What follows belongs to an exercise in optimizing a design on an open flow for small area; a production flow would make more cautious choices.
Where RTL was checked, it was by simulation tests only, not by an equivalence proof against the original.
Some runs may be left out. An edit can pass the tests and still lose a function that they never use.
No functional check of the RTL was part of run 7.

==> run_1/m1.png <==
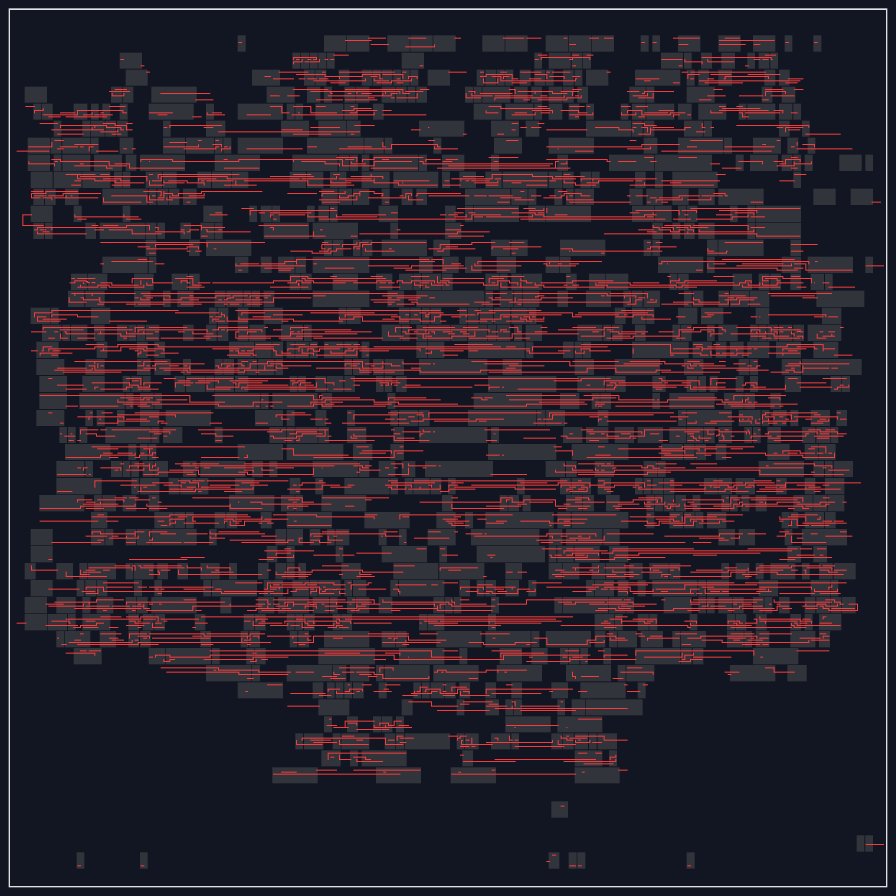
==> run_1/m2.png <==
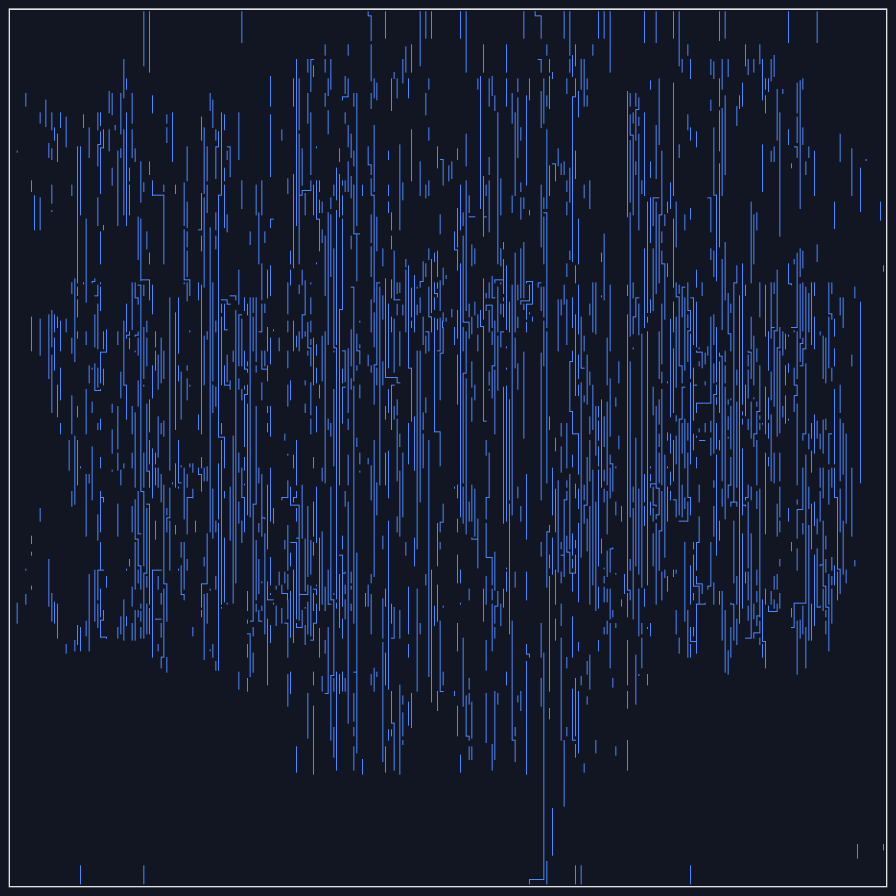
==> run_1/m3.png <==
The bar under the picture is 50 um long.
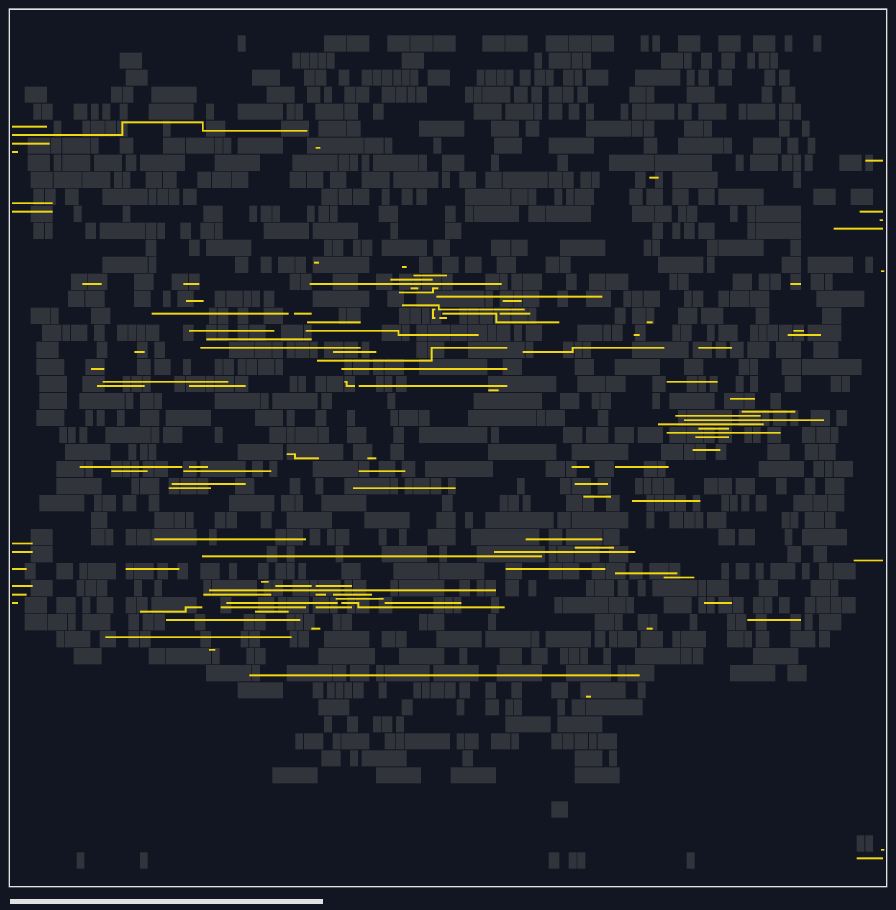
$ cat design/flow/design.v
module sevenSeg(input [3:0] A, output [0:6] Seg);
  localparam [111:0] TBL = {7'b1111111, 7'b1111111, 7'b1111111, 7'b1111111, 7'b1111111,
                            7'b0000100, 7'b0000100, 7'b0000000, 7'b0001111, 7'b0100000,
                            7'b0100100, 7'b1001100, 7'b0000110, 7'b0010010, 7'b1001111,
                            7'b0000001};
  assign Seg = TBL[A * 7 +: 7];
endmodule
module FinalProject(input [3:0] in, input [1:0] pushButton, input clk, input rst, input onOff,
                    output [0:6] Hex0, Hex1, Hex2, Hex3, Hex4, Hex5, output readyLed);
  localparam [3:0] BL = 4'd15;   
  reg p;
  always @(posedge clk) p <= ~rst & ~p;
  reg [3:0] m1, h1, h2;
  reg [2:0] m2;
  wire m1e = m1[3] & m1[0];    
  wire m2e = m2[2] & m2[0];    
  wire h1e = h1[3] & h1[0];    
  wire [3:0] m1n = {(m1[3] & ~m1[0]) | (m1[2] & m1[1] & m1[0]), m1[2] ^ (m1[1] & m1[0]),
                    ~m1[3] & (m1[1] ^ m1[0]), ~m1[0]};
  wire [3:0] h1n = {(h1[3] & ~h1[0]) | (h1[2] & h1[1] & h1[0]), h1[2] ^ (h1[1] & h1[0]),
                    ~h1[3] & (h1[1] ^ h1[0]), ~h1[0]};
  wire [2:0] m2n = {(m2[2] & ~m2[0]) | (m2[1] & m2[0]), ~m2[2] & (m2[1] ^ m2[0]), ~m2[0]};
  wire [3:0] h2n = {h2[3] ^ (h2[2] & h2[1] & h2[0]), h2[2] ^ (h2[1] & h2[0]), h2[1] ^ h2[0], ~h2[0]};
  always @(posedge clk)
    if (rst) begin m1 <= 0; m2 <= 0; h1 <= 0; h2 <= 0; end
    else if (!p) begin
      m1 <= m1n;
      if (m1e) begin
        m2 <= m2n;
        if (m2e) begin
          h1 <= h1n;
          if (h1e) h2 <= h2n;
        end
      end
    end
  wire b0 = ~pushButton[0], b1 = ~pushButton[1];
  wire [2:0] f3 = {in[2] & (in[1] | in[0]), in[2] ? ~(in[1] ^ in[0]) : in[1], in[2] ^ in[0]};
  wire [2:0] f2 = {in[3] & (in[2] | in[1]), in[3] ? ~(in[2] ^ in[1]) : in[2], in[3] ^ in[1]};
  wire [3:0] fsw = {in[3] & f3[2], in[3] ^ f3[2], f3[1], f3[0]};    
  reg [1:0] S;                    
  reg [3:0] hv0, hv1, hv2, hv3;   
  reg [11:0] X;                   
  reg [2:0] ith; reg [3:0] itt, itu;    
  reg [2:0] cth; reg [3:0] ctt, ctu;    
  reg Ca; reg [3:0] Cb; reg [2:0] Cc; reg [3:0] Cd;   
  reg tc, rdy;
  assign readyLed = rdy;
  wire [3:0] val = X[3:0];
  wire [2:0] ts = X[6:4];
  wire z = X[7];
  wire [3:0] w = X[11:8];
  wire [2:0] hv3z = hv3[3] ? 3'd0 : hv3[2:0];
  wire [3:0] H0 = w[0] ? val : hv0;
  wire [3:0] H1 = w[1] ? val : (z ? 4'd0 : hv1);
  wire [3:0] H2 = w[2] ? val : (z ? 4'd0 : hv2);
  wire [2:0] H3 = w[3] ? val[2:0] : (z ? 3'd0 : hv3z);
  reg [11:0] Xe;
  always @* begin
    if (!onOff) Xe = {4'b0001, 1'b1, 2'b00, b0, fsw};
    else case (ts)
      3'd0: Xe = {4'b0001, 1'b0, 2'b00, b0, fsw};
      3'd1: Xe = {4'b0010, 1'b0, b0 ? 3'd2 : 3'd1, fsw};
      3'd2: Xe = b1 ? {4'b0001, 1'b1, 3'd3, 4'd0} : {4'b0100, 1'b0, 3'd2, 1'b0, f2};
      3'd3: Xe = {4'b0001, 1'b0, b0 ? 3'd4 : 3'd3, fsw};
      3'd4: Xe = {4'b0010, 1'b0, b0 ? 3'd5 : 3'd4, fsw};
      3'd5: Xe = {4'b0100, 1'b0, b0 ? 3'd6 : 3'd5, fsw};
      default: Xe = {4'b1000, 1'b0, 3'd6, 1'b0, f3};
    endcase
  end
  wire [2:0] ithn; wire [3:0] ittn, Dn; wire [11:0] Tload;
  m_norm u_norm(H0, H1, H2, H3, ithn, ittn, Dn, Tload);
  wire Ta = X[11]; wire [3:0] Tb = X[10:7]; wire [2:0] Tc = X[6:4]; wire [3:0] Td = X[3:0];
  wire tA, nb; wire [3:0] tB, tD; wire [2:0] tC;
  m_sub u_sub(X, Ca, Cb, Cc, Cd, tA, tB, tC, tD, nb);
  wire cz0 = Cd[3] & Cd[0], cz1 = cz0 & Cc[2] & Cc[0], cz2 = cz1 & Cb[3] & Cb[0];
  wire [3:0] Cdi = {(Cd[3] & ~Cd[0]) | (Cd[2] & Cd[1] & Cd[0]), Cd[2] ^ (Cd[1] & Cd[0]),
                    ~Cd[3] & (Cd[1] ^ Cd[0]), ~Cd[0]};
  wire [2:0] Cci = {(Cc[2] & ~Cc[0]) | (Cc[1] & Cc[0]), ~Cc[2] & (Cc[1] ^ Cc[0]), ~Cc[0]};
  wire [3:0] Cbi = {(Cb[3] & ~Cb[0]) | (Cb[2] & Cb[1] & Cb[0]), Cb[2] ^ (Cb[1] & Cb[0]),
                    ~Cb[3] & (Cb[1] ^ Cb[0]), ~Cb[0]};
  wire eq = {cth, ctt, ctu} == {ith, itt, itu};
  wire cnt = eq & nb;
  wire tcn = tc | (eq & ~nb);
  wire tdisp = cnt & ~tc;
  wire [2:0] qh; wire [3:0] qt, qu; wire reach, le67, lt2;
  m_temp u_temp(cth, ith, ctt, ctu, itt, itu, tcn, qh, qt, qu, reach, le67, lt2);
  always @(posedge clk)
    if (rst) begin
      S <= 0; hv0 <= BL; hv1 <= BL; hv2 <= BL; hv3 <= BL;
      X <= {4'b0001, 1'b1, 3'd0, 4'd0};
      {Ca, Cb, Cc, Cd} <= 0; cth <= 0; ctt <= 6; ctu <= 5; tc <= 0;
    end else if (p) begin
      if (!onOff) begin
        hv0 <= m1; hv1 <= {1'b0, m2}; hv2 <= h1; hv3 <= h2; S <= 0; X <= Xe;
      end else case (S)
        2'd0: begin
          hv0 <= H0; hv1 <= H1; hv2 <= H2; hv3 <= BL; X <= Xe;
          if (b1) begin ith <= ithn; itt <= ittn; itu <= Dn; S <= 2'd1; end
        end
        2'd1: begin
          hv0 <= H0; hv1 <= H1; hv2 <= H2; hv3 <= {1'b0, H3};
          if (b1) begin X <= Tload; S <= 2'd2; end
          else X <= Xe;
        end
        default: begin
          if (tdisp) begin hv0 <= tD; hv1 <= {1'b0, tC}; hv2 <= tB; hv3 <= {3'b0, tA}; end
          else begin hv0 <= ctu; hv1 <= ctt; hv2 <= {1'b0, cth}; hv3 <= BL; end
        end
      endcase
      if (S == 2'd2) begin
        tc <= tcn;
        if (cnt) begin
          Cd <= Cdi;
          if (cz0) Cc <= Cci;
          if (cz1) Cb <= Cbi;
          if (cz2) Ca <= ~Ca;
        end
        if (~tcn) begin
          if (~eq) begin
            if (reach) begin cth <= ith; ctt <= itt; ctu <= itu; end
            else begin cth <= qh; ctt <= qt; ctu <= qu; end
          end
        end else begin
          if (le67 & ~lt2) begin cth <= 0; ctt <= 6; ctu <= 5; end
          else if (~le67) begin cth <= qh; ctt <= qt; ctu <= qu; end
        end
      end
    end
  always @(posedge clk)
    if (rst) rdy <= 0;
    else if (!p && S == 2'd2) begin
      if (tcn & ~le67) rdy <= 0;
      else if (eq) rdy <= 1;
    end
  sevenSeg Seg0(hv0, Hex0);
  sevenSeg Seg1(hv1, Hex1);
  sevenSeg Seg2(hv2, Hex2);
  sevenSeg Seg3(hv3, Hex3);
  assign Hex4 = 7'b1111111;
  assign Hex5 = 7'b1111111;
endmodule
module m_norm(input [3:0] H0, H1, H2, input [2:0] H3, output [2:0] ithn, output [3:0] ittn, output [3:0] Dn, output [11:0] Tload);
  function [4:0] add4(input [3:0] a, input [3:0] b, input ci);
    reg c; integer i;
    begin c = ci;
      for (i = 0; i < 4; i = i + 1) begin add4[i] = a[i] ^ b[i] ^ c; c = (a[i] & b[i]) | (c & (a[i] ^ b[i])); end
      add4[4] = c;
    end
  endfunction
  function [3:0] add3(input [2:0] a, input [2:0] b, input ci);
    reg c; integer i;
    begin c = ci;
      for (i = 0; i < 3; i = i + 1) begin add3[i] = a[i] ^ b[i] ^ c; c = (a[i] & b[i]) | (c & (a[i] ^ b[i])); end
      add3[3] = c;
    end
  endfunction
  wire c0 = H0[3] & H0[1];
  assign Dn = {H0[3] & ~H0[1], H0[2], H0[1] & ~H0[3], H0[0]};
  wire c1, t10, c2;
  wire [2:0] Cdn, An;
  wire [3:0] Bn;
  assign c1 = (H1[1] & H1[2]) | (H1[3]) | (H1[0] & H1[2] & c0);
  assign Cdn[0] = (H1[0] & ~c0) | (~H1[0] & c0);
  assign Cdn[1] = (H1[0] & ~H1[1] & ~H1[2] & ~H1[3] & c0) | (~H1[0] & H1[1] & ~H1[2] & ~H1[3]) | (H1[0] & H1[1] & H1[2] & c0) | (~H1[0] & ~H1[1] & H1[3]) | (H1[0] & H1[3] & ~c0) | (H1[0] & H1[1] & ~H1[2] & ~c0);
  assign Cdn[2] = (~H1[1] & H1[2] & ~c0) | (H1[1] & H1[3]) | (H1[0] & H1[1] & ~H1[2] & c0) | (~H1[0] & ~H1[1] & H1[2]) | (H1[0] & H1[3] & c0);
  assign t10 = (H1[0] & H1[3] & c0) | (H1[1] & H1[3]);
  assign ittn[0] = (H1[0] & ~c0) | (~H1[0] & c0);
  assign ittn[1] = ~((~H1[1] & ~c0) | (H1[3]) | (~H1[0] & ~H1[1]) | (H1[0] & H1[1] & c0));
  assign ittn[2] = (H1[2] & ~c0) | (H1[0] & H1[1] & ~H1[2] & c0) | (~H1[1] & H1[2]) | (~H1[0] & H1[2]);
  assign ittn[3] = (~H1[0] & ~H1[1] & H1[3]) | (H1[0] & H1[1] & H1[2] & c0) | (H1[0] & H1[3] & ~c0);
  assign c2 = (H2[0] & H2[3] & c1) | (H2[1] & H2[3]);
  assign Bn[0] = (H2[0] & ~c1) | (~H2[0] & c1);
  assign Bn[1] = ~((~H2[1] & ~c1) | (H2[3]) | (~H2[0] & ~H2[1]) | (H2[0] & H2[1] & c1));
  assign Bn[2] = (H2[2] & ~c1) | (H2[0] & H2[1] & ~H2[2] & c1) | (~H2[1] & H2[2]) | (~H2[0] & H2[2]);
  assign Bn[3] = (~H2[0] & ~H2[1] & H2[3]) | (H2[0] & H2[1] & H2[2] & c1) | (H2[0] & H2[3] & ~c1);
  assign ithn[0] = (H2[0] & ~t10) | (~H2[0] & t10);
  assign ithn[1] = (H2[1] & ~t10) | (H2[0] & ~H2[1] & t10) | (~H2[0] & H2[1]);
  assign ithn[2] = (H2[2]) | (H2[0] & H2[1] & t10);
  assign An[0] = (H3[0] & ~c2) | (~H3[0] & c2);
  assign An[1] = (H3[1] & ~c2) | (H3[0] & ~H3[1] & c2) | (~H3[0] & H3[1]);
  assign An[2] = (H3[2]) | (H3[0] & H3[1] & c2);
  wire g424, g248, g72, g496;
  assign g424 = ~((~Bn[2] & ~Bn[3]) | (~Bn[1] & Bn[2]) | (~Bn[0] & Bn[1]) | (~Dn[2] & ~Dn[3] & ~Cdn[0] & ~Cdn[1] & ~Cdn[2] & Bn[2]));
  assign g248 = ~((~Bn[2] & ~Bn[3]) | (~Dn[3] & ~Cdn[0] & ~Cdn[1] & ~Cdn[2] & ~Bn[0] & ~Bn[1] & Bn[2]));
  assign g72 = ~((~Cdn[0] & ~Cdn[1] & ~Cdn[2] & ~Bn[1] & ~Bn[2] & ~Bn[3]) | (~Bn[0] & ~Bn[1] & ~Bn[2] & ~Bn[3]) | (~Dn[1] & ~Dn[2] & ~Dn[3] & ~Cdn[1] & ~Cdn[2] & ~Bn[1] & ~Bn[2] & ~Bn[3]));
  assign g496 = (Dn[1] & Dn[2] & Cdn[0] & Bn[3]) | (Dn[3] & Cdn[0] & Bn[3]) | (Cdn[1] & Bn[3]) | (Cdn[2] & Bn[3]) | (Bn[0] & Bn[3]);
  wire [2:0] k;
  assign k[0] = (An[1] & ~An[2] & ~g248) | (~An[0] & An[1] & ~g496) | (An[0] & ~An[1] & ~An[2] & g424) | (An[0] & ~An[1] & An[2] & g72) | (~An[0] & An[1] & ~An[2]);
  assign k[1] = (~An[1] & An[2]) | (~An[0] & An[2] & ~g496) | (An[0] & An[1] & ~An[2] & g248);
  assign k[2] = ~((~An[2]) | (~An[1]) | (~An[0] & ~g496));
  wire [2:0] LD2, LC; wire [3:0] LB; wire K4;
  assign LD2[0] = (k[0] & ~k[1]) | (~k[0] & k[1]);
  assign LD2[1] = (k[0] & ~k[1]) | (k[2]);
  assign LD2[2] = (k[0] & k[1]);
  assign LC[0] = (k[0] & ~k[1]) | (~k[0] & k[1]);
  assign LC[1] = 1'b0;
  assign LC[2] = ~((~k[0] & ~k[1] & ~k[2]));
  assign LB[0] = (~k[0] & k[1]) | (k[2]);
  assign LB[1] = (k[0] & ~k[1]);
  assign LB[2] = (~k[0] & k[1]);
  assign LB[3] = (k[0] & k[1]);
  assign K4 = (k[2]);
  wire e0, e1, e2;
  wire [2:0] TD3, TC; wire [3:0] TB;
  wire [3:0] sWD = add3(Dn[3:1], LD2, 1'b0);
  wire [3:0] sWC = add3(Cdn, LC, e0);
  wire [4:0] sWB = add4(Bn, LB, e1);
  assign e0 = ~((~sWD[2] & ~sWD[3]) | (~sWD[0] & ~sWD[1] & ~sWD[3]));
  assign TD3[0] = (sWD[3]) | (sWD[0] & ~sWD[2]) | (~sWD[0] & sWD[1] & sWD[2]);
  assign TD3[1] = ~((~sWD[1] & ~sWD[3]) | (~sWD[0] & sWD[2]));
  assign TD3[2] = (~sWD[0] & ~sWD[1] & sWD[2]);
  assign e1 = (sWC[1] & sWC[2]) | (sWC[3]);
  assign TC[0] = (sWC[0]);
  assign TC[1] = (~sWC[1] & sWC[3]) | (sWC[1] & ~sWC[2] & ~sWC[3]);
  assign TC[2] = (sWC[1] & sWC[3]) | (~sWC[1] & sWC[2]);
  assign e2 = ~((~sWB[3] & ~sWB[4]) | (~sWB[1] & ~sWB[2] & sWB[3]));
  assign TB[0] = (sWB[0]);
  assign TB[1] = (sWB[1] & ~sWB[3] & ~sWB[4]) | (~sWB[1] & sWB[2] & sWB[3]) | (~sWB[1] & sWB[4]);
  assign TB[2] = (sWB[2] & ~sWB[3]) | (sWB[1] & sWB[2]) | (~sWB[1] & sWB[4]);
  assign TB[3] = (~sWB[1] & ~sWB[2] & sWB[3]) | (sWB[1] & sWB[4]);
  assign Tload = {An[0] ^ K4 ^ e2, TB, TC, TD3, Dn[0]};
endmodule
module m_sub(input [11:0] X, input Ca, input [3:0] Cb, input [2:0] Cc, input [3:0] Cd, output tA, output [3:0] tB, output [2:0] tC, output [3:0] tD, output nb);
  function [4:0] add4(input [3:0] a, input [3:0] b, input ci);
    reg c; integer i;
    begin c = ci;
      for (i = 0; i < 4; i = i + 1) begin add4[i] = a[i] ^ b[i] ^ c; c = (a[i] & b[i]) | (c & (a[i] ^ b[i])); end
      add4[4] = c;
    end
  endfunction
  function [3:0] add3(input [2:0] a, input [2:0] b, input ci);
    reg c; integer i;
    begin c = ci;
      for (i = 0; i < 3; i = i + 1) begin add3[i] = a[i] ^ b[i] ^ c; c = (a[i] & b[i]) | (c & (a[i] ^ b[i])); end
      add3[3] = c;
    end
  endfunction
  wire Ta = X[11]; wire [3:0] Tb = X[10:7]; wire [2:0] Tc = X[6:4]; wire [3:0] Td = X[3:0];
  wire [4:0] sD = add4(Td, ~Cd, 1'b0);
  wire bD = ~sD[4];
  wire [3:0] sC = add3(Tc, ~Cc, ~bD);
  wire bC = ~sC[3];
  wire [4:0] sB = add4(Tb, ~Cb, ~bC);
  wire bB = ~sB[4];
  assign tD[0] = (sD[0]);
  assign tD[1] = (sD[1] & ~bD) | (~sD[1] & bD);
  assign tD[2] = (sD[2] & ~bD) | (~sD[1] & sD[2]) | (sD[1] & ~sD[2] & bD);
  assign tD[3] = (sD[3] & ~bD) | (sD[1] & sD[2] & sD[3]);
  assign tC[0] = (sC[0]);
  assign tC[1] = (sC[1] & ~bC) | (~sC[1] & bC);
  assign tC[2] = ~((~sC[2]) | (~sC[1] & bC));
  assign tB[0] = (sB[0]);
  assign tB[1] = (sB[1] & ~bB) | (~sB[1] & bB);
  assign tB[2] = (sB[2] & ~bB) | (~sB[1] & sB[2]) | (sB[1] & ~sB[2] & bB);
  assign tB[3] = (sB[3] & ~bB) | (sB[1] & sB[2] & sB[3]);
  assign tA = Ta ^ Ca ^ bB;
  assign nb = ~((~Ta & (Ca | bB)) | (Ca & bB));
endmodule
module m_temp(input [2:0] cth, ith, input [3:0] ctt, ctu, itt, itu, input dn,
              output [2:0] qh, output [3:0] qt, qu, output reach, le67, lt2);
  wire cu, ct2;
  assign cu = (ctu[3] & ~dn) | (~ctu[1] & ~ctu[2] & ~ctu[3] & dn);
  assign qu[0] = (ctu[0]);
  assign qu[1] = ~((ctu[1]) | (ctu[3] & ~dn) | (~ctu[2] & ~ctu[3] & dn));
  assign qu[2] = (ctu[1] & ~ctu[2] & ~dn) | (~ctu[1] & ctu[2] & ~dn) | (ctu[1] & ctu[2] & dn) | (ctu[3] & dn);
  assign qu[3] = (~ctu[1] & ~ctu[2] & ~ctu[3] & dn) | (ctu[1] & ctu[2] & ~dn);
  assign ct2 = (~ctt[0] & ~ctt[1] & ~ctt[2] & ~ctt[3] & cu & dn) | (ctt[0] & ctt[3] & cu & ~dn);
  assign qt[0] = (ctt[0] & ~cu) | (~ctt[0] & cu);
  assign qt[1] = (ctt[1] & ~cu) | (ctt[0] & ~ctt[1] & ~ctt[3] & cu & ~dn) | (~ctt[0] & ctt[1] & ~dn) | (ctt[0] & ctt[1] & dn) | (~ctt[0] & ~ctt[1] & ctt[2] & cu & dn) | (~ctt[0] & ctt[3] & cu & dn);
  assign qt[2] = (ctt[2] & ~cu) | (ctt[0] & ctt[1] & ~ctt[2] & cu & ~dn) | (~ctt[0] & ctt[3] & cu & dn) | (~ctt[0] & ctt[2] & ~dn) | (ctt[0] & ctt[2] & dn) | (ctt[0] & ~ctt[1] & ctt[2]) | (~ctt[0] & ctt[1] & ctt[2]);
  assign qt[3] = (ctt[3] & ~cu) | (~ctt[0] & ~ctt[1] & ~ctt[2] & ~ctt[3] & cu & dn) | (ctt[0] & ctt[1] & ctt[2] & cu & ~dn) | (~ctt[0] & ctt[3] & ~dn) | (ctt[0] & ctt[3] & dn);
  assign qh[0] = (cth[0] & ~ct2) | (~cth[0] & ct2);
  assign qh[1] = (cth[1] & ~ct2) | (cth[0] & ~cth[1] & ct2 & ~dn) | (~cth[0] & cth[1] & ~dn) | (~cth[0] & ~cth[1] & ct2 & dn) | (cth[0] & cth[1] & dn);
  assign qh[2] = ~((~cth[2] & ~ct2) | (cth[0] & cth[1] & cth[2] & ct2 & ~dn) | (~cth[0] & ~cth[1] & cth[2] & ct2 & dn) | (~cth[0] & ~cth[2] & ~dn) | (cth[0] & ~cth[1] & ~cth[2]) | (cth[1] & ~cth[2] & dn));
  assign le67 = ~((ctu[3] & ctt[1] & ctt[2]) | (ctt[0] & ctt[1] & ctt[2]) | (ctt[3]) | (cth[0]) | (cth[1]) | (cth[2]));
  assign lt2 = (~ctu[1] & ~ctu[2] & ~ctu[3] & ~ctt[0] & ~ctt[1] & ~ctt[2] & ~ctt[3] & ~cth[0] & ~cth[1] & ~cth[2]);
  wire [10:0] qv = {qh, qt, qu}, iv = {ith, itt, itu};
  reg c; integer i;
  always @* begin
    c = 1'b1;
    for (i = 0; i < 11; i = i + 1) c = (qv[i] & ~iv[i]) | (c & (qv[i] | ~iv[i]));
  end
  assign reach = c;
endmodule
$ cat design/flow/run.sh
#!/bin/bash
# synth_recipe.tcl (not shown) runs the flow's synth.tcl, then flattens the netlist and writes it again
# the make line also repeats each setting of config.mk as NAME=value (left out here)
make -C /OpenROAD-flow-scripts/flow DESIGN_CONFIG=/design/flow/config.mk WORK_HOME=/design/flow/orfs CLKGATE_MAP_FILE= SYNTH_SCRIPT=/design/flow/synth_recipe.tcl finish
$ cat design/flow/constraint.sdc
create_clock -name core_clock -period 100.0 [get_ports {clk}]
set_input_delay 20.0000 -clock core_clock [delete_from_list [all_inputs] [get_ports {clk}]]
set_output_delay 20.0000 -clock core_clock [all_outputs]
set_load 0.01 [all_outputs]
$ cat design/flow/config.mk
export PLATFORM = sky130hd
export DESIGN_NAME = FinalProject
export DESIGN_NICKNAME = FinalProject
export VERILOG_FILES = /design/flow/design.v
export SDC_FILE = /design/flow/constraint.sdc
export NUM_CORES = 8
export LEC_CHECK = 0
export CAP_MARGIN = 20
export CORE_MARGIN = 2
export CORE_UTILIZATION = 40
export SLEW_MARGIN = 20
==> PnR_summary.wiki, run 1 <==
{| class="wikitable"
! Metric !! Value
|-
| Max FFs per register || 12
|-
| Setup repair after global routing missed its margin || false
|-
| Crit share post-route || 0.2208
|-
| Routed length on met2 || 8.754 mm
|-
| Overflow left after global routing || 0
|-
| Hold_buf cts || 0
|-
| Count of unique library cells instantiated by Yosys || 75
|-
| Number of top-level pins || 52
|-
| Pin count of the biggest net entering global routing || 52
|-
| Commonest cells after routing, fill and taps aside || 122 x nand2_1, 109 x nor2_1, 84 x a21oi_1
|-
| Most frequent standard cell in the layout excluding fill and tap cells || nand2_1
|-
| Global-route wire length before repair || 33.36 mm
|-
| Dominant delay contributor by cell family on the critical path || buffers and inverters
|-
| Clk_skew || 7.867 ps
|-
| Yosys reg bits || 82
|-
| Global-route met3 utilization || 0.03350
|-
| Register name with the most flops || X
|-
| Dominant kind of cell by area || multi-input gates
|-
| Layout Nets || 1067
|-
| Share of the final layout cell area in sequential cells || 0.2164
|-
| Endpoint of the most critical setup path || Hex0[3]
|-
| Layout buffering overhead excluding clock cells || 0.05194
|-
| Crit path required time || 80000 ps
|-
| Share of synthesized cell area in full adder, half adder and majority cells || 0.1158
|-
| Vias || 7042
|-
| Final max-slew violation count || 0
|-
| CTS H-Tree Depth || 3
|-
| Met2 GRT Util || 0.3199
|-
| Top achievable clock speed || 45.29 MHz
|-
| Quantity of I/O buffers inserted on ports || 37
|-
| Multiplexer area fraction after synthesis || 0.02824
|-
| Total CTS buffers || 9
|-
| Ys flop type || dfxtp_1
|-
| Endpoint kind of the worst setup timing path || output pin
|-
| Number of warning messages in the yosys log || 4
|-
| Routability congestion estimate from global placement || 0.9185
|-
| Antenna violations before repair || 0
|-
| Post-CTS clock slew at the launch and capture registers of the worst setup and hold paths || 60 ps
|-
| Cell depth of the worst setup path || 6
|-
| Via count of the first global-routing pass || 6406
|-
| Cell breakdown of the critical path || inv_1, ha_1, or2_2, a21oi_1, nor2_1, clkdlybuf4s50_1
|-
| RR Endpoint || X[11]
|-
| Uppermost routed layer || met4
|-
| Critical Path Max Stage Delay || 490 ps
|-
| Total global routing track utilization || 0.2091
|-
| TAP cells || 229
|-
| RR Startpoint || X[9]
|-
| First-pass iteration count of the detailed router || 21
|-
| Core Rows || 49
|-
| Worst slew margin relative to its limit || 0.3902
|-
| Proportion of synthesized chip area in sequential cells || 0.2367
|-
| Transition time of the tightest slew-check pin || 914.6 ps
|-
| Routed via count divided by cell count || 5.693
|-
| Number of sequential cells || 82
|-
| Number of instances on the worst hold path || 2
|-
| Largest area contributor in the netlist || dfxtp_1
|-
| Compound-Gate Fraction of Synth Area || 0.2415
|-
| Path depth of the worst reg2reg path || 38
|-
| Final Hold Violating Endpoints || 0
|-
| Instance count after placement with tap cells included || 1221
|-
| Outcome || complete, no violations
|-
| Non-clock inverter count in the final layout || 64
|-
| Dominant combinational cell family by area after synthesis || simple AND/OR/NAND/NOR gates
|-
| Clock root buffer || clkbuf_16
|-
| CP Max Fanout || 5
|-
| Per-instance average area after synthesis || 7.319 sq um
|-
| Number of clock buffers in the layout || 13
|-
| DP HPWL || 14.73 mm
|-
| Vertical extent of the die || 140.0 um
|-
| Routed wl met3 || 1.207 mm
|-
| Aggregate negative setup slack || 0 ps
|-
| CTS resizes || 0
|-
| CP startpoint || hv0[1]
|-
| Area taken by flip-flops and latches || 0.001752 sq mm
|-
| Classification of the worst-slack hold path || reg2reg
|-
| Worst Setup Slack post-DPL || 78100 ps
|-
| Number of clock sinks seen by CTS || 82
|-
| Max Buffers Root-to-Sink || 2
|-
| Synth cell count leaders || 122 x nand2_1, 109 x nor2_1, 84 x a21oi_1
|-
| Clock tree from TritonCTS || built
|-
| Post-synth EDFFs || 11
|-
| Routed met1 length || 9.783 mm
|-
| Count of fill cells added during filler insertion || 1862
|-
| Clock network area share || 0.03818
|-
| Antenna Nets Post-Route || 0
|-
| # Max-Cap Violations || 0
|-
| Simple-gate portion of the synthesized area || 0.2438
|-
| Crit Path Class || reg2out
|-
| Setup fix buffers added after clock tree synthesis || 0
|-
| Clock insertion delay at the later pin of the skew report || 350 ps
|-
| Share of Yosys cell area claimed by the top area cell type || 0.1921
|-
| Area of all placed cells without fillers || 0.008094 sq mm
|-
| Fraction of final layout cells sized beyond drive strength 1 || 0.04762
|-
| Setup crit start kind || flop
|-
| Final wirelength || 20.21 mm
|-
| Multi-input gate area || 0.005086 sq mm
|-
| Share of async-settable or async-resettable flops after synthesis || 0
|-
| Multi-Input Combinational || 801
|}
About m1.png:
The layer holds 48% of the routed length. The wires run mostly horizontal. The layer carries 9780 um of wire. 983 nets have wire on it.

About m2.png:
The wires run mostly vertical. 839 nets have wire on it. The longest straight run is 52.4 um. The layer holds 43% of the routed length. The layer carries 8750 um of wire.

About m3.png:
The wires run mostly horizontal. The layer carries 1210 um of wire.

==> run 2: a larger rewrite; changed files in full <==
==> design/flow/design.v <==
module sevenSeg(input [3:0] A, output [0:6] Seg);
  localparam [111:0] TBL = {7'b1111111, 7'b1111111, 7'b1111111, 7'b1111111, 7'b1111111,
                            7'b0000100, 7'b0000100, 7'b0000000, 7'b0001111, 7'b0100000,
                            7'b0100100, 7'b1001100, 7'b0000110, 7'b0010010, 7'b1001111,
                            7'b0000001};
  assign Seg = TBL[A * 7 +: 7];
endmodule
module FinalProject(input [3:0] in, input [1:0] pushButton, input clk, input rst, input onOff,
                    output [0:6] Hex0, Hex1, Hex2, Hex3, Hex4, Hex5, output readyLed);
  localparam [3:0] BL = 4'd15;   
  reg p;
  always @(posedge clk) p <= ~rst & ~p;
  wire [3:0] m1, h1, h2; wire [2:0] m2;
  m_tod u_tod(clk, rst, p, m1, m2, h1, h2);
  wire b0 = ~pushButton[0], b1 = ~pushButton[1];
  reg [1:0] S;                    
  reg [3:0] hv0, hv1, hv2, hv3;   
  reg [11:0] X;                   
  reg [2:0] ith; reg [3:0] itt, itu;    
  reg [2:0] cth; reg [3:0] ctt, ctu;    
  reg NA; reg [3:0] NB; reg [2:0] NC; reg [3:0] ND;   
  reg tc, rdy;
  assign readyLed = rdy;
  wire [3:0] H0, H1, H2; wire [2:0] H3; wire [11:0] Xe;
  m_entry u_entry(X, hv0, hv1, hv2, hv3, onOff, b0, b1, in, H0, H1, H2, H3, Xe);
  wire [2:0] ithn; wire [3:0] ittn, Dn; wire [11:0] Rn, Lk;
  m_norm u_norm(H0, H1, H2, H3, ithn, ittn, Dn, Rn, Lk);
  wire [11:0] sum; wire co;
  m_add u_add(S[1] ? X : Rn, S[1] ? {NA, NB, NC, ND} : Lk, sum, co);
  wire tA = sum[11]; wire [3:0] tB = sum[10:7]; wire [2:0] tC = sum[6:4]; wire [3:0] tD = sum[3:0];
  wire nb = co;
  wire nz0 = ~|ND, nz1 = nz0 & ~|NC, nz2 = nz1 & ~|NB;
  wire [3:0] NDd, NBd; wire [2:0] NCd;
  assign NDd[0] = (~ND[0]);
  assign NDd[1] = (~ND[0] & ND[3]) | (ND[0] & ND[1]) | (~ND[0] & ~ND[1] & ND[2]);
  assign NDd[2] = (~ND[0] & ND[3]) | (ND[0] & ND[2]) | (ND[1] & ND[2]);
  assign NDd[3] = (~ND[0] & ~ND[1] & ~ND[2] & ~ND[3]) | (ND[0] & ND[3]);
  assign NCd[0] = (~NC[0]);
  assign NCd[1] = (NC[0] & NC[1]) | (~NC[0] & NC[2]);
  assign NCd[2] = (~NC[0] & ~NC[1] & ~NC[2]) | (NC[0] & NC[2]);
  assign NBd[0] = (~NB[0]);
  assign NBd[1] = (~NB[0] & NB[3]) | (NB[0] & NB[1]) | (~NB[0] & ~NB[1] & NB[2]);
  assign NBd[2] = (~NB[0] & NB[3]) | (NB[0] & NB[2]) | (NB[1] & NB[2]);
  assign NBd[3] = (~NB[0] & ~NB[1] & ~NB[2] & ~NB[3]) | (NB[0] & NB[3]);
  wire eq = {cth, ctt, ctu} == {ith, itt, itu};
  wire cnt = eq & nb;
  wire tcn = tc | (eq & ~nb);
  wire tdisp = cnt & ~tc;
  wire [2:0] qh; wire [3:0] qt, qu; wire reach, le67, lt2;
  m_temp u_temp(cth, ith, ctt, ctu, itt, itu, tcn, qh, qt, qu, reach, le67, lt2);
  always @(posedge clk)
    if (rst) begin
      S <= 0; hv0 <= BL; hv1 <= BL; hv2 <= BL; hv3 <= BL;
      X <= {4'b0001, 1'b1, 3'd0, 4'd0};
      NA <= 1; NB <= 9; NC <= 5; ND <= 9; cth <= 0; ctt <= 6; ctu <= 5; tc <= 0;
    end else if (p) begin
      if (!onOff) begin
        hv0 <= m1; hv1 <= {1'b0, m2}; hv2 <= h1; hv3 <= h2; S <= 0; X <= Xe;
      end else case (S)
        2'd0: begin
          hv0 <= H0; hv1 <= H1; hv2 <= H2; hv3 <= BL; X <= Xe;
          if (b1) begin ith <= ithn; itt <= ittn; itu <= Dn; S <= 2'd1; end
        end
        2'd1: begin
          hv0 <= H0; hv1 <= H1; hv2 <= H2; hv3 <= {1'b0, H3};
          if (b1) begin X <= sum; S <= 2'd2; end
          else X <= Xe;
        end
        default: begin
          if (tdisp) begin hv0 <= tD; hv1 <= {1'b0, tC}; hv2 <= tB; hv3 <= {3'b0, tA}; end
          else begin hv0 <= ctu; hv1 <= ctt; hv2 <= {1'b0, cth}; hv3 <= BL; end
        end
      endcase
      if (S == 2'd2) begin
        tc <= tcn;
        if (cnt) begin
          ND <= NDd;
          if (nz0) NC <= NCd;
          if (nz1) NB <= NBd;
          if (nz2) NA <= ~NA;
        end
        if (~tcn) begin
          if (~eq) begin
            if (reach) begin cth <= ith; ctt <= itt; ctu <= itu; end
            else begin cth <= qh; ctt <= qt; ctu <= qu; end
          end
        end else begin
          if (le67 & ~lt2) begin cth <= 0; ctt <= 6; ctu <= 5; end
          else if (~le67) begin cth <= qh; ctt <= qt; ctu <= qu; end
        end
      end
    end
  always @(posedge clk)
    if (rst) rdy <= 0;
    else if (!p && S == 2'd2) begin
      if (tcn & ~le67) rdy <= 0;
      else if (eq) rdy <= 1;
    end
  segDC Seg0(hv0, Hex0);
  segDC Seg1(hv1, Hex1);
  segDC Seg2(hv2, Hex2);
  sevenSeg Seg3(hv3, Hex3);
  assign Hex4 = 7'b1111111;
  assign Hex5 = 7'b1111111;
endmodule
module m_tod(input clk, rst, p, output reg [3:0] m1, output reg [2:0] m2, output reg [3:0] h1, h2);
  wire m1e = m1[3] & m1[0];    
  wire m2e = m2[2] & m2[0];    
  wire h1e = h1[3] & h1[0];    
  wire [3:0] m1n = {(m1[3] & ~m1[0]) | (m1[2] & m1[1] & m1[0]), m1[2] ^ (m1[1] & m1[0]),
                    ~m1[3] & (m1[1] ^ m1[0]), ~m1[0]};
  wire [3:0] h1n = {(h1[3] & ~h1[0]) | (h1[2] & h1[1] & h1[0]), h1[2] ^ (h1[1] & h1[0]),
                    ~h1[3] & (h1[1] ^ h1[0]), ~h1[0]};
  wire [2:0] m2n = {(m2[2] & ~m2[0]) | (m2[1] & m2[0]), ~m2[2] & (m2[1] ^ m2[0]), ~m2[0]};
  wire [3:0] h2n = {h2[3] ^ (h2[2] & h2[1] & h2[0]), h2[2] ^ (h2[1] & h2[0]), h2[1] ^ h2[0], ~h2[0]};
  always @(posedge clk)
    if (rst) begin m1 <= 0; m2 <= 0; h1 <= 0; h2 <= 0; end
    else if (!p) begin
      m1 <= m1n;
      if (m1e) begin
        m2 <= m2n;
        if (m2e) begin
          h1 <= h1n;
          if (h1e) h2 <= h2n;
        end
      end
    end
endmodule
module m_entry(input [11:0] X, input [3:0] hv0, hv1, hv2, hv3, input onOff, b0, b1, input [3:0] in, output [3:0] H0, H1, H2, output [2:0] H3, output reg [11:0] Xe);
  wire [2:0] f3 = {in[2] & (in[1] | in[0]), in[2] ? ~(in[1] ^ in[0]) : in[1], in[2] ^ in[0]};
  wire [2:0] f2 = {in[3] & (in[2] | in[1]), in[3] ? ~(in[2] ^ in[1]) : in[2], in[3] ^ in[1]};
  wire [3:0] fsw = {in[3] & f3[2], in[3] ^ f3[2], f3[1], f3[0]};    
  wire [3:0] val = X[3:0];
  wire [2:0] ts = X[6:4];
  wire z = X[7];
  wire [3:0] w = X[11:8];
  wire [2:0] hv3z = hv3[3] ? 3'd0 : hv3[2:0];
  assign H0 = w[0] ? val : hv0;
  assign H1 = w[1] ? val : (z ? 4'd0 : hv1);
  assign H2 = w[2] ? val : (z ? 4'd0 : hv2);
  assign H3 = w[3] ? val[2:0] : (z ? 3'd0 : hv3z);
  always @* begin
    if (!onOff) Xe = {4'b0001, 1'b1, 2'b00, b0, fsw};
    else case (ts)
      3'd0: Xe = {4'b0001, 1'b0, 2'b00, b0, fsw};
      3'd1: Xe = {4'b0010, 1'b0, b0 ? 3'd2 : 3'd1, fsw};
      3'd2: Xe = b1 ? {4'b0001, 1'b1, 3'd3, 4'd0} : {4'b0100, 1'b0, 3'd2, 1'b0, f2};
      3'd3: Xe = {4'b0001, 1'b0, b0 ? 3'd4 : 3'd3, fsw};
      3'd4: Xe = {4'b0010, 1'b0, b0 ? 3'd5 : 3'd4, fsw};
      3'd5: Xe = {4'b0100, 1'b0, b0 ? 3'd6 : 3'd5, fsw};
      default: Xe = {4'b1000, 1'b0, 3'd6, 1'b0, f3};
    endcase
  end
endmodule
module m_norm(input [3:0] H0, H1, H2, input [2:0] H3, output [2:0] ithn, output [3:0] ittn, output [3:0] Dn, output [11:0] Rn, output [11:0] Lk);
  wire c0 = H0[3] & H0[1];
  assign Dn = {H0[3] & ~H0[1], H0[2], H0[1] & ~H0[3], H0[0]};
  wire c1, t10, c2;
  wire [2:0] Cdn, An;
  wire [3:0] Bn;
  assign c1 = (H1[1] & H1[2]) | (H1[3]) | (H1[0] & H1[2] & c0);
  assign Cdn[0] = (H1[0] & ~c0) | (~H1[0] & c0);
  assign Cdn[1] = (H1[0] & ~H1[1] & ~H1[2] & ~H1[3] & c0) | (~H1[0] & H1[1] & ~H1[2] & ~H1[3]) | (H1[0] & H1[1] & H1[2] & c0) | (~H1[0] & ~H1[1] & H1[3]) | (H1[0] & H1[3] & ~c0) | (H1[0] & H1[1] & ~H1[2] & ~c0);
  assign Cdn[2] = (~H1[1] & H1[2] & ~c0) | (H1[1] & H1[3]) | (H1[0] & H1[1] & ~H1[2] & c0) | (~H1[0] & ~H1[1] & H1[2]) | (H1[0] & H1[3] & c0);
  assign t10 = (H1[0] & H1[3] & c0) | (H1[1] & H1[3]);
  assign ittn[0] = (H1[0] & ~c0) | (~H1[0] & c0);
  assign ittn[1] = ~((~H1[1] & ~c0) | (H1[3]) | (~H1[0] & ~H1[1]) | (H1[0] & H1[1] & c0));
  assign ittn[2] = (H1[2] & ~c0) | (H1[0] & H1[1] & ~H1[2] & c0) | (~H1[1] & H1[2]) | (~H1[0] & H1[2]);
  assign ittn[3] = (~H1[0] & ~H1[1] & H1[3]) | (H1[0] & H1[1] & H1[2] & c0) | (H1[0] & H1[3] & ~c0);
  assign c2 = (H2[0] & H2[3] & c1) | (H2[1] & H2[3]);
  assign Bn[0] = (H2[0] & ~c1) | (~H2[0] & c1);
  assign Bn[1] = ~((~H2[1] & ~c1) | (H2[3]) | (~H2[0] & ~H2[1]) | (H2[0] & H2[1] & c1));
  assign Bn[2] = (H2[2] & ~c1) | (H2[0] & H2[1] & ~H2[2] & c1) | (~H2[1] & H2[2]) | (~H2[0] & H2[2]);
  assign Bn[3] = (~H2[0] & ~H2[1] & H2[3]) | (H2[0] & H2[1] & H2[2] & c1) | (H2[0] & H2[3] & ~c1);
  assign ithn[0] = (H2[0] & ~t10) | (~H2[0] & t10);
  assign ithn[1] = (H2[1] & ~t10) | (H2[0] & ~H2[1] & t10) | (~H2[0] & H2[1]);
  assign ithn[2] = (H2[2]) | (H2[0] & H2[1] & t10);
  assign An[0] = (H3[0] & ~c2) | (~H3[0] & c2);
  assign An[1] = (H3[1] & ~c2) | (H3[0] & ~H3[1] & c2) | (~H3[0] & H3[1]);
  assign An[2] = (H3[2]) | (H3[0] & H3[1] & c2);
  wire g424, g248, g72, g496;
  assign g424 = ~((~Bn[2] & ~Bn[3]) | (~Bn[1] & Bn[2]) | (~Bn[0] & Bn[1]) | (~Dn[2] & ~Dn[3] & ~Cdn[0] & ~Cdn[1] & ~Cdn[2] & Bn[2]));
  assign g248 = ~((~Bn[2] & ~Bn[3]) | (~Dn[3] & ~Cdn[0] & ~Cdn[1] & ~Cdn[2] & ~Bn[0] & ~Bn[1] & Bn[2]));
  assign g72 = ~((~Cdn[0] & ~Cdn[1] & ~Cdn[2] & ~Bn[1] & ~Bn[2] & ~Bn[3]) | (~Bn[0] & ~Bn[1] & ~Bn[2] & ~Bn[3]) | (~Dn[1] & ~Dn[2] & ~Dn[3] & ~Cdn[1] & ~Cdn[2] & ~Bn[1] & ~Bn[2] & ~Bn[3]));
  assign g496 = (Dn[1] & Dn[2] & Cdn[0] & Bn[3]) | (Dn[3] & Cdn[0] & Bn[3]) | (Cdn[1] & Bn[3]) | (Cdn[2] & Bn[3]) | (Bn[0] & Bn[3]);
  wire [2:0] k;
  assign k[0] = (An[1] & ~An[2] & ~g248) | (~An[0] & An[1] & ~g496) | (An[0] & ~An[1] & ~An[2] & g424) | (An[0] & ~An[1] & An[2] & g72) | (~An[0] & An[1] & ~An[2]);
  assign k[1] = (~An[1] & An[2]) | (~An[0] & An[2] & ~g496) | (An[0] & An[1] & ~An[2] & g248);
  assign k[2] = ~((~An[2]) | (~An[1]) | (~An[0] & ~g496));
  assign Lk[0] = 1'b0;
  assign Lk[1] = (k[0] & ~k[1]) | (~k[0] & k[1]);
  assign Lk[2] = (k[0] & ~k[1]) | (k[2]);
  assign Lk[3] = (k[0] & k[1]);
  assign Lk[4] = (k[0] & ~k[1]) | (~k[0] & k[1]);
  assign Lk[5] = 1'b0;
  assign Lk[6] = ~((~k[0] & ~k[1] & ~k[2]));
  assign Lk[7] = (~k[0] & k[1]) | (k[2]);
  assign Lk[8] = (k[0] & ~k[1]);
  assign Lk[9] = (~k[0] & k[1]);
  assign Lk[10] = (k[0] & k[1]);
  assign Lk[11] = (k[2]);
  assign Rn = {An[0], Bn, Cdn, Dn};
endmodule
module m_add(input [11:0] a, input [11:0] b, output [11:0] s, output co);
  function [4:0] add4(input [3:0] a, input [3:0] b, input ci);
    reg c; integer i;
    begin c = ci;
      for (i = 0; i < 4; i = i + 1) begin add4[i] = a[i] ^ b[i] ^ c; c = (a[i] & b[i]) | (c & (a[i] ^ b[i])); end
      add4[4] = c;
    end
  endfunction
  function [3:0] add3(input [2:0] a, input [2:0] b, input ci);
    reg c; integer i;
    begin c = ci;
      for (i = 0; i < 3; i = i + 1) begin add3[i] = a[i] ^ b[i] ^ c; c = (a[i] & b[i]) | (c & (a[i] ^ b[i])); end
      add3[3] = c;
    end
  endfunction
  wire [4:0] xD = add4(a[3:0], b[3:0], 1'b0);
  wire c1, c2, c3;
  assign c1 = ~((~xD[3] & ~xD[4]) | (~xD[1] & ~xD[2] & xD[3]));
  assign s[0] = (xD[0]);
  assign s[1] = (xD[1] & ~xD[3] & ~xD[4]) | (~xD[1] & xD[2] & xD[3]) | (~xD[1] & xD[4]);
  assign s[2] = (xD[2] & ~xD[3]) | (xD[1] & xD[2]) | (~xD[1] & xD[4]);
  assign s[3] = (~xD[1] & ~xD[2] & xD[3]) | (xD[1] & xD[4]);
  wire [3:0] xC = add3(a[6:4], b[6:4], c1);
  assign c2 = (xC[1] & xC[2]) | (xC[3]);
  assign s[4+0] = (xC[0]);
  assign s[4+1] = (~xC[1] & xC[3]) | (xC[1] & ~xC[2] & ~xC[3]);
  assign s[4+2] = (xC[1] & xC[3]) | (~xC[1] & xC[2]);
  wire [4:0] xB = add4(a[10:7], b[10:7], c2);
  assign c3 = ~((~xB[3] & ~xB[4]) | (~xB[1] & ~xB[2] & xB[3]));
  assign s[7+0] = (xB[0]);
  assign s[7+1] = (xB[1] & ~xB[3] & ~xB[4]) | (~xB[1] & xB[2] & xB[3]) | (~xB[1] & xB[4]);
  assign s[7+2] = (xB[2] & ~xB[3]) | (xB[1] & xB[2]) | (~xB[1] & xB[4]);
  assign s[7+3] = (~xB[1] & ~xB[2] & xB[3]) | (xB[1] & xB[4]);
  assign s[11] = a[11] ^ b[11] ^ c3;
  assign co = (a[11] & b[11]) | (c3 & (a[11] | b[11]));
endmodule
module m_temp(input [2:0] cth, ith, input [3:0] ctt, ctu, itt, itu, input dn,
              output [2:0] qh, output [3:0] qt, qu, output reach, le67, lt2);
  wire cu, ct2;
  assign cu = (ctu[3] & ~dn) | (~ctu[1] & ~ctu[2] & ~ctu[3] & dn);
  assign qu[0] = (ctu[0]);
  assign qu[1] = ~((ctu[1]) | (ctu[3] & ~dn) | (~ctu[2] & ~ctu[3] & dn));
  assign qu[2] = (ctu[1] & ~ctu[2] & ~dn) | (~ctu[1] & ctu[2] & ~dn) | (ctu[1] & ctu[2] & dn) | (ctu[3] & dn);
  assign qu[3] = (~ctu[1] & ~ctu[2] & ~ctu[3] & dn) | (ctu[1] & ctu[2] & ~dn);
  assign ct2 = (~ctt[0] & ~ctt[1] & ~ctt[2] & ~ctt[3] & cu & dn) | (ctt[0] & ctt[3] & cu & ~dn);
  assign qt[0] = (ctt[0] & ~cu) | (~ctt[0] & cu);
  assign qt[1] = (ctt[1] & ~cu) | (ctt[0] & ~ctt[1] & ~ctt[3] & cu & ~dn) | (~ctt[0] & ctt[1] & ~dn) | (ctt[0] & ctt[1] & dn) | (~ctt[0] & ~ctt[1] & ctt[2] & cu & dn) | (~ctt[0] & ctt[3] & cu & dn);
  assign qt[2] = (ctt[2] & ~cu) | (ctt[0] & ctt[1] & ~ctt[2] & cu & ~dn) | (~ctt[0] & ctt[3] & cu & dn) | (~ctt[0] & ctt[2] & ~dn) | (ctt[0] & ctt[2] & dn) | (ctt[0] & ~ctt[1] & ctt[2]) | (~ctt[0] & ctt[1] & ctt[2]);
  assign qt[3] = (ctt[3] & ~cu) | (~ctt[0] & ~ctt[1] & ~ctt[2] & ~ctt[3] & cu & dn) | (ctt[0] & ctt[1] & ctt[2] & cu & ~dn) | (~ctt[0] & ctt[3] & ~dn) | (ctt[0] & ctt[3] & dn);
  assign qh[0] = (cth[0] & ~ct2) | (~cth[0] & ct2);
  assign qh[1] = (cth[1] & ~ct2) | (cth[0] & ~cth[1] & ct2 & ~dn) | (~cth[0] & cth[1] & ~dn) | (~cth[0] & ~cth[1] & ct2 & dn) | (cth[0] & cth[1] & dn);
  assign qh[2] = ~((~cth[2] & ~ct2) | (cth[0] & cth[1] & cth[2] & ct2 & ~dn) | (~cth[0] & ~cth[1] & cth[2] & ct2 & dn) | (~cth[0] & ~cth[2] & ~dn) | (cth[0] & ~cth[1] & ~cth[2]) | (cth[1] & ~cth[2] & dn));
  assign le67 = ~((ctu[3] & ctt[1] & ctt[2]) | (ctt[0] & ctt[1] & ctt[2]) | (ctt[3]) | (cth[0]) | (cth[1]) | (cth[2]));
  assign lt2 = (~ctu[1] & ~ctu[2] & ~ctu[3] & ~ctt[0] & ~ctt[1] & ~ctt[2] & ~ctt[3] & ~cth[0] & ~cth[1] & ~cth[2]);
  wire [10:0] qv = {qh, qt, qu}, iv = {ith, itt, itu};
  reg c; integer i;
  always @* begin
    c = 1'b1;
    for (i = 0; i < 11; i = i + 1) c = (qv[i] & ~iv[i]) | (c & (qv[i] | ~iv[i]));
  end
  assign reach = c;
endmodule
module segDC(input [3:0] A, output [0:6] Seg);
  assign Seg[0] = (A[0] & ~A[1] & ~A[2] & ~A[3]) | (~A[0] & ~A[1] & A[2]) | (A[2] & A[3]);
  assign Seg[1] = ~((~A[2]) | (~A[0] & ~A[1]) | (A[0] & A[1] & ~A[3]));
  assign Seg[2] = (~A[0] & A[1] & ~A[2] & ~A[3]) | (A[2] & A[3]);
  assign Seg[3] = (A[0] & ~A[1] & ~A[2] & ~A[3]) | (~A[0] & ~A[1] & A[2]) | (A[0] & A[1] & A[2]);
  assign Seg[4] = (A[0]) | (~A[1] & A[2]) | (A[1] & A[3]);
  assign Seg[5] = (A[0] & ~A[2] & ~A[3]) | (A[1] & ~A[2] & ~A[3]) | (A[0] & A[1]);
  assign Seg[6] = (~A[1] & ~A[2] & ~A[3]) | (A[0] & A[1] & A[2]);
endmodule
==> design/flow/config.mk <==
export PLATFORM = sky130hd
export DESIGN_NAME = FinalProject
export DESIGN_NICKNAME = FinalProject
export VERILOG_FILES = /design/flow/design.v
export SDC_FILE = /design/flow/constraint.sdc
export NUM_CORES = 8
export LEC_CHECK = 0
export CAP_MARGIN = 20
export CORE_MARGIN = 2
export CORE_UTILIZATION = 40
export CTS_BUF_LIST = sky130_fd_sc_hd__clkbuf_8
export SLEW_MARGIN = 20
==> run_2/m1.png <==
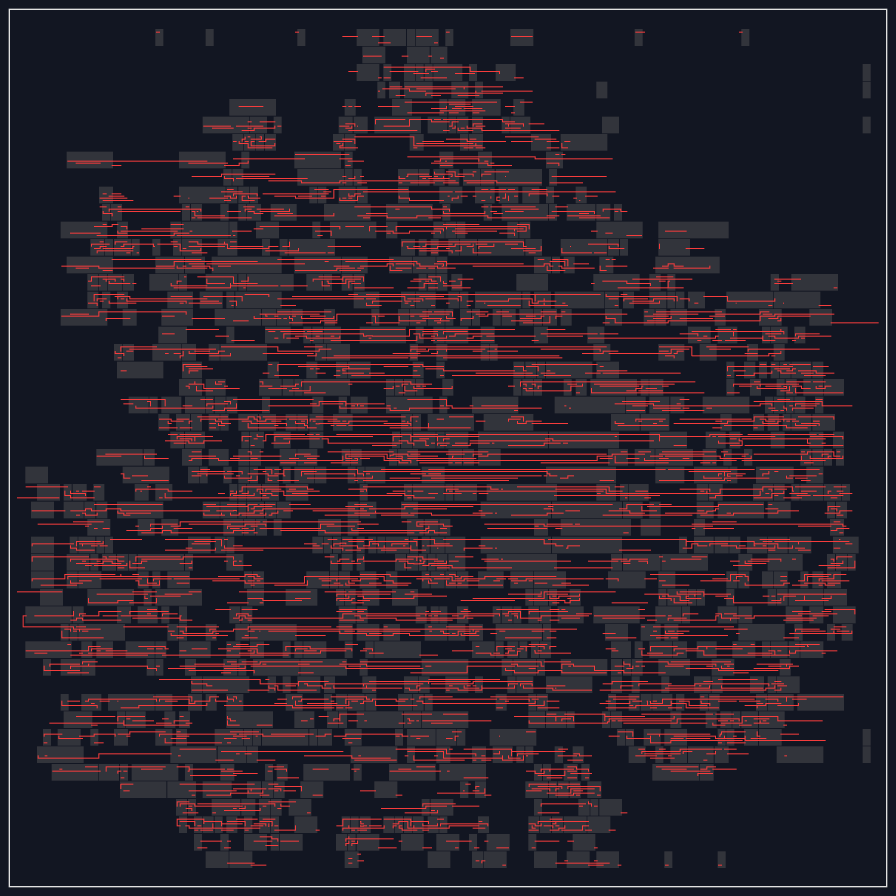
The longest straight run is 50.6 um. The layer carries 9060 um of wire. 903 nets have wire on it. The wires run mostly horizontal. The layer holds 47% of the routed length.

==> run_2/m2.png <==
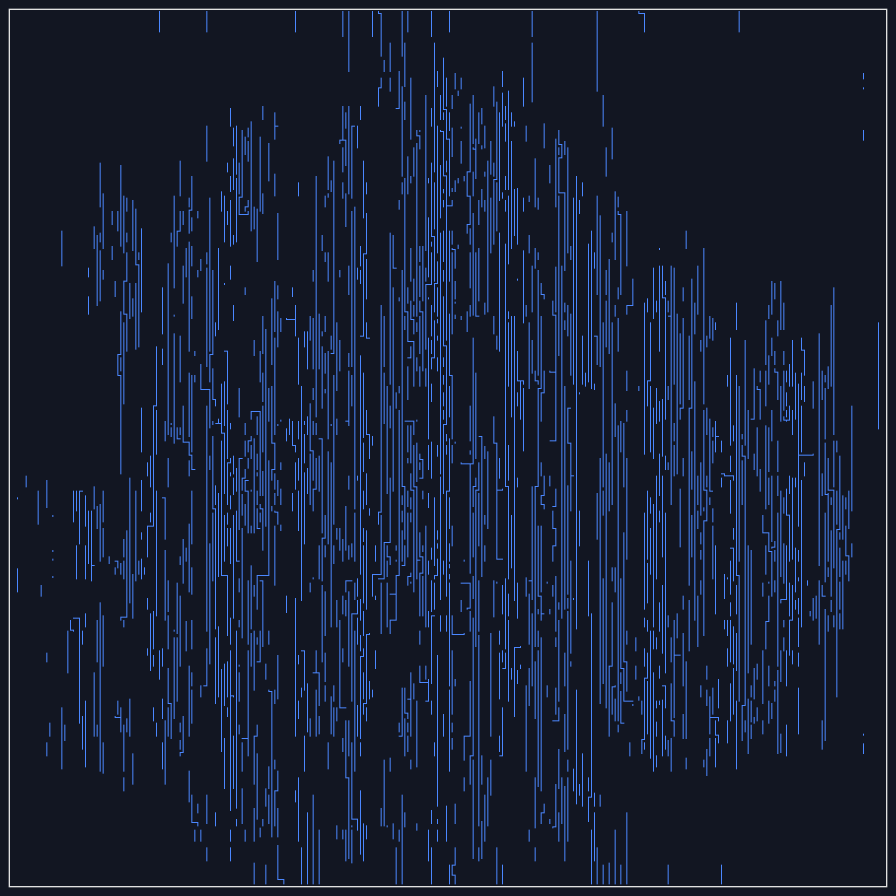
The layer carries 9030 um of wire. The longest straight run is 70.4 um. The layer holds 47% of the routed length.

==> run 2 against run 1 <==
Compared with the run above: still clean on timing, DRC and antenna; synthesized area is 5.5% lower; clock skew hardly changed; clock-buffer cell count is 4 lower; sequential share of layout area is 1.6 points higher; design area is 6.8% lower; via count is 7.7% lower; synthesized cell count is 6.6% lower.
==> PnR_summary.wiki, run 2 <==
{| class="wikitable"
! Metric !! Value
|-
| Outcome || complete, no violations (unchanged)
|-
| Path depth of the worst reg2reg path || 46 (was 38)
|-
| Max Buffers Root-to-Sink || 2 (unchanged)
|-
| Share of synthesized cell area in full adder, half adder and majority cells || 0.06766 (was 0.1158)
|-
| Multi-input gate area || 0.004703 sq mm (was 0.005086 sq mm)
|-
| Instance count after placement with tap cells included || 1139 (was 1221)
|-
| Count of fill cells added during filler insertion || 1788 (was 1862)
|-
| Setup fix buffers added after clock tree synthesis || 0 (unchanged)
|-
| Number of instances on the worst hold path || 2 (unchanged)
|-
| Clock root buffer || clkbuf_8 (was clkbuf_16)
|-
| Cell depth of the worst setup path || 6 (unchanged)
|-
| Count of unique library cells instantiated by Yosys || 77 (was 75)
|-
| Layout Nets || 962 (was 1067)
|-
| Classification of the worst-slack hold path || reg2reg (unchanged)
|-
| Post-CTS clock slew at the launch and capture registers of the worst setup and hold paths || 80 ps (was 60 ps)
|-
| Clock insertion delay at the later pin of the skew report || 390 ps (was 350 ps)
|-
| Clock tree from TritonCTS || built (unchanged)
|-
| # Max-Cap Violations || 0 (unchanged)
|-
| Number of clock sinks seen by CTS || 82 (unchanged)
|-
| Antenna Nets Post-Route || 0 (unchanged)
|-
| Number of warning messages in the yosys log || 5 (was 4)
|-
| Fraction of final layout cells sized beyond drive strength 1 || 0.05806 (was 0.04762)
|-
| Via count of the first global-routing pass || 5816 (was 6406)
|-
| Dominant combinational cell family by area after synthesis || compound AO/OA/AOI/OAI gates (was simple AND/OR/NAND/NOR gates)
|-
| Hold_buf cts || 0 (unchanged)
|-
| Simple-gate portion of the synthesized area || 0.2318 (was 0.2438)
|-
| Compound-Gate Fraction of Synth Area || 0.2468 (was 0.2415)
|-
| Top achievable clock speed || 45.36 MHz (was 45.29 MHz)
|-
| Overflow left after global routing || 0 (unchanged)
|-
| Final wirelength || 19.31 mm (was 20.21 mm)
|-
| Routability congestion estimate from global placement || 0.9214 (was 0.9185)
|-
| Clk_skew || 8.353 ps (was 7.867 ps)
|-
| Met2 GRT Util || 0.3495 (was 0.3199)
|-
| Max FFs per register || 12 (unchanged)
|-
| Antenna violations before repair || 0 (unchanged)
|-
| Proportion of synthesized chip area in sequential cells || 0.2506 (was 0.2367)
|-
| Number of clock buffers in the layout || 9 (was 13)
|-
| Multiplexer area fraction after synthesis || 0.07052 (was 0.02824)
|-
| Crit path required time || 80000 ps (about the same)
|-
| Number of sequential cells || 82 (unchanged)
|-
| Layout buffering overhead excluding clock cells || 0.05637 (was 0.05194)
|-
| Critical Path Max Stage Delay || 490 ps (about the same)
|-
| Per-instance average area after synthesis || 7.405 sq um (was 7.319 sq um)
|-
| Worst Setup Slack post-DPL || 77240 ps (was 78100 ps)
|-
| Global-route met3 utilization || 0.03169 (was 0.03350)
|-
| Setup repair after global routing missed its margin || false (unchanged)
|-
| Synth cell count leaders || 109 x nand2_1, 94 x nor2_1, 76 x a21oi_1 (was 122 x nand2_1, 109 x nor2_1, 84 x a21oi_1)
|-
| Share of Yosys cell area claimed by the top area cell type || 0.2033 (was 0.1921)
|-
| Dominant delay contributor by cell family on the critical path || buffers and inverters (unchanged)
|-
| Routed met1 length || 9.062 mm (was 9.783 mm)
|-
| CP Max Fanout || 6 (was 5)
|-
| Final Hold Violating Endpoints || 0 (unchanged)
|-
| Core Rows || 48 (was 49)
|-
| Crit share post-route || 0.2205 (was 0.2208)
|-
| CP startpoint || hv3[1] (was hv0[1])
|-
| Post-synth EDFFs || 11 (unchanged)
|-
| Share of the final layout cell area in sequential cells || 0.2323 (was 0.2164)
|-
| DP HPWL || 14.19 mm (was 14.73 mm)
|-
| Routed wl met3 || 751 um (was 1.207 mm)
|-
| Endpoint kind of the worst setup timing path || output pin (unchanged)
|-
| First-pass iteration count of the detailed router || 6 (was 21)
|-
| Dominant kind of cell by area || multi-input gates (unchanged)
|-
| Vias || 6502 (was 7042)
|-
| Total CTS buffers || 9 (unchanged)
|-
| Ys flop type || dfxtp_1 (unchanged)
|-
| Area taken by flip-flops and latches || 0.001753 sq mm (was 0.001752 sq mm)
|-
| Multi-Input Combinational || 741 (was 801)
|-
| Worst slew margin relative to its limit || 0.3338 (was 0.3902)
|-
| Total global routing track utilization || 0.2136 (was 0.2091)
|-
| Register name with the most flops || X (unchanged)
|-
| CTS resizes || 0 (unchanged)
|-
| Share of async-settable or async-resettable flops after synthesis || 0 (unchanged)
|-
| Vertical extent of the die || 136.2 um (was 140.0 um)
|-
| Largest area contributor in the netlist || dfxtp_1 (unchanged)
|-
| Endpoint of the most critical setup path || Hex3[3] (was Hex0[3])
|-
| Transition time of the tightest slew-check pin || 990.1 ps (was 914.6 ps)
|-
| RR Endpoint || ctt[0] (was X[11])
|}
--- run 3 (diff from run 2) ---
==> design/flow/flow/run.sh (new file) <==
#!/bin/bash
# Own layout flow: the standard ORFS flow, with
#  - synthesis re-run with an area-oriented ABC script and without Yosys's full-adder extraction
#    (same passes before ABC, so the same registers; their instance names are then set to the
#    standard synthesis's, paired by the net on their Q pin),
#  - port buffers of the smallest buffer cell.
# Every tool's output goes to a log file in this folder.
set -uo pipefail
here=$PWD
R=$here/orfs/results/$FLOW_PLATFORM/FinalProject/base
# 1. standard synthesis (reference for the register names; also the fallback netlist)
bash standard.sh synth > std_synth.log 2>&1 || { echo "standard synthesis failed"; exit 1; }
cp $R/1_2_yosys.v std_1_2_yosys.v
# 2. own synthesis
mkdir -p own
sed -e '/# Technology mapping of adders/,/# Technology mapping of latches/{/# Technology mapping of latches/!d}' \
    -e "s#log_cmd abc {\*}\$abc_args#log_cmd abc -script $here/flow/area.abc {*}\$lib_args {*}\$lib_dont_use_args#" \
    $FLOW_HOME/scripts/synth.tcl > own/synth_core.tcl
sed "s#source \$::env(SCRIPTS_DIR)/synth.tcl#source $here/own/synth_core.tcl#" synth_recipe.tcl > own/synth.tcl
if grep -q "flow/area.abc" own/synth_core.tcl && ! grep -q "extract_fa" own/synth_core.tcl && grep -q "own/synth_core.tcl" own/synth.tcl; then
  make -C $FLOW_HOME DESIGN_CONFIG=$FLOW_CONFIG WORK_HOME=$here/own/orfs CLKGATE_MAP_FILE= \
    SYNTH_SCRIPT=$here/own/synth.tcl $here/own/orfs/results/$FLOW_PLATFORM/FinalProject/base/1_2_yosys.v > own_synth.log 2>&1 \
  && python3 flow/fixnames.py std_1_2_yosys.v own/orfs/results/$FLOW_PLATFORM/FinalProject/base/1_2_yosys.v own_1_2_yosys.v > fixnames.log 2>&1 \
  && { cp own_1_2_yosys.v $R/1_2_yosys.v; rm -f $R/1_synth.odb $R/1_synth.sdc; echo "using own synthesis" >> fixnames.log; } \
  || echo "own synthesis not used" >> fixnames.log
else
  echo "own synthesis script not built; using the standard one" >> fixnames.log
fi
# 3. the rest of the standard flow
export BUFFER_PORTS_ARGS="-buffer_cell sky130_fd_sc_hd__buf_1"
bash standard.sh finish > std_finish.log 2>&1 || { echo "flow failed"; tail -20 std_finish.log; exit 1; }
ls -l out/ > out.log
==> design/flow/flow/area.abc (new file) <==
strash
ifraig
scorr
dc2
strash
&get -n
&dch -f
&nf -R 1000 -p -F 8 -A 4
&put
==> design/flow/flow/fixnames.py (new file) <==
#!/usr/bin/env python3
"""Give the registers of our own synthesis the instance names the standard synthesis gave them.
usage: fixnames.py STD_NETLIST OWN_NETLIST OUT_NETLIST
Registers are paired by the net on their Q pin. Auto-named objects (_123_) of our netlist are
renamed to _o123_ first, so that the standard names cannot collide with them.
Exits with status 1 if the registers (names, cell types) cannot be paired one to one."""
import re, sys

FF = re.compile(r'^\s*(sky130_fd_sc_hd__\w*df\w*)\s+(\\\S+\s|\S+)\s*\((.*?)\);', re.M | re.S)

def regs(text):
    out = {}
    for m in FF.finditer(text):
        cell, inst, pins = m.group(1), m.group(2).strip(), m.group(3)
        q = re.search(r'\.Q\((.*?)\)\s*(,|$)', pins, re.S)
        if not q:
            sys.exit('no Q pin on ' + inst)
        out[q.group(1).strip()] = (inst, cell)
    return out

std = open(sys.argv[1]).read()
own = open(sys.argv[2]).read()
own = re.sub(r'(?<![\w$\\])_(\d+)_(?![\w$])', r'_o\1_', own)
rs, ro = regs(std), regs(own)
if set(rs) != set(ro):
    sys.exit('register Q nets differ: %s' % sorted(set(rs) ^ set(ro))[:10])
for q, (inst, cell) in rs.items():
    oinst, ocell = ro[q]
    if ocell != cell:
        sys.exit('cell type differs for %s: %s vs %s' % (q, cell, ocell))
    if oinst != inst:
        pat = re.compile(r'(sky130_fd_sc_hd__\w+\s+)' + re.escape(oinst) + (r'(?=\s)' if not oinst.startswith('\\') else r''))
        own, n = pat.subn(lambda m: m.group(1) + inst + (' ' if inst.startswith('\\') and not oinst.startswith('\\') else ''), own, count=1)
        if n != 1:
            sys.exit('could not rename ' + oinst)
# check
r2 = regs(own)
for q, (inst, cell) in rs.items():
    if r2[q] != (inst, cell):
        sys.exit('rename check failed for %s: %s vs %s' % (q, r2[q], (inst, cell)))
open(sys.argv[3], 'w').write(own)
print('registers paired:', len(rs))
==> design/flow/standard.sh (new file) <==
#!/bin/bash
# synth_recipe.tcl (not shown) runs the flow's synth.tcl, then flattens the netlist and writes it again
# the make line also repeats each setting of config.mk as NAME=value (left out here)
make -C /OpenROAD-flow-scripts/flow DESIGN_CONFIG=/design/flow/config.mk WORK_HOME=/design/flow/orfs CLKGATE_MAP_FILE= SYNTH_SCRIPT=/design/flow/synth_recipe.tcl "${@:-finish}"
removed: design/flow/run.sh
==> run_3/m3.png <==
The bar under the picture is 20 um long.
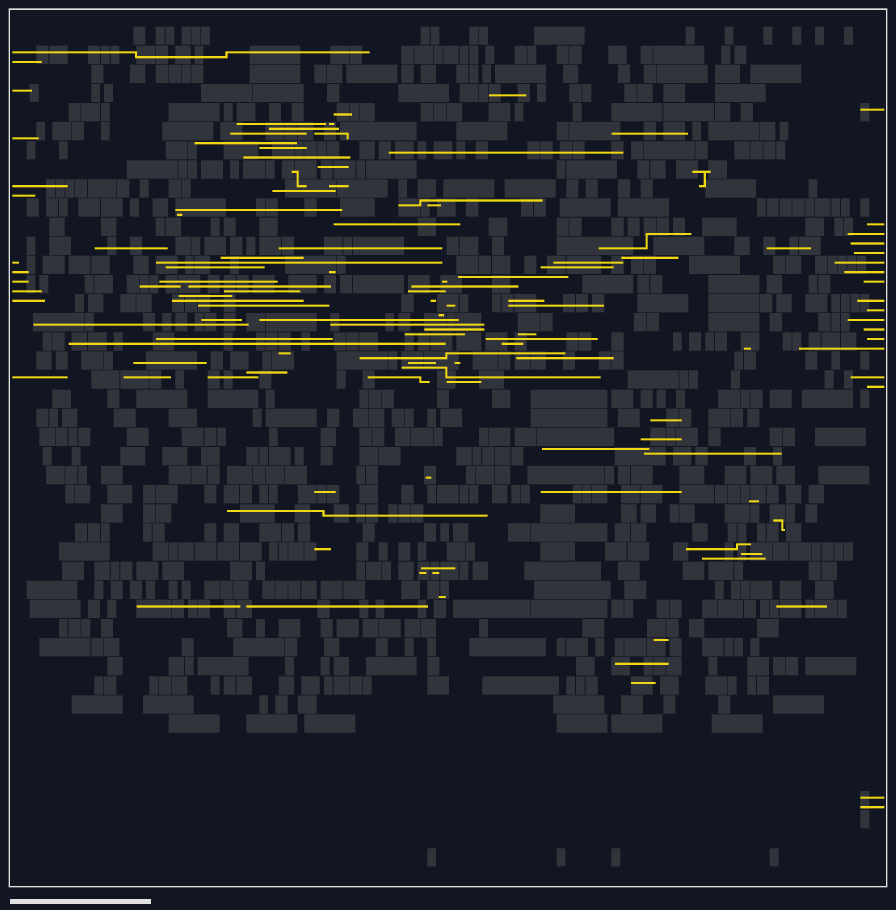
The layer carries 1200 um of wire. The layer holds 6.9% of the routed length. The wires run mostly horizontal.
final wirelength: 17.38 mm
vias: 6019
global-route met3 utilization: 0.05627

==> run_3/m2.png <==
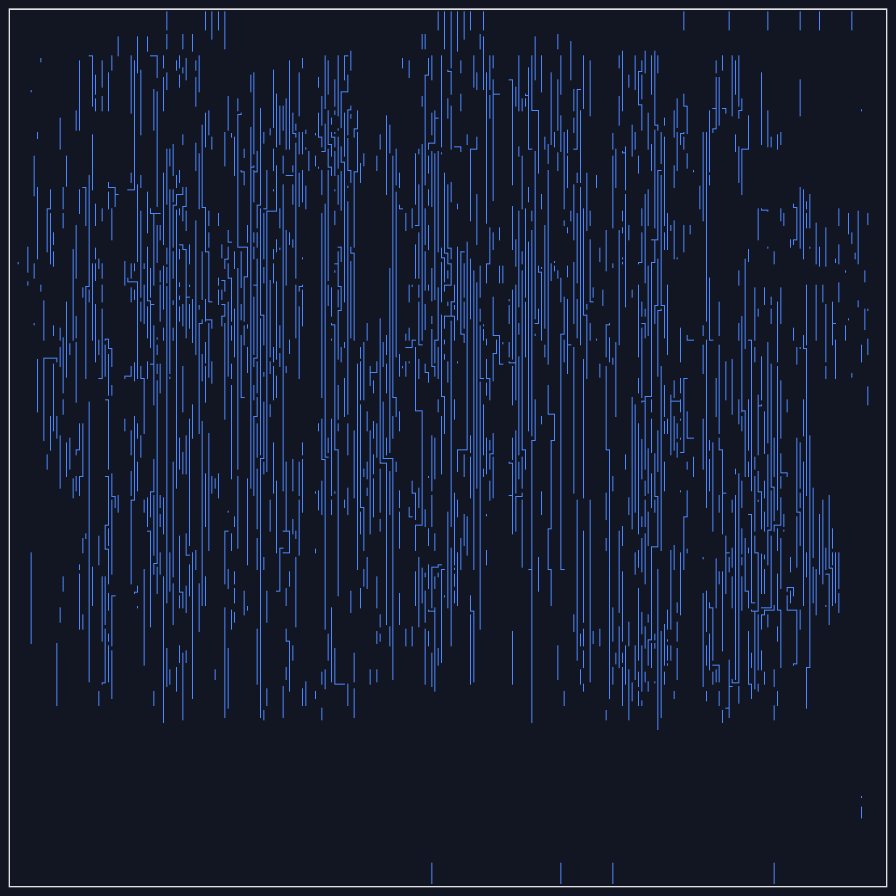
The longest straight run is 51.3 um. The layer carries 7370 um of wire. The wires run mostly vertical. The layer holds 42% of the routed length.
met2 GRT Util: 0.3333

==> run 3 against run 2 <==
Compared with the run above: still clean on timing, DRC and antenna; via count is 7.4% lower; first-iteration DRC count increased by 61%; critical path depth decreased by 1; critical path type unchanged; highest routed layer unchanged.
==> PnR_summary.wiki, run 3 <==
{| class="wikitable"
! Metric !! Value
|-
| Clock tree from TritonCTS || built (unchanged)
|-
| Critical Path Max Stage Delay || 430 ps (was 490 ps)
|-
| # Max-Cap Violations || 0 (unchanged)
|-
| Count of fill cells added during filler insertion || 1530 (was 1788)
|-
| Number of sequential cells || 82 (unchanged)
|-
| Layout buffering overhead excluding clock cells || 0.02998 (was 0.05637)
|-
| Top achievable clock speed || 45.93 MHz (was 45.36 MHz)
|-
| Clock insertion delay at the later pin of the skew report || 380 ps (was 390 ps)
|-
| Commonest cells after routing, fill and taps aside || 103 x a21oi_1, 98 x nor2_1, 90 x o21ai_0 (was 109 x nand2_1, 94 x nor2_1, 76 x a21oi_1)
|-
| Routability congestion estimate from global placement || 0.9175 (was 0.9214)
|-
| Area of all placed cells without fillers || 0.006426 sq mm (was 0.007547 sq mm)
|-
| DP HPWL || 12.64 mm (was 14.19 mm)
|-
| Instance count after placement with tap cells included || 1029 (was 1139)
|-
| Setup crit start kind || flop (unchanged)
|-
| Register name with the most flops || X (unchanged)
|-
| Max Buffers Root-to-Sink || 2 (unchanged)
|-
| Routed length on met2 || 7.373 mm (was 9.032 mm)
|-
| Antenna violations before repair || 0 (unchanged)
|-
| Post-CTS clock slew at the launch and capture registers of the worst setup and hold paths || 90 ps (was 80 ps)
|-
| Number of clock buffers in the layout || 10 (was 9)
|-
| Share of the final layout cell area in sequential cells || 0.2726 (was 0.2323)
|-
| Most frequent standard cell in the layout excluding fill and tap cells || a21oi_1 (was nand2_1)
|-
| Vertical extent of the die || 124.7 um (was 136.2 um)
|-
| Total global routing track utilization || 0.2244 (was 0.2136)
|-
| CTS H-Tree Depth || 3 (unchanged)
|-
| Final Hold Violating Endpoints || 0 (unchanged)
|-
| Crit path required time || 80000 ps (about the same)
|-
| Classification of the worst-slack hold path || reg2reg (unchanged)
|-
| Area taken by flip-flops and latches || 0.001752 sq mm (was 0.001753 sq mm)
|-
| Layout Nets || 866 (was 962)
|-
| Final max-slew violation count || 0 (unchanged)
|-
| Pin count of the biggest net entering global routing || 74 (was 55)
|-
| Endpoint of the most critical setup path || Hex3[6] (was Hex3[3])
|-
| Uppermost routed layer || met4 (unchanged)
|-
| Number of top-level pins || 52 (unchanged)
|-
| Outcome || complete, no violations (unchanged)
|-
| Multi-Input Combinational || 682 (was 741)
|-
| Number of warning messages in the yosys log || 5 (unchanged)
|-
| Setup fix buffers added after clock tree synthesis || 0 (unchanged)
|-
| Worst Setup Slack post-DPL || 78140 ps (was 77240 ps)
|-
| Crit Path Class || reg2out (unchanged)
|-
| Clock root buffer || clkbuf_8 (unchanged)
|-
| Global-route wire length before repair || 28.55 mm (was 31.06 mm)
|-
| Via count of the first global-routing pass || 5502 (was 5816)
|-
| First-pass iteration count of the detailed router || 5 (was 6)
|-
| Cell depth of the worst setup path || 5 (was 6)
|-
| RR Endpoint || ctu[1] (was ctt[0])
|-
| Total CTS buffers || 9 (unchanged)
|-
| Antenna Nets Post-Route || 0 (unchanged)
|-
| Quantity of I/O buffers inserted on ports || 37 (unchanged)
|-
| Number of clock sinks seen by CTS || 82 (unchanged)
|-
| Endpoint kind of the worst setup timing path || output pin (unchanged)
|-
| Transition time of the tightest slew-check pin || 873.4 ps (was 990.1 ps)
|-
| Clock network area share || 0.03621 (was 0.02802)
|-
| Per-instance average area after synthesis || 7.256 sq um (was 7.405 sq um)
|-
| Cell breakdown of the critical path || nand2_1, clkinv_1, o21ai_0, o21ai_0, buf_1 (was inv_1, ha_1, or2_2, a21oi_1, nor2_1, clkdlybuf4s50_1)
|}
--- run 4 (diff from run 3) ---
--- a/design/flow/flow/run.sh
+++ b/design/flow/flow/run.sh
@@ -28,5 +28,6 @@
 fi
 # 3. the rest of the standard flow
 export BUFFER_PORTS_ARGS="-buffer_cell sky130_fd_sc_hd__buf_1"
+export CTS_ARGS="-sink_clustering_enable -repair_clock_nets -dont_use_dummy_load -sink_clustering_size 30 -sink_clustering_max_diameter 100 -buf_list sky130_fd_sc_hd__clkbuf_8"
 bash standard.sh finish > std_finish.log 2>&1 || { echo "flow failed"; tail -20 std_finish.log; exit 1; }
 ls -l out/ > out.log
==> design/flow/config.mk (replaced) <==
export PLATFORM = sky130hd
export DESIGN_NAME = FinalProject
export DESIGN_NICKNAME = FinalProject
export VERILOG_FILES = /design/flow/design.v
export SDC_FILE = /design/flow/constraint.sdc
export NUM_CORES = 8
export LEC_CHECK = 0
export CAP_MARGIN = 0
export CORE_MARGIN = 2
export CORE_UTILIZATION = 40
export GPL_TIMING_DRIVEN = 0
export SLEW_MARGIN = 0
==> run_4/m2.png <==
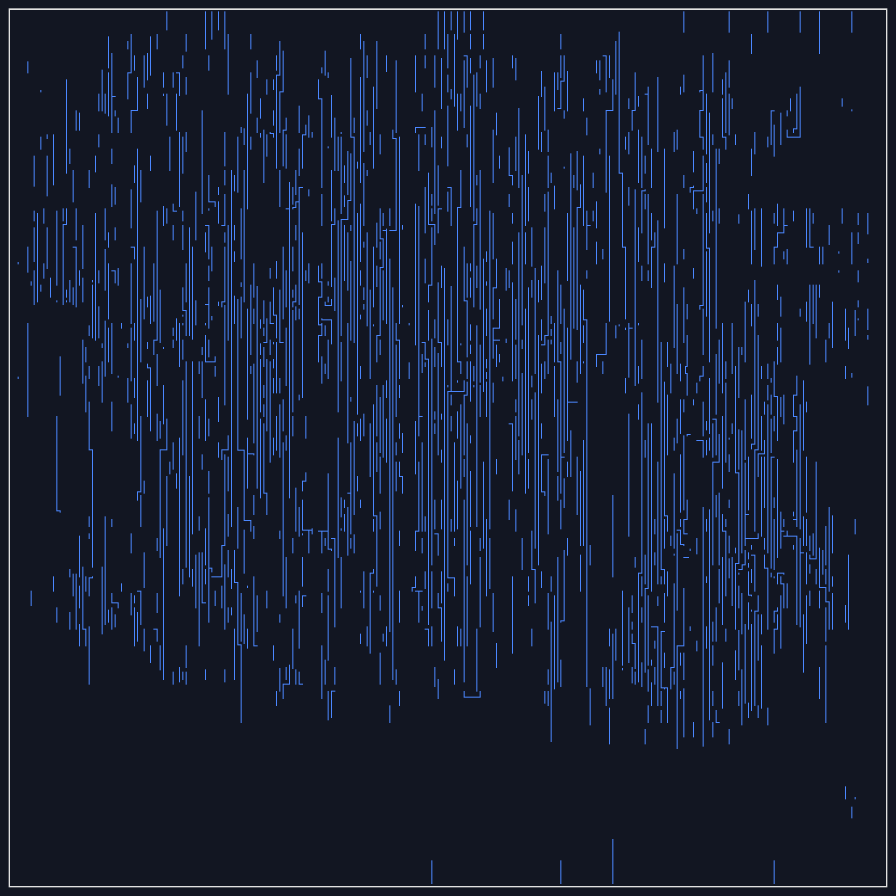
The wires run mostly vertical. The longest straight run is 55.8 um. The layer holds 43% of the routed length. The layer carries 7310 um of wire. 686 nets have wire on it.
met2 GRT Util: 0.3269
vias: 5994
final wirelength: 16.93 mm

==> run_4/m1.png <==
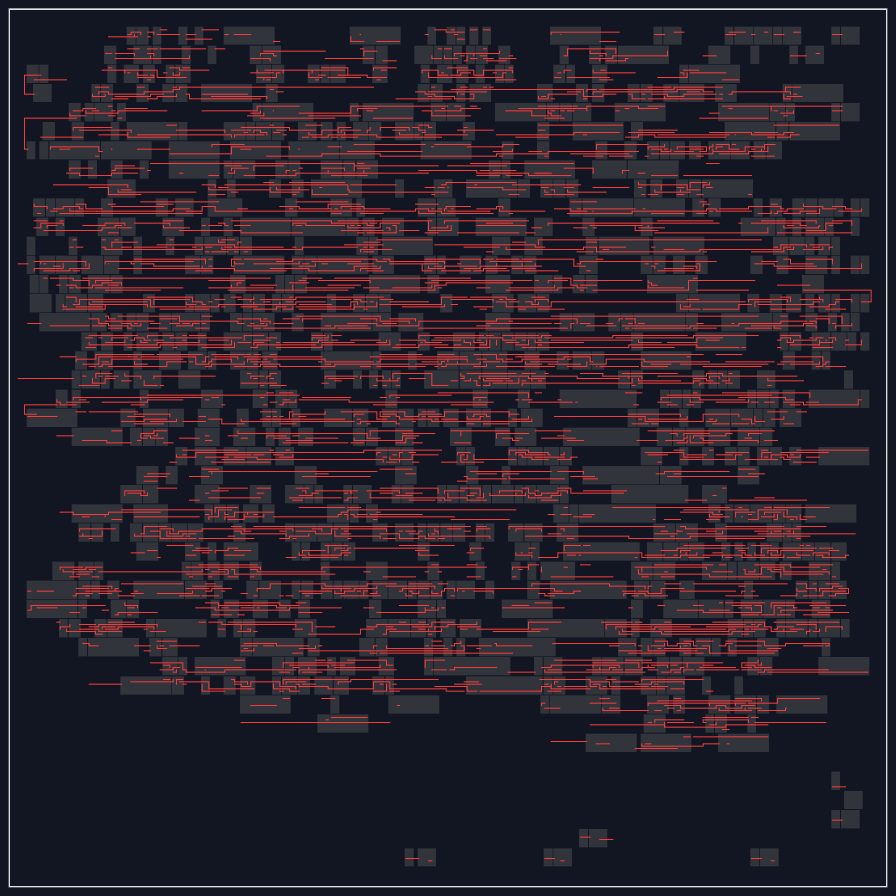
The wires run mostly horizontal. The longest straight run is 31.7 um. The layer holds 49% of the routed length. The layer carries 8320 um of wire.
grt met1 use: 0.3160

==> run 4 against run 3 <==
Compared with the run above: still clean; via count fell by 0.42%; first-iteration DRC count rose by 0.64%; global-route usage fell by 0.75 points; final cell count barely moved; setup slack got worse by 670 ps; critical path depth rose by 1; sequential cell count did not move; critical endpoint is now X[0].
==> PnR_summary.wiki, run 4 <==
{| class="wikitable"
! Metric !! Value
|-
| Overflow left after global routing || 0 (unchanged)
|-
| Area of all placed cells without fillers || 0.006397 sq mm (was 0.006426 sq mm)
|-
| Transition time of the tightest slew-check pin || 1250 ps (was 873.4 ps)
|-
| Antenna violations before repair || 0 (unchanged)
|-
| Clock tree from TritonCTS || built (unchanged)
|-
| Uppermost routed layer || met4 (unchanged)
|-
| Number of clock sinks seen by CTS || 82 (unchanged)
|-
| Quantity of I/O buffers inserted on ports || 37 (unchanged)
|-
| Max FFs per register || 12 (unchanged)
|-
| # Max-Cap Violations || 0 (unchanged)
|-
| Endpoint kind of the worst setup timing path || flop (was output pin)
|-
| DP HPWL || 12.48 mm (was 12.64 mm)
|-
| Setup repair after global routing missed its margin || false (unchanged)
|-
| Slack of the worst reg-to-reg path || 86490 ps (was 86500 ps)
|-
| Fraction of final layout cells sized beyond drive strength 1 || 0.03244 (was 0.02784)
|-
| Routed length on met2 || 7.306 mm (was 7.373 mm)
|-
| Worst Setup Slack post-DPL || 75960 ps (was 78140 ps)
|-
| Clock insertion delay at the later pin of the skew report || 380 ps (about the same)
|-
| Dominant kind of cell by area || multi-input gates (unchanged)
|-
| Dominant delay contributor by cell family on the critical path || buffers and inverters (was compound AO/OA/AOI/OAI gates)
|-
| Setup crit start kind || input pin (was flop)
|-
| CP Max Fanout || 38 (was 8)
|-
| Worst Min Path Start || ND[2] (was NA)
|-
| RR Endpoint || ctu[1] (unchanged)
|-
| Post-Syn Instances || 803 (unchanged)
|-
| Classification of the worst-slack hold path || reg2reg (unchanged)
|-
| Endpoint of the most critical setup path || X[0] (was Hex3[6])
|-
| Count of fill cells added during filler insertion || 1503 (was 1530)
|-
| Non-clock inverter count in the final layout || 38 (unchanged)
|-
| Top achievable clock speed || 44.55 MHz (was 45.93 MHz)
|-
| CTS H-Tree Depth || 3 (unchanged)
|-
| Via count of the first global-routing pass || 5272 (was 5502)
|-
| Critical Path Max Stage Delay || 900 ps (was 430 ps)
|-
| Non-filler cells in the finished layout || 1047 (was 1046)
|-
| Global-route wire length before repair || 27.45 mm (was 28.55 mm)
|-
| Routed length per instance || 16.17 um (was 16.61 um)
|-
| Pin count of the biggest net entering global routing || 50 (was 74)
|-
| Number of setup violations in the final report || 0 (unchanged)
|-
| Setup fix buffers added after clock tree synthesis || 0 (unchanged)
|-
| Number of clock buffers in the layout || 9 (was 10)
|-
| Path depth of the worst reg2reg path || 56 (was 55)
|-
| Cell breakdown of the critical path || clkbuf_2, clkinv_1, o21ai_1, nor2_1, a32oi_1, a21oi_1 (was nand2_1, clkinv_1, o21ai_0, o21ai_0, buf_1)
|-
| Number of instances on the worst hold path || 2 (unchanged)
|-
| Routed via count divided by cell count || 5.725 (was 5.754)
|-
| Routed met1 length || 8.321 mm (was 8.407 mm)
|-
| Per-instance average area after synthesis || 7.256 sq um (unchanged)
|-
| Post-CTS clock slew at the launch and capture registers of the worst setup and hold paths || 70 ps (was 90 ps)
|-
| Number of top-level pins || 52 (unchanged)
|-
| Global-route met3 utilization || 0.04338 (was 0.05627)
|-
| Total global routing track utilization || 0.2169 (was 0.2244)
|-
| Clk_skew || 39.70 ps (was 10.10 ps)
|-
| Instance count after placement with tap cells included || 1038 (was 1029)
|-
| Area taken by flip-flops and latches || 0.001753 sq mm (was 0.001752 sq mm)
|-
| Critical path's slowest cell || o21ai_1 (was o21ai_0)
|-
| Hold_buf cts || 0 (unchanged)
|-
| Crit share post-route || 0.2245 (was 0.2177)
|-
| Clock root buffer || clkbuf_8 (unchanged)
|-
| Total CTS buffers || 9 (unchanged)
|-
| Routability congestion estimate from global placement || 0.8700 (was 0.9175)
|-
| Multi-input gate area || 0.003881 sq mm (was 0.003876 sq mm)
|-
| Number of sequential cells || 82 (unchanged)
|-
| Final critical-path setup slack || 77550 ps (was 78230 ps)
|-
| Routed wl met3 || 1.087 mm (was 1.199 mm)
|-
| Placed instance area || 0.006271 sq mm (was 0.006186 sq mm)
|-
| Most frequent standard cell in the layout excluding fill and tap cells || a21oi_1 (unchanged)
|-
| Outcome || complete, no violations (unchanged)
|-
| Crit path required time || 100250 ps (was 80000 ps)
|-
| Commonest cells after routing, fill and taps aside || 103 x a21oi_1, 98 x nor2_1, 89 x o21ai_0 (was 103 x a21oi_1, 98 x nor2_1, 90 x o21ai_0)
|-
| Layout buffering overhead excluding clock cells || 0.04166 (was 0.02998)
|-
| Final core occ || 0.4452 (was 0.4472)
|-
| Post-synth design cell area || 0.005827 sq mm (unchanged)
|-
| Final Hold Violating Endpoints || 0 (unchanged)
|-
| First-pass iteration count of the detailed router || 5 (unchanged)
|-
| Core Rows || 44 (unchanged)
|-
| Number of warning messages in the yosys log || 5 (unchanged)
|-
| Final max-slew violation count || 0 (unchanged)
|-
| Worst slew margin relative to its limit || 0.1670 (was 0.4101)
|-
| RR Startpoint || hv1[0] (was X[8])
|-
| Worst hold margin || 481.5 ps (was 486.2 ps)
|-
| Antenna Nets Post-Route || 0 (unchanged)
|-
| Effective utilization at floorplan || 0.4055 (unchanged)
|-
| TAP cells || 184 (unchanged)
|-
| DRC errors left || 0 (unchanged)
|-
| Multi-Input Combinational || 682 (unchanged)
|-
| Worst Hold End || ND[2] (was NA)
|-
| Clock network area share || 0.01936 (was 0.03621)
|-
| Starting DRT DRC Count || 630 (was 626)
|-
| Vertical extent of the die || 124.7 um (unchanged)
|-
| Cell depth of the worst setup path || 6 (was 5)
|-
| Max Buffers Root-to-Sink || 2 (unchanged)
|-
| CP startpoint || onOff (was hv3[0])
|-
| Register name with the most flops || X (unchanged)
|-
| Aggregate negative setup slack || 0 ps (unchanged)
|-
| Crit Path Class || in2reg (was reg2out)
|-
| Layout Nets || 874 (was 866)
|-
| CTS resizes || 0 (unchanged)
|-
| Share of the final layout cell area in sequential cells || 0.2740 (was 0.2726)
|}
--- run 5 (diff from run 4) ---
--- a/design/flow/config.mk
+++ b/design/flow/config.mk
@@ -8,5 +8,4 @@
 export CAP_MARGIN = 0
 export CORE_MARGIN = 2
 export CORE_UTILIZATION = 40
-export GPL_TIMING_DRIVEN = 0
 export SLEW_MARGIN = 0
==> run_5/m3.png <==
The bar under the picture is 20 um long.
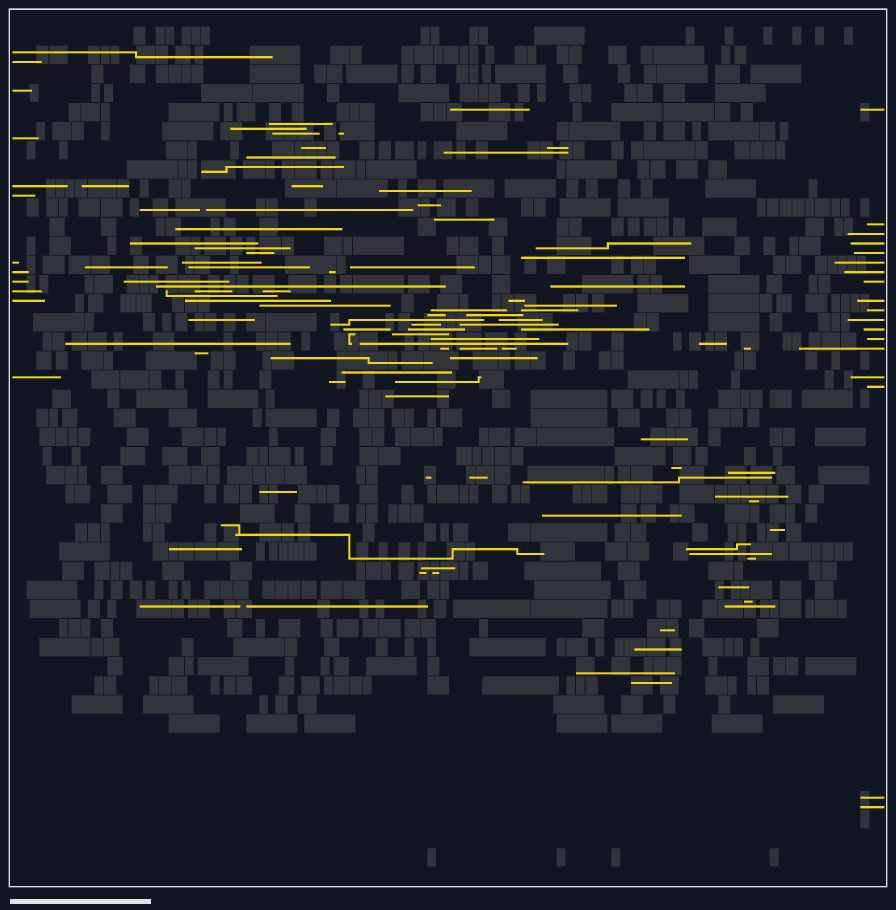
The longest straight run is 40.9 um. The wires run mostly horizontal. The layer carries 1180 um of wire. 97 nets have wire on it. The layer holds 6.8% of the routed length.
final wirelength: 17.39 mm
global-route met3 utilization: 0.04639
vias: 6006

==> run_5/m1.png <==
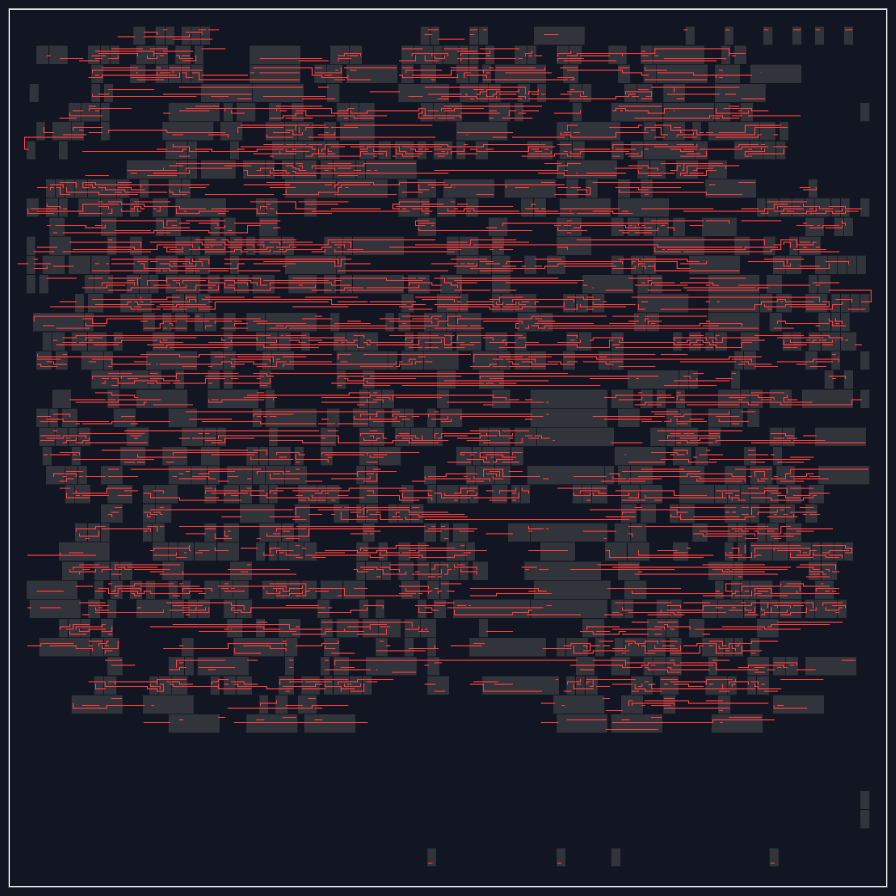
808 nets have wire on it. The wires run mostly horizontal. The longest straight run is 42.3 um. The layer holds 48% of the routed length.

==> run 5 against run 4 <==
Compared with the run above: routed wire length grew 2.7%; critical path type is now reg2out; critical endpoint is now Hex3[6]; largest cell class unchanged; highest routed layer unchanged.
==> PnR_summary.wiki, run 5 <==
{| class="wikitable"
! Metric !! Value
|-
| Outcome || complete, no violations (unchanged)
|-
| Routed met1 length || 8.373 mm (was 8.321 mm)
|-
| Clock root buffer || clkbuf_8 (unchanged)
|-
| Number of instances on the worst hold path || 2 (unchanged)
|-
| Path depth of the worst reg2reg path || 56 (unchanged)
|-
| Number of setup violations in the final report || 0 (unchanged)
|-
| TAP cells || 184 (unchanged)
|-
| Post-CTS clock slew at the launch and capture registers of the worst setup and hold paths || 70 ps (about the same)
|-
| Grt met1 use || 0.3225 (was 0.3160)
|-
| Transition time of the tightest slew-check pin || 1111 ps (was 1250 ps)
|-
| CP Max Fanout || 8 (was 38)
|-
| Final Hold Violating Endpoints || 0 (unchanged)
|-
| CTS H-Tree Depth || 3 (unchanged)
|-
| Met2 GRT Util || 0.3388 (was 0.3269)
|-
| Most frequent standard cell in the layout excluding fill and tap cells || a21oi_1 (unchanged)
|-
| Multi-Input Combinational || 682 (unchanged)
|-
| CTS resizes || 0 (unchanged)
|-
| DRC errors left || 0 (unchanged)
|-
| Endpoint kind of the worst setup timing path || output pin (was flop)
|-
| Classification of the worst-slack hold path || reg2reg (unchanged)
|-
| Endpoint of the most critical setup path || Hex3[6] (was X[0])
|-
| Clock tree from TritonCTS || built (unchanged)
|-
| Setup repair after global routing missed its margin || false (unchanged)
|-
| Dominant delay contributor by cell family on the critical path || compound AO/OA/AOI/OAI gates (was buffers and inverters)
|-
| RR Startpoint || hv1[0] (unchanged)
|-
| Core Rows || 44 (unchanged)
|-
| Worst slew margin relative to its limit || 0.2594 (was 0.1670)
|-
| Max FFs per register || 12 (unchanged)
|-
| Post-synth design cell area || 0.005827 sq mm (unchanged)
|-
| Count of fill cells added during filler insertion || 1537 (was 1503)
|-
| Worst hold margin || 485.6 ps (was 481.5 ps)
|-
| Worst Setup Slack post-DPL || 78140 ps (was 75960 ps)
|-
| Hold_buf cts || 0 (unchanged)
|-
| Per-instance average area after synthesis || 7.256 sq um (unchanged)
|-
| Clk_skew || 21.53 ps (was 39.70 ps)
|-
| Number of clock sinks seen by CTS || 82 (unchanged)
|-
| Area taken by flip-flops and latches || 0.001752 sq mm (was 0.001753 sq mm)
|-
| Placed instance area || 0.006186 sq mm (was 0.006271 sq mm)
|-
| First-pass iteration count of the detailed router || 5 (unchanged)
|-
| Worst Min Path Start || ND[2] (unchanged)
|-
| Final max-slew violation count || 0 (unchanged)
|-
| Number of top-level pins || 52 (unchanged)
|-
| Number of clock buffers in the layout || 9 (unchanged)
|-
| Slack of the worst reg-to-reg path || 86480 ps (was 86490 ps)
|-
| Multi-input gate area || 0.003876 sq mm (was 0.003881 sq mm)
|-
| Crit share post-route || 0.2178 (was 0.2245)
|-
| Max Buffers Root-to-Sink || 2 (unchanged)
|-
| Non-filler cells in the finished layout || 1038 (was 1047)
|-
| Clock insertion delay at the later pin of the skew report || 390 ps (was 380 ps)
|-
| Overflow left after global routing || 0 (unchanged)
|-
| Share of the final layout cell area in sequential cells || 0.2776 (was 0.2740)
|-
| Critical path's slowest cell || o21ai_0 (was o21ai_1)
|-
| Routed wl met3 || 1.182 mm (was 1.087 mm)
|-
| Total CTS buffers || 9 (unchanged)
|-
| Routed via count divided by cell count || 5.786 (was 5.725)
|-
| Quantity of I/O buffers inserted on ports || 37 (unchanged)
|-
| Vertical extent of the die || 124.7 um (unchanged)
|-
| Via count of the first global-routing pass || 5480 (was 5272)
|-
| Antenna violations before repair || 0 (unchanged)
|-
| Setup crit start kind || flop (was input pin)
|-
| Antenna Nets Post-Route || 0 (unchanged)
|-
| Number of warning messages in the yosys log || 5 (unchanged)
|-
| Register name with the most flops || X (unchanged)
|-
| Aggregate negative setup slack || 0 ps (unchanged)
|-
| Routability congestion estimate from global placement || 0.9175 (was 0.8700)
|-
| RR Endpoint || ctu[1] (unchanged)
|-
| Final critical-path setup slack || 78220 ps (was 77550 ps)
|}
--- run 6 (diff from run 5) ---
--- a/design/flow/config.mk
+++ b/design/flow/config.mk
@@ -7,5 +7,7 @@
 export LEC_CHECK = 0
 export CAP_MARGIN = 0
 export CORE_MARGIN = 2
-export CORE_UTILIZATION = 40
+export CORE_UTILIZATION = 70
+export GPL_TIMING_DRIVEN = 0
+export PLACE_DENSITY = 0.85
 export SLEW_MARGIN = 0
==> run_6/m4.png <==
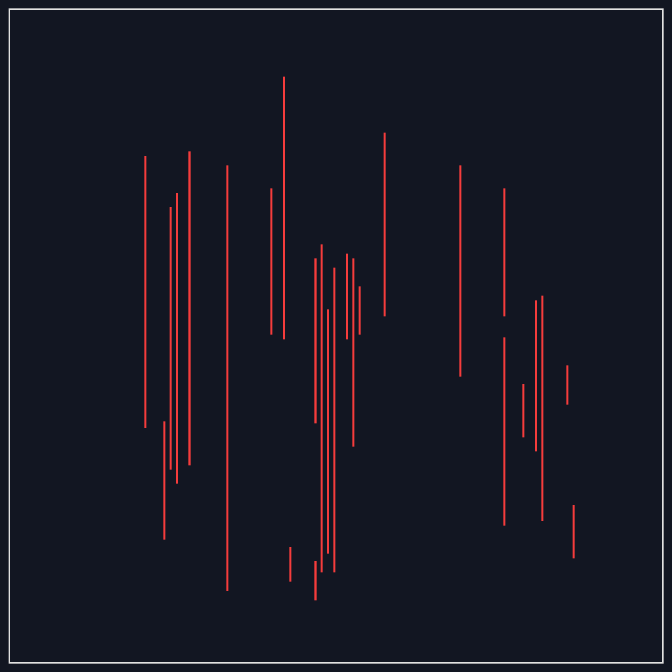
The layer holds 4.2% of the routed length. The wires run mostly vertical.
vias: 6302
final wirelength: 16.38 mm

==> run_6/m2.png <==
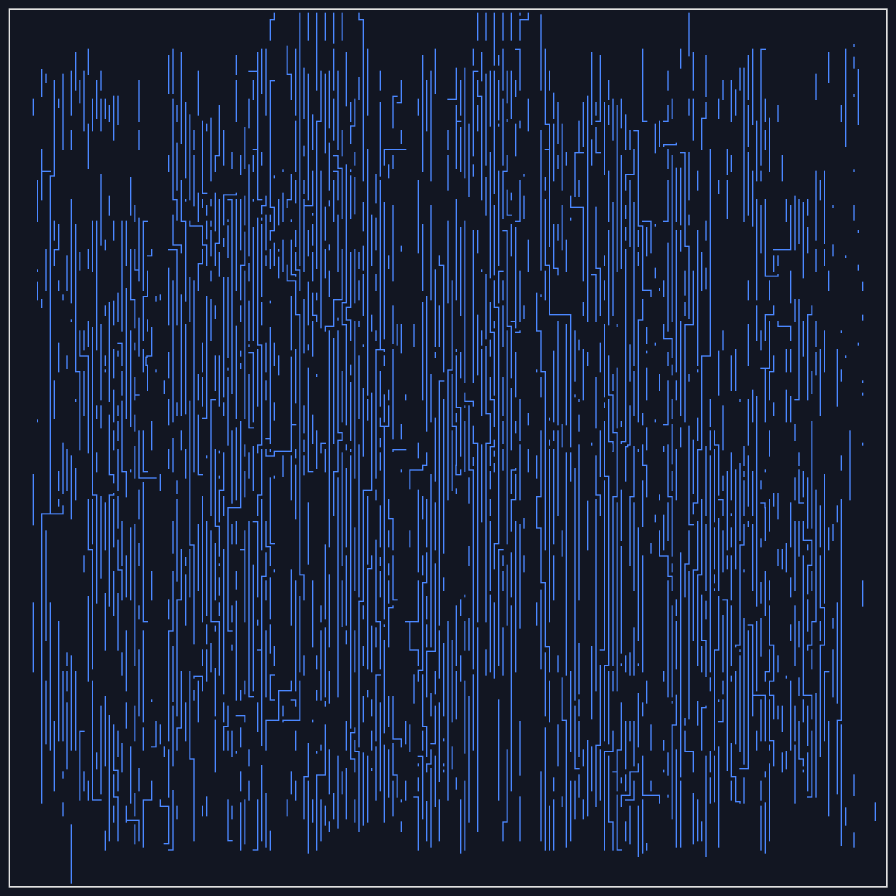
The wires run mostly vertical. The layer holds 46% of the routed length. The layer carries 7520 um of wire.
met2 GRT Util: 0.5833

==> run 6 against run 5 <==
Compared with the run above: clock skew up 1.9 ps; first-iteration DRC count up 6.5%; final cell count down 6.7%.
==> PnR_summary.wiki, run 6 <==
{| class="wikitable"
! Metric !! Value
|-
| Outcome || complete, no violations (unchanged)
|-
| Classification of the worst-slack hold path || reg2reg (unchanged)
|-
| Placed instance area || 0.006167 sq mm (was 0.006186 sq mm)
|-
| Instance count after placement with tap cells included || 959 (was 1029)
|-
| CP startpoint || onOff (was hv3[0])
|-
| Antenna violations before repair || 0 (unchanged)
|-
| Clock network area share || 0.01967 (was 0.01963)
|-
| Dominant delay contributor by cell family on the critical path || compound AO/OA/AOI/OAI gates (unchanged)
|-
| Max Buffers Root-to-Sink || 2 (unchanged)
|-
| Final critical path time including I/O delays and setup || 22480 ps (was 21780 ps)
|-
| Clock tree from TritonCTS || built (unchanged)
|-
| Routed met1 length || 6.630 mm (was 8.373 mm)
|-
| Number of clock buffers in the layout || 9 (unchanged)
|-
| Worst Setup Slack post-DPL || 76130 ps (was 78140 ps)
|-
| Slack of the worst reg-to-reg path || 86210 ps (was 86480 ps)
|-
| RR Startpoint || hv1[0] (unchanged)
|-
| Crit Path Class || in2reg (was reg2out)
|-
| Grt met1 use || 0.4755 (was 0.3225)
|-
| Worst Hold End || ND[2] (unchanged)
|-
| Non-filler cells in the finished layout || 968 (was 1038)
|-
| Global-route wire length before repair || 25.60 mm (was 28.55 mm)
|-
| Routed length per instance || 16.92 um (was 16.75 um)
|-
| Post-CTS clock slew at the launch and capture registers of the worst setup and hold paths || 70 ps (about the same)
|-
| Post-synth design cell area || 0.005827 sq mm (unchanged)
|-
| Commonest cells after routing, fill and taps aside || 103 x a21oi_1, 98 x nor2_1, 89 x o21ai_0 (was 103 x a21oi_1, 98 x nor2_1, 90 x o21ai_0)
|-
| Worst slew margin relative to its limit || 0.1960 (was 0.2594)
|-
| # Max-Cap Violations || 0 (unchanged)
|-
| Worst Min Path Start || ND[2] (unchanged)
|-
| Layout buffering overhead excluding clock cells || 0.04231 (was 0.02935)
|-
| Worst hold margin || 481.2 ps (was 485.6 ps)
|-
| CTS resizes || 0 (unchanged)
|-
| Per-instance average area after synthesis || 7.256 sq um (unchanged)
|-
| Fraction of final layout cells sized beyond drive strength 1 || 0.03244 (was 0.01874)
|-
| Setup fix buffers added after clock tree synthesis || 0 (unchanged)
|-
| Non-clock inverter count in the final layout || 38 (unchanged)
|-
| Vertical extent of the die || 95.24 um (was 124.7 um)
|-
| Number of setup violations in the final report || 0 (unchanged)
|-
| Final max-slew violation count || 0 (unchanged)
|-
| Uppermost routed layer || met4 (unchanged)
|-
| Pin count of the biggest net entering global routing || 53 (was 74)
|-
| Via count of the first global-routing pass || 5409 (was 5480)
|-
| Clock root buffer || clkbuf_8 (unchanged)
|-
| Antenna Nets Post-Route || 0 (unchanged)
|-
| TAP cells || 105 (was 184)
|-
| Clock insertion delay at the later pin of the skew report || 370 ps (was 390 ps)
|-
| CTS H-Tree Depth || 3 (unchanged)
|-
| Cell breakdown of the critical path || clkbuf_2, clkinv_1, o21ai_1, nor2_1, a32oi_1, a21oi_1 (was nand2_1, clkinv_1, o21ai_0, o21ai_0, buf_1)
|-
| Routed via count divided by cell count || 6.510 (was 5.786)
|-
| DRC errors left || 0 (unchanged)
|-
| Most frequent standard cell in the layout excluding fill and tap cells || a21oi_1 (unchanged)
|-
| Crit share post-route || 0.2248 (was 0.2178)
|-
| Hold_buf cts || 0 (unchanged)
|-
| Share of the final layout cell area in sequential cells || 0.2783 (was 0.2776)
|-
| Top achievable clock speed || 44.48 MHz (was 45.91 MHz)
|-
| Final critical-path setup slack || 77520 ps (was 78220 ps)
|-
| Post-Syn Instances || 803 (unchanged)
|-
| Clk_skew || 23.38 ps (was 21.53 ps)
|-
| Number of warning messages in the yosys log || 5 (unchanged)
|-
| Overflow left after global routing || 0 (unchanged)
|-
| Transition time of the tightest slew-check pin || 1206 ps (was 1111 ps)
|-
| Path depth of the worst reg2reg path || 56 (unchanged)
|-
| Total global routing track utilization || 0.3598 (was 0.2249)
|-
| Final Hold Violating Endpoints || 0 (unchanged)
|-
| Multi-Input Combinational || 682 (unchanged)
|-
| Number of top-level pins || 52 (unchanged)
|-
| Dominant kind of cell by area || multi-input gates (unchanged)
|-
| Starting DRT DRC Count || 691 (was 649)
|-
| Count of fill cells added during filler insertion || 642 (was 1537)
|-
| Quantity of I/O buffers inserted on ports || 37 (unchanged)
|-
| Routed wl met3 || 1.534 mm (was 1.182 mm)
|-
| Critical path's slowest cell || o21ai_1 (was o21ai_0)
|-
| Global-route met3 utilization || 0.04585 (was 0.04639)
|-
| Setup repair after global routing missed its margin || false (unchanged)
|-
| Area of all placed cells without fillers || 0.006299 sq mm (was 0.006310 sq mm)
|-
| Effective utilization at floorplan || 0.7164 (was 0.4055)
|-
| Area taken by flip-flops and latches || 0.001753 sq mm (was 0.001752 sq mm)
|-
| Number of instances on the worst hold path || 2 (unchanged)
|-
| Routed length on met2 || 7.523 mm (was 7.473 mm)
|-
| Number of sequential cells || 82 (unchanged)
|-
| Layout Nets || 874 (was 865)
|-
| Total CTS buffers || 9 (unchanged)
|-
| Endpoint of the most critical setup path || X[0] (was Hex3[6])
|-
| Endpoint kind of the worst setup timing path || flop (was output pin)
|-
| Max FFs per register || 12 (unchanged)
|-
| CP Max Fanout || 38 (was 8)
|-
| Final core occ || 0.7743 (was 0.4391)
|-
| Routability congestion estimate from global placement || 0.9261 (was 0.9175)
|-
| Register name with the most flops || X (unchanged)
|-
| First-pass iteration count of the detailed router || 7 (was 5)
|-
| Crit path required time || 100240 ps (was 80000 ps)
|-
| Aggregate negative setup slack || 0 ps (unchanged)
|-
| RR Endpoint || ctu[1] (unchanged)
|-
| Cell depth of the worst setup path || 6 (was 5)
|-
| Multi-input gate area || 0.003881 sq mm (was 0.003876 sq mm)
|-
| Critical Path Max Stage Delay || 920 ps (was 440 ps)
|-
| Core Rows || 33 (was 44)
|}
--- run 7 (diff from run 6) ---
--- a/design/flow/design.v
+++ b/design/flow/design.v
@@ -51,7 +51,7 @@
   always @(posedge clk)
     if (rst) begin
       S <= 0; hv0 <= BL; hv1 <= BL; hv2 <= BL; hv3 <= BL;
-      X <= {4'b0001, 1'b1, 3'd0, 4'd0};
+      X <= {4'b0000, 1'b1, 3'd0, 4'd0};
       NA <= 1; NB <= 9; NC <= 5; ND <= 9; cth <= 0; ctt <= 6; ctu <= 5; tc <= 0;
     end else if (p) begin
       if (!onOff) begin
@@ -126,31 +126,29 @@
       end
     end
 endmodule
-module m_entry(input [11:0] X, input [3:0] hv0, hv1, hv2, hv3, input onOff, b0, b1, input [3:0] in, output [3:0] H0, H1, H2, output [2:0] H3, output reg [11:0] Xe);
+module m_entry(input [11:0] X, input [3:0] hv0, hv1, hv2, hv3, input onOff, b0, b1, input [3:0] in, output [3:0] H0, H1, H2, output [2:0] H3, output [11:0] Xe);
   wire [2:0] f3 = {in[2] & (in[1] | in[0]), in[2] ? ~(in[1] ^ in[0]) : in[1], in[2] ^ in[0]};
   wire [2:0] f2 = {in[3] & (in[2] | in[1]), in[3] ? ~(in[2] ^ in[1]) : in[2], in[3] ^ in[1]};
   wire [3:0] fsw = {in[3] & f3[2], in[3] ^ f3[2], f3[1], f3[0]};    
   wire [3:0] val = X[3:0];
-  wire [2:0] ts = X[6:4];
+  wire [1:0] idx = X[5:4];
+  wire tmr = X[6];
   wire z = X[7];
-  wire [3:0] w = X[11:8];
+  wire [1:0] ip = X[9:8];
   wire [2:0] hv3z = hv3[3] ? 3'd0 : hv3[2:0];
-  assign H0 = w[0] ? val : hv0;
-  assign H1 = w[1] ? val : (z ? 4'd0 : hv1);
-  assign H2 = w[2] ? val : (z ? 4'd0 : hv2);
-  assign H3 = w[3] ? val[2:0] : (z ? 3'd0 : hv3z);
-  always @* begin
-    if (!onOff) Xe = {4'b0001, 1'b1, 2'b00, b0, fsw};
-    else case (ts)
-      3'd0: Xe = {4'b0001, 1'b0, 2'b00, b0, fsw};
-      3'd1: Xe = {4'b0010, 1'b0, b0 ? 3'd2 : 3'd1, fsw};
-      3'd2: Xe = b1 ? {4'b0001, 1'b1, 3'd3, 4'd0} : {4'b0100, 1'b0, 3'd2, 1'b0, f2};
-      3'd3: Xe = {4'b0001, 1'b0, b0 ? 3'd4 : 3'd3, fsw};
-      3'd4: Xe = {4'b0010, 1'b0, b0 ? 3'd5 : 3'd4, fsw};
-      3'd5: Xe = {4'b0100, 1'b0, b0 ? 3'd6 : 3'd5, fsw};
-      default: Xe = {4'b1000, 1'b0, 3'd6, 1'b0, f3};
-    endcase
-  end
+  assign H0 = (ip == 2'd0) ? val : (z ? 4'd0 : hv0);
+  assign H1 = (ip == 2'd1) ? val : (z ? 4'd0 : hv1);
+  assign H2 = (ip == 2'd2) ? val : (z ? 4'd0 : hv2);
+  assign H3 = (ip == 2'd3) ? val[2:0] : (z ? 3'd0 : hv3z);
+  wire t2 = ~tmr & idx[1];               
+  wire t3 = tmr & idx[1] & idx[0];       
+  wire rs = ~onOff | (t2 & b1);          
+  wire adv = b0 & ~t2 & ~t3;
+  wire [1:0] idxn = ~onOff ? {1'b0, b0} : (t2 & b1) ? 2'd0 : {idx[1] ^ (adv & idx[0]), idx[0] ^ adv};
+  wire tmrn = onOff & (tmr | (t2 & b1));
+  wire [3:0] valn = ~onOff ? fsw : t2 ? (b1 ? 4'd0 : {1'b0, f2}) : t3 ? {1'b0, f3} : fsw;
+  wire [1:0] ipn = rs ? 2'd0 : idx;
+  assign Xe = {ipn, ipn, rs, tmrn, idxn, valn};
 endmodule
 module m_norm(input [3:0] H0, H1, H2, input [2:0] H3, output [2:0] ithn, output [3:0] ittn, output [3:0] Dn, output [11:0] Rn, output [11:0] Lk);
   wire c0 = H0[3] & H0[1];
--- a/design/flow/flow/run.sh
+++ b/design/flow/flow/run.sh
@@ -28,6 +28,6 @@
 fi
 # 3. the rest of the standard flow
 export BUFFER_PORTS_ARGS="-buffer_cell sky130_fd_sc_hd__buf_1"
-export CTS_ARGS="-sink_clustering_enable -repair_clock_nets -dont_use_dummy_load -sink_clustering_size 30 -sink_clustering_max_diameter 100 -buf_list sky130_fd_sc_hd__clkbuf_8"
+export CTS_ARGS="-sink_clustering_enable -repair_clock_nets -dont_use_dummy_load -buf_list sky130_fd_sc_hd__clkbuf_8"
 bash standard.sh finish > std_finish.log 2>&1 || { echo "flow failed"; tail -20 std_finish.log; exit 1; }
 ls -l out/ > out.log
==> design/flow/flow/area.abc (replaced) <==
strash
ifraig
scorr
dc2
strash
balance -l
resub -K 6 -l
rewrite -l
resub -K 6 -N 2 -l
refactor -l
resub -K 8 -l
balance -l
resub -K 8 -N 2 -l
rewrite -l
resub -K 10 -l
rewrite -z -l
resub -K 10 -N 2 -l
balance -l
resub -K 12 -l
refactor -z -l
resub -K 12 -N 2 -l
rewrite -z -l
balance -l
dch -f
balance -l
resub -K 6 -l
rewrite -l
resub -K 6 -N 2 -l
refactor -l
resub -K 8 -l
balance -l
resub -K 8 -N 2 -l
rewrite -l
resub -K 10 -l
rewrite -z -l
resub -K 10 -N 2 -l
balance -l
resub -K 12 -l
refactor -z -l
resub -K 12 -N 2 -l
rewrite -z -l
balance -l
dch -f
amap -m -F 4 -A 8
strash
dch -f
amap -m -F 4 -A 8
topo
--- a/design/flow/config.mk
+++ b/design/flow/config.mk
@@ -7,7 +7,5 @@
 export LEC_CHECK = 0
 export CAP_MARGIN = 0
 export CORE_MARGIN = 2
-export CORE_UTILIZATION = 70
-export GPL_TIMING_DRIVEN = 0
-export PLACE_DENSITY = 0.85
+export CORE_UTILIZATION = 40
 export SLEW_MARGIN = 0
==> run_7/m1.png <==
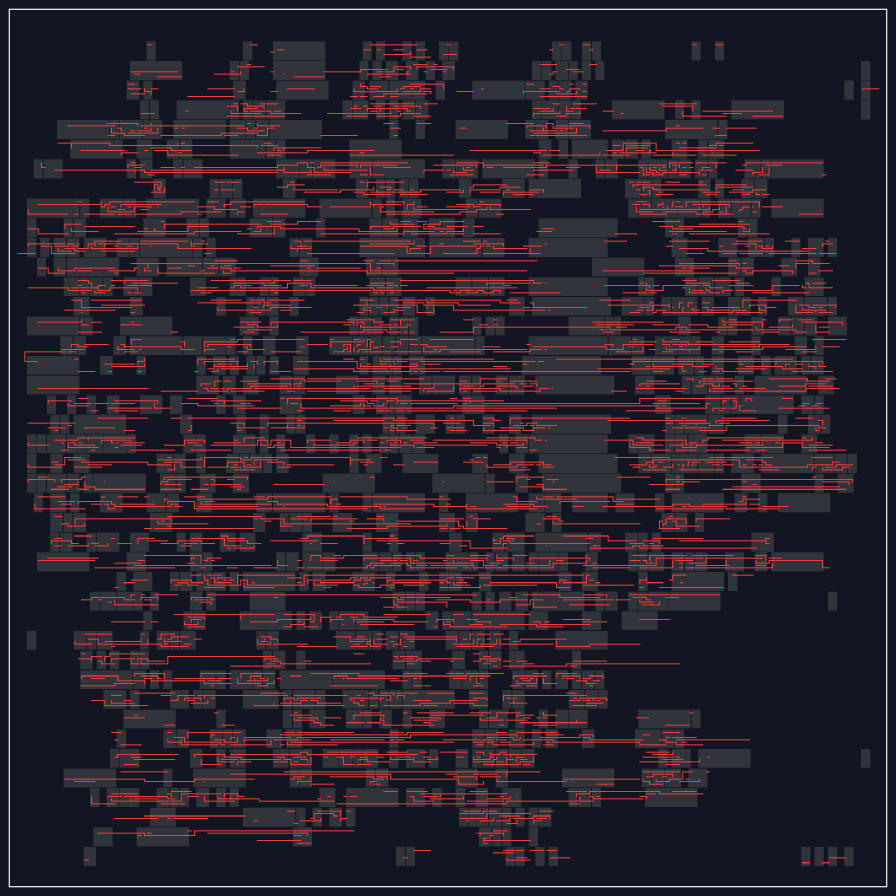
830 nets have wire on it. The wires run mostly horizontal. The layer carries 7840 um of wire. The layer holds 46% of the routed length.

==> run_7/m3.png <==
The bar under the picture is 20 um long.
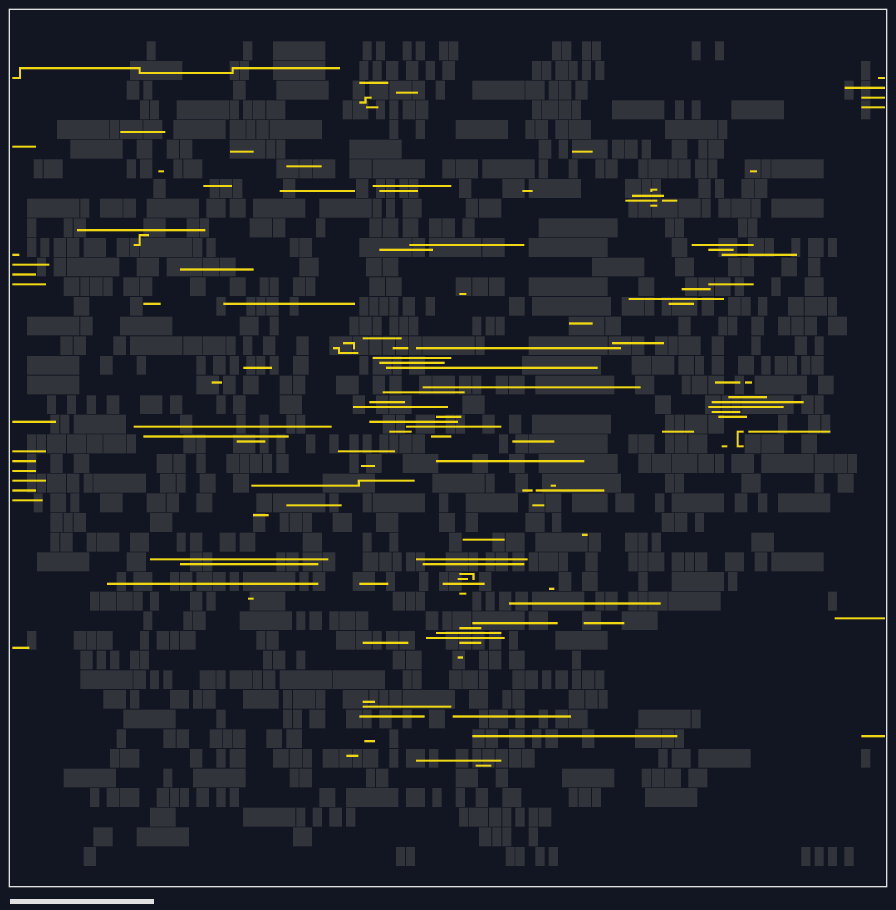
The layer holds 5.6% of the routed length. The layer carries 959 um of wire. The wires run mostly horizontal. The longest straight run is 29.9 um.

==> run 7 against run 6 <==
Compared with the run above: first-iteration DRC count shrank 12%; clock skew shrank 6.4 ps; critical path type is now reg2out; clock-buffer cell count is the same; synthesized cell count grew 0.75%; core utilization shrank 32 points; sequential cell count is the same; still clean; design area shrank 4.6%; hold slack lost 27 ps; die area grew 62%.
==> PnR_summary.wiki, run 7 <==
{| class="wikitable"
! Metric !! Value
|-
| Outcome || complete, no violations (unchanged)
|-
| Vias || 6054 (was 6302)
|-
| Crit share post-route || 0.2186 (was 0.2248)
|-
| Post-Syn Instances || 809 (was 803)
|-
| Number of clock sinks seen by CTS || 82 (unchanged)
|-
| Clock insertion delay at the later pin of the skew report || 360 ps (was 370 ps)
|-
| Final max-slew violation count || 0 (unchanged)
|-
| Worst slew margin relative to its limit || 0.5610 (was 0.1960)
|-
| RR Startpoint || X[8] (was hv1[0])
|-
| Antenna violations before repair || 0 (unchanged)
|-
| Routed length per instance || 16.40 um (was 16.92 um)
|-
| Area taken by flip-flops and latches || 0.001752 sq mm (was 0.001753 sq mm)
|-
| Placed instance area || 0.005887 sq mm (was 0.006167 sq mm)
|-
| Clk_skew || 16.99 ps (was 23.38 ps)
|-
| Worst Hold End || u_tod.h2[3] (was ND[2])
|-
| Dominant kind of cell by area || multi-input gates (unchanged)
|-
| Starting DRT DRC Count || 609 (was 691)
|-
| Post-synth design cell area || 0.005500 sq mm (was 0.005827 sq mm)
|-
| CTS resizes || 0 (unchanged)
|-
| Effective utilization at floorplan || 0.4121 (was 0.7164)
|-
| Worst Setup Slack post-DPL || 77890 ps (was 76130 ps)
|-
| Global-route met3 utilization || 0.02491 (was 0.04585)
|-
| Slack of the worst reg-to-reg path || 86970 ps (was 86210 ps)
|-
| Area of all placed cells without fillers || 0.006011 sq mm (was 0.006299 sq mm)
|-
| Pin count of the biggest net entering global routing || 37 (was 53)
|-
| Critical Path Max Stage Delay || 400 ps (was 920 ps)
|-
| Count of fill cells added during filler insertion || 1458 (was 642)
|-
| Quantity of I/O buffers inserted on ports || 37 (unchanged)
|-
| Hold_buf cts || 0 (unchanged)
|-
| Crit Path Class || reg2out (was in2reg)
|-
| Vertical extent of the die || 121.3 um (was 95.24 um)
|-
| Global-route wire length before repair || 27.05 mm (was 25.60 mm)
|-
| RR Endpoint || ctt[0] (was ctu[1])
|-
| Commonest cells after routing, fill and taps aside || 128 x nor2_1, 111 x clkinv_1, 102 x o21ai_0 (was 103 x a21oi_1, 98 x nor2_1, 89 x o21ai_0)
|-
| Worst Min Path Start || u_tod.h2[3] (was ND[2])
|-
| Classification of the worst-slack hold path || reg2reg (unchanged)
|-
| Most frequent standard cell in the layout excluding fill and tap cells || nor2_1 (was a21oi_1)
|-
| Final core occ || 0.4503 (was 0.7743)
|-
| Setup repair after global routing missed its margin || false (unchanged)
|-
| Multi-input gate area || 0.003276 sq mm (was 0.003881 sq mm)
|-
| Max Buffers Root-to-Sink || 2 (unchanged)
|-
| Post-CTS clock slew at the launch and capture registers of the worst setup and hold paths || 70 ps (about the same)
|-
| Clock network area share || 0.02061 (was 0.01967)
|-
| Transition time of the tightest slew-check pin || 658.5 ps (was 1206 ps)
|-
| Overflow left after global routing || 0 (unchanged)
|-
| Multi-Input Combinational || 615 (was 682)
|-
| Number of setup violations in the final report || 0 (unchanged)
|-
| First-pass iteration count of the detailed router || 7 (unchanged)
|-
| Path depth of the worst reg2reg path || 67 (was 56)
|-
| Register name with the most flops || X (unchanged)
|-
| Endpoint of the most critical setup path || Hex3[0] (was X[0])
|-
| Total global routing track utilization || 0.2352 (was 0.3598)
|-
| Non-clock inverter count in the final layout || 111 (was 38)
|-
| Antenna Nets Post-Route || 0 (unchanged)
|-
| Routed length on met2 || 7.847 mm (was 7.523 mm)
|-
| Uppermost routed layer || met4 (unchanged)
|-
| Number of clock buffers in the layout || 9 (unchanged)
|-
| Worst hold margin || 454.3 ps (was 481.2 ps)
|-
| Setup crit start kind || flop (was input pin)
|-
| Final wirelength || 17.08 mm (was 16.38 mm)
|-
| CP startpoint || hv3[1] (was onOff)
|-
| Layout buffering overhead excluding clock cells || 0.03705 (was 0.04231)
|-
| Total CTS buffers || 9 (unchanged)
|-
| Endpoint kind of the worst setup timing path || output pin (was flop)
|-
| Crit path required time || 80000 ps (was 100240 ps)
|-
| Critical path's slowest cell || dfxtp_1 (was o21ai_1)
|-
| Routed wl met3 || 959 um (was 1.534 mm)
|-
| Number of sequential cells || 82 (unchanged)
|-
| Layout Nets || 876 (was 874)
|-
| DRC errors left || 0 (unchanged)
|-
| # Max-Cap Violations || 0 (unchanged)
|-
| Share of the final layout cell area in sequential cells || 0.2914 (was 0.2783)
|-
| CTS H-Tree Depth || 3 (unchanged)
|-
| Met2 GRT Util || 0.3817 (was 0.5833)
|-
| Final Hold Violating Endpoints || 0 (unchanged)
|-
| Final critical-path setup slack || 78140 ps (was 77520 ps)
|-
| Number of top-level pins || 52 (unchanged)
|-
| Final critical path time including I/O delays and setup || 21860 ps (was 22480 ps)
|-
| Max FFs per register || 12 (unchanged)
|-
| Grt met1 use || 0.3213 (was 0.4755)
|}

## static timing again, ports no longer ideal
Ports are ideal in the flow. The routed layouts listed here were re-timed in OpenROAD.
Step 1, drivers: a clkbuf_16 drives clk and a buf_2 each remaining input, both assumed.
Step 2 also shifts input and output timing later by t, the mid clock arrival at the registers, as if the neighbouring blocks saw the same clock.
a / b / c = no drivers / after step 1 / after step 2; a / b = the first two.
run | t (ns) | setup slack, ns | slew at the worst register clock pin (ns) | worst data-port slew with drivers (ns) | pins driven straight from the clock port
run 1 | 0.391 | 77.919 / 77.876 / 78.025 | 0.07 / 0.07 | 0.05 | 1
run 2 | 0.422 | 77.952 / 77.913 / 77.551 | 0.09 / 0.09 | 0.03 | 1
run 3 | 0.410 | 78.227 / 78.191 / 78.040 | 0.09 / 0.09 | 0.04 | 1
run 4 | 0.398 | 77.555 / 77.568 / 77.170 | 0.09 / 0.09 | 0.03 | 1
run 5 | 0.413 | 78.219 / 78.182 / 78.032 | 0.09 / 0.09 | 0.04 | 1
run 6 | 0.393 | 77.519 / 77.527 / 77.134 | 0.09 / 0.09 | 0.04 | 1
run 7 | 0.392 | 78.138 / 78.101 / 77.789 | 0.09 / 0.09 | 0.03 | 1
After both steps every run listed still meets setup and hold. The setup slack of run 2, which loses most, moves by -0.039 ns with the drivers and by -0.401 ns with both steps.
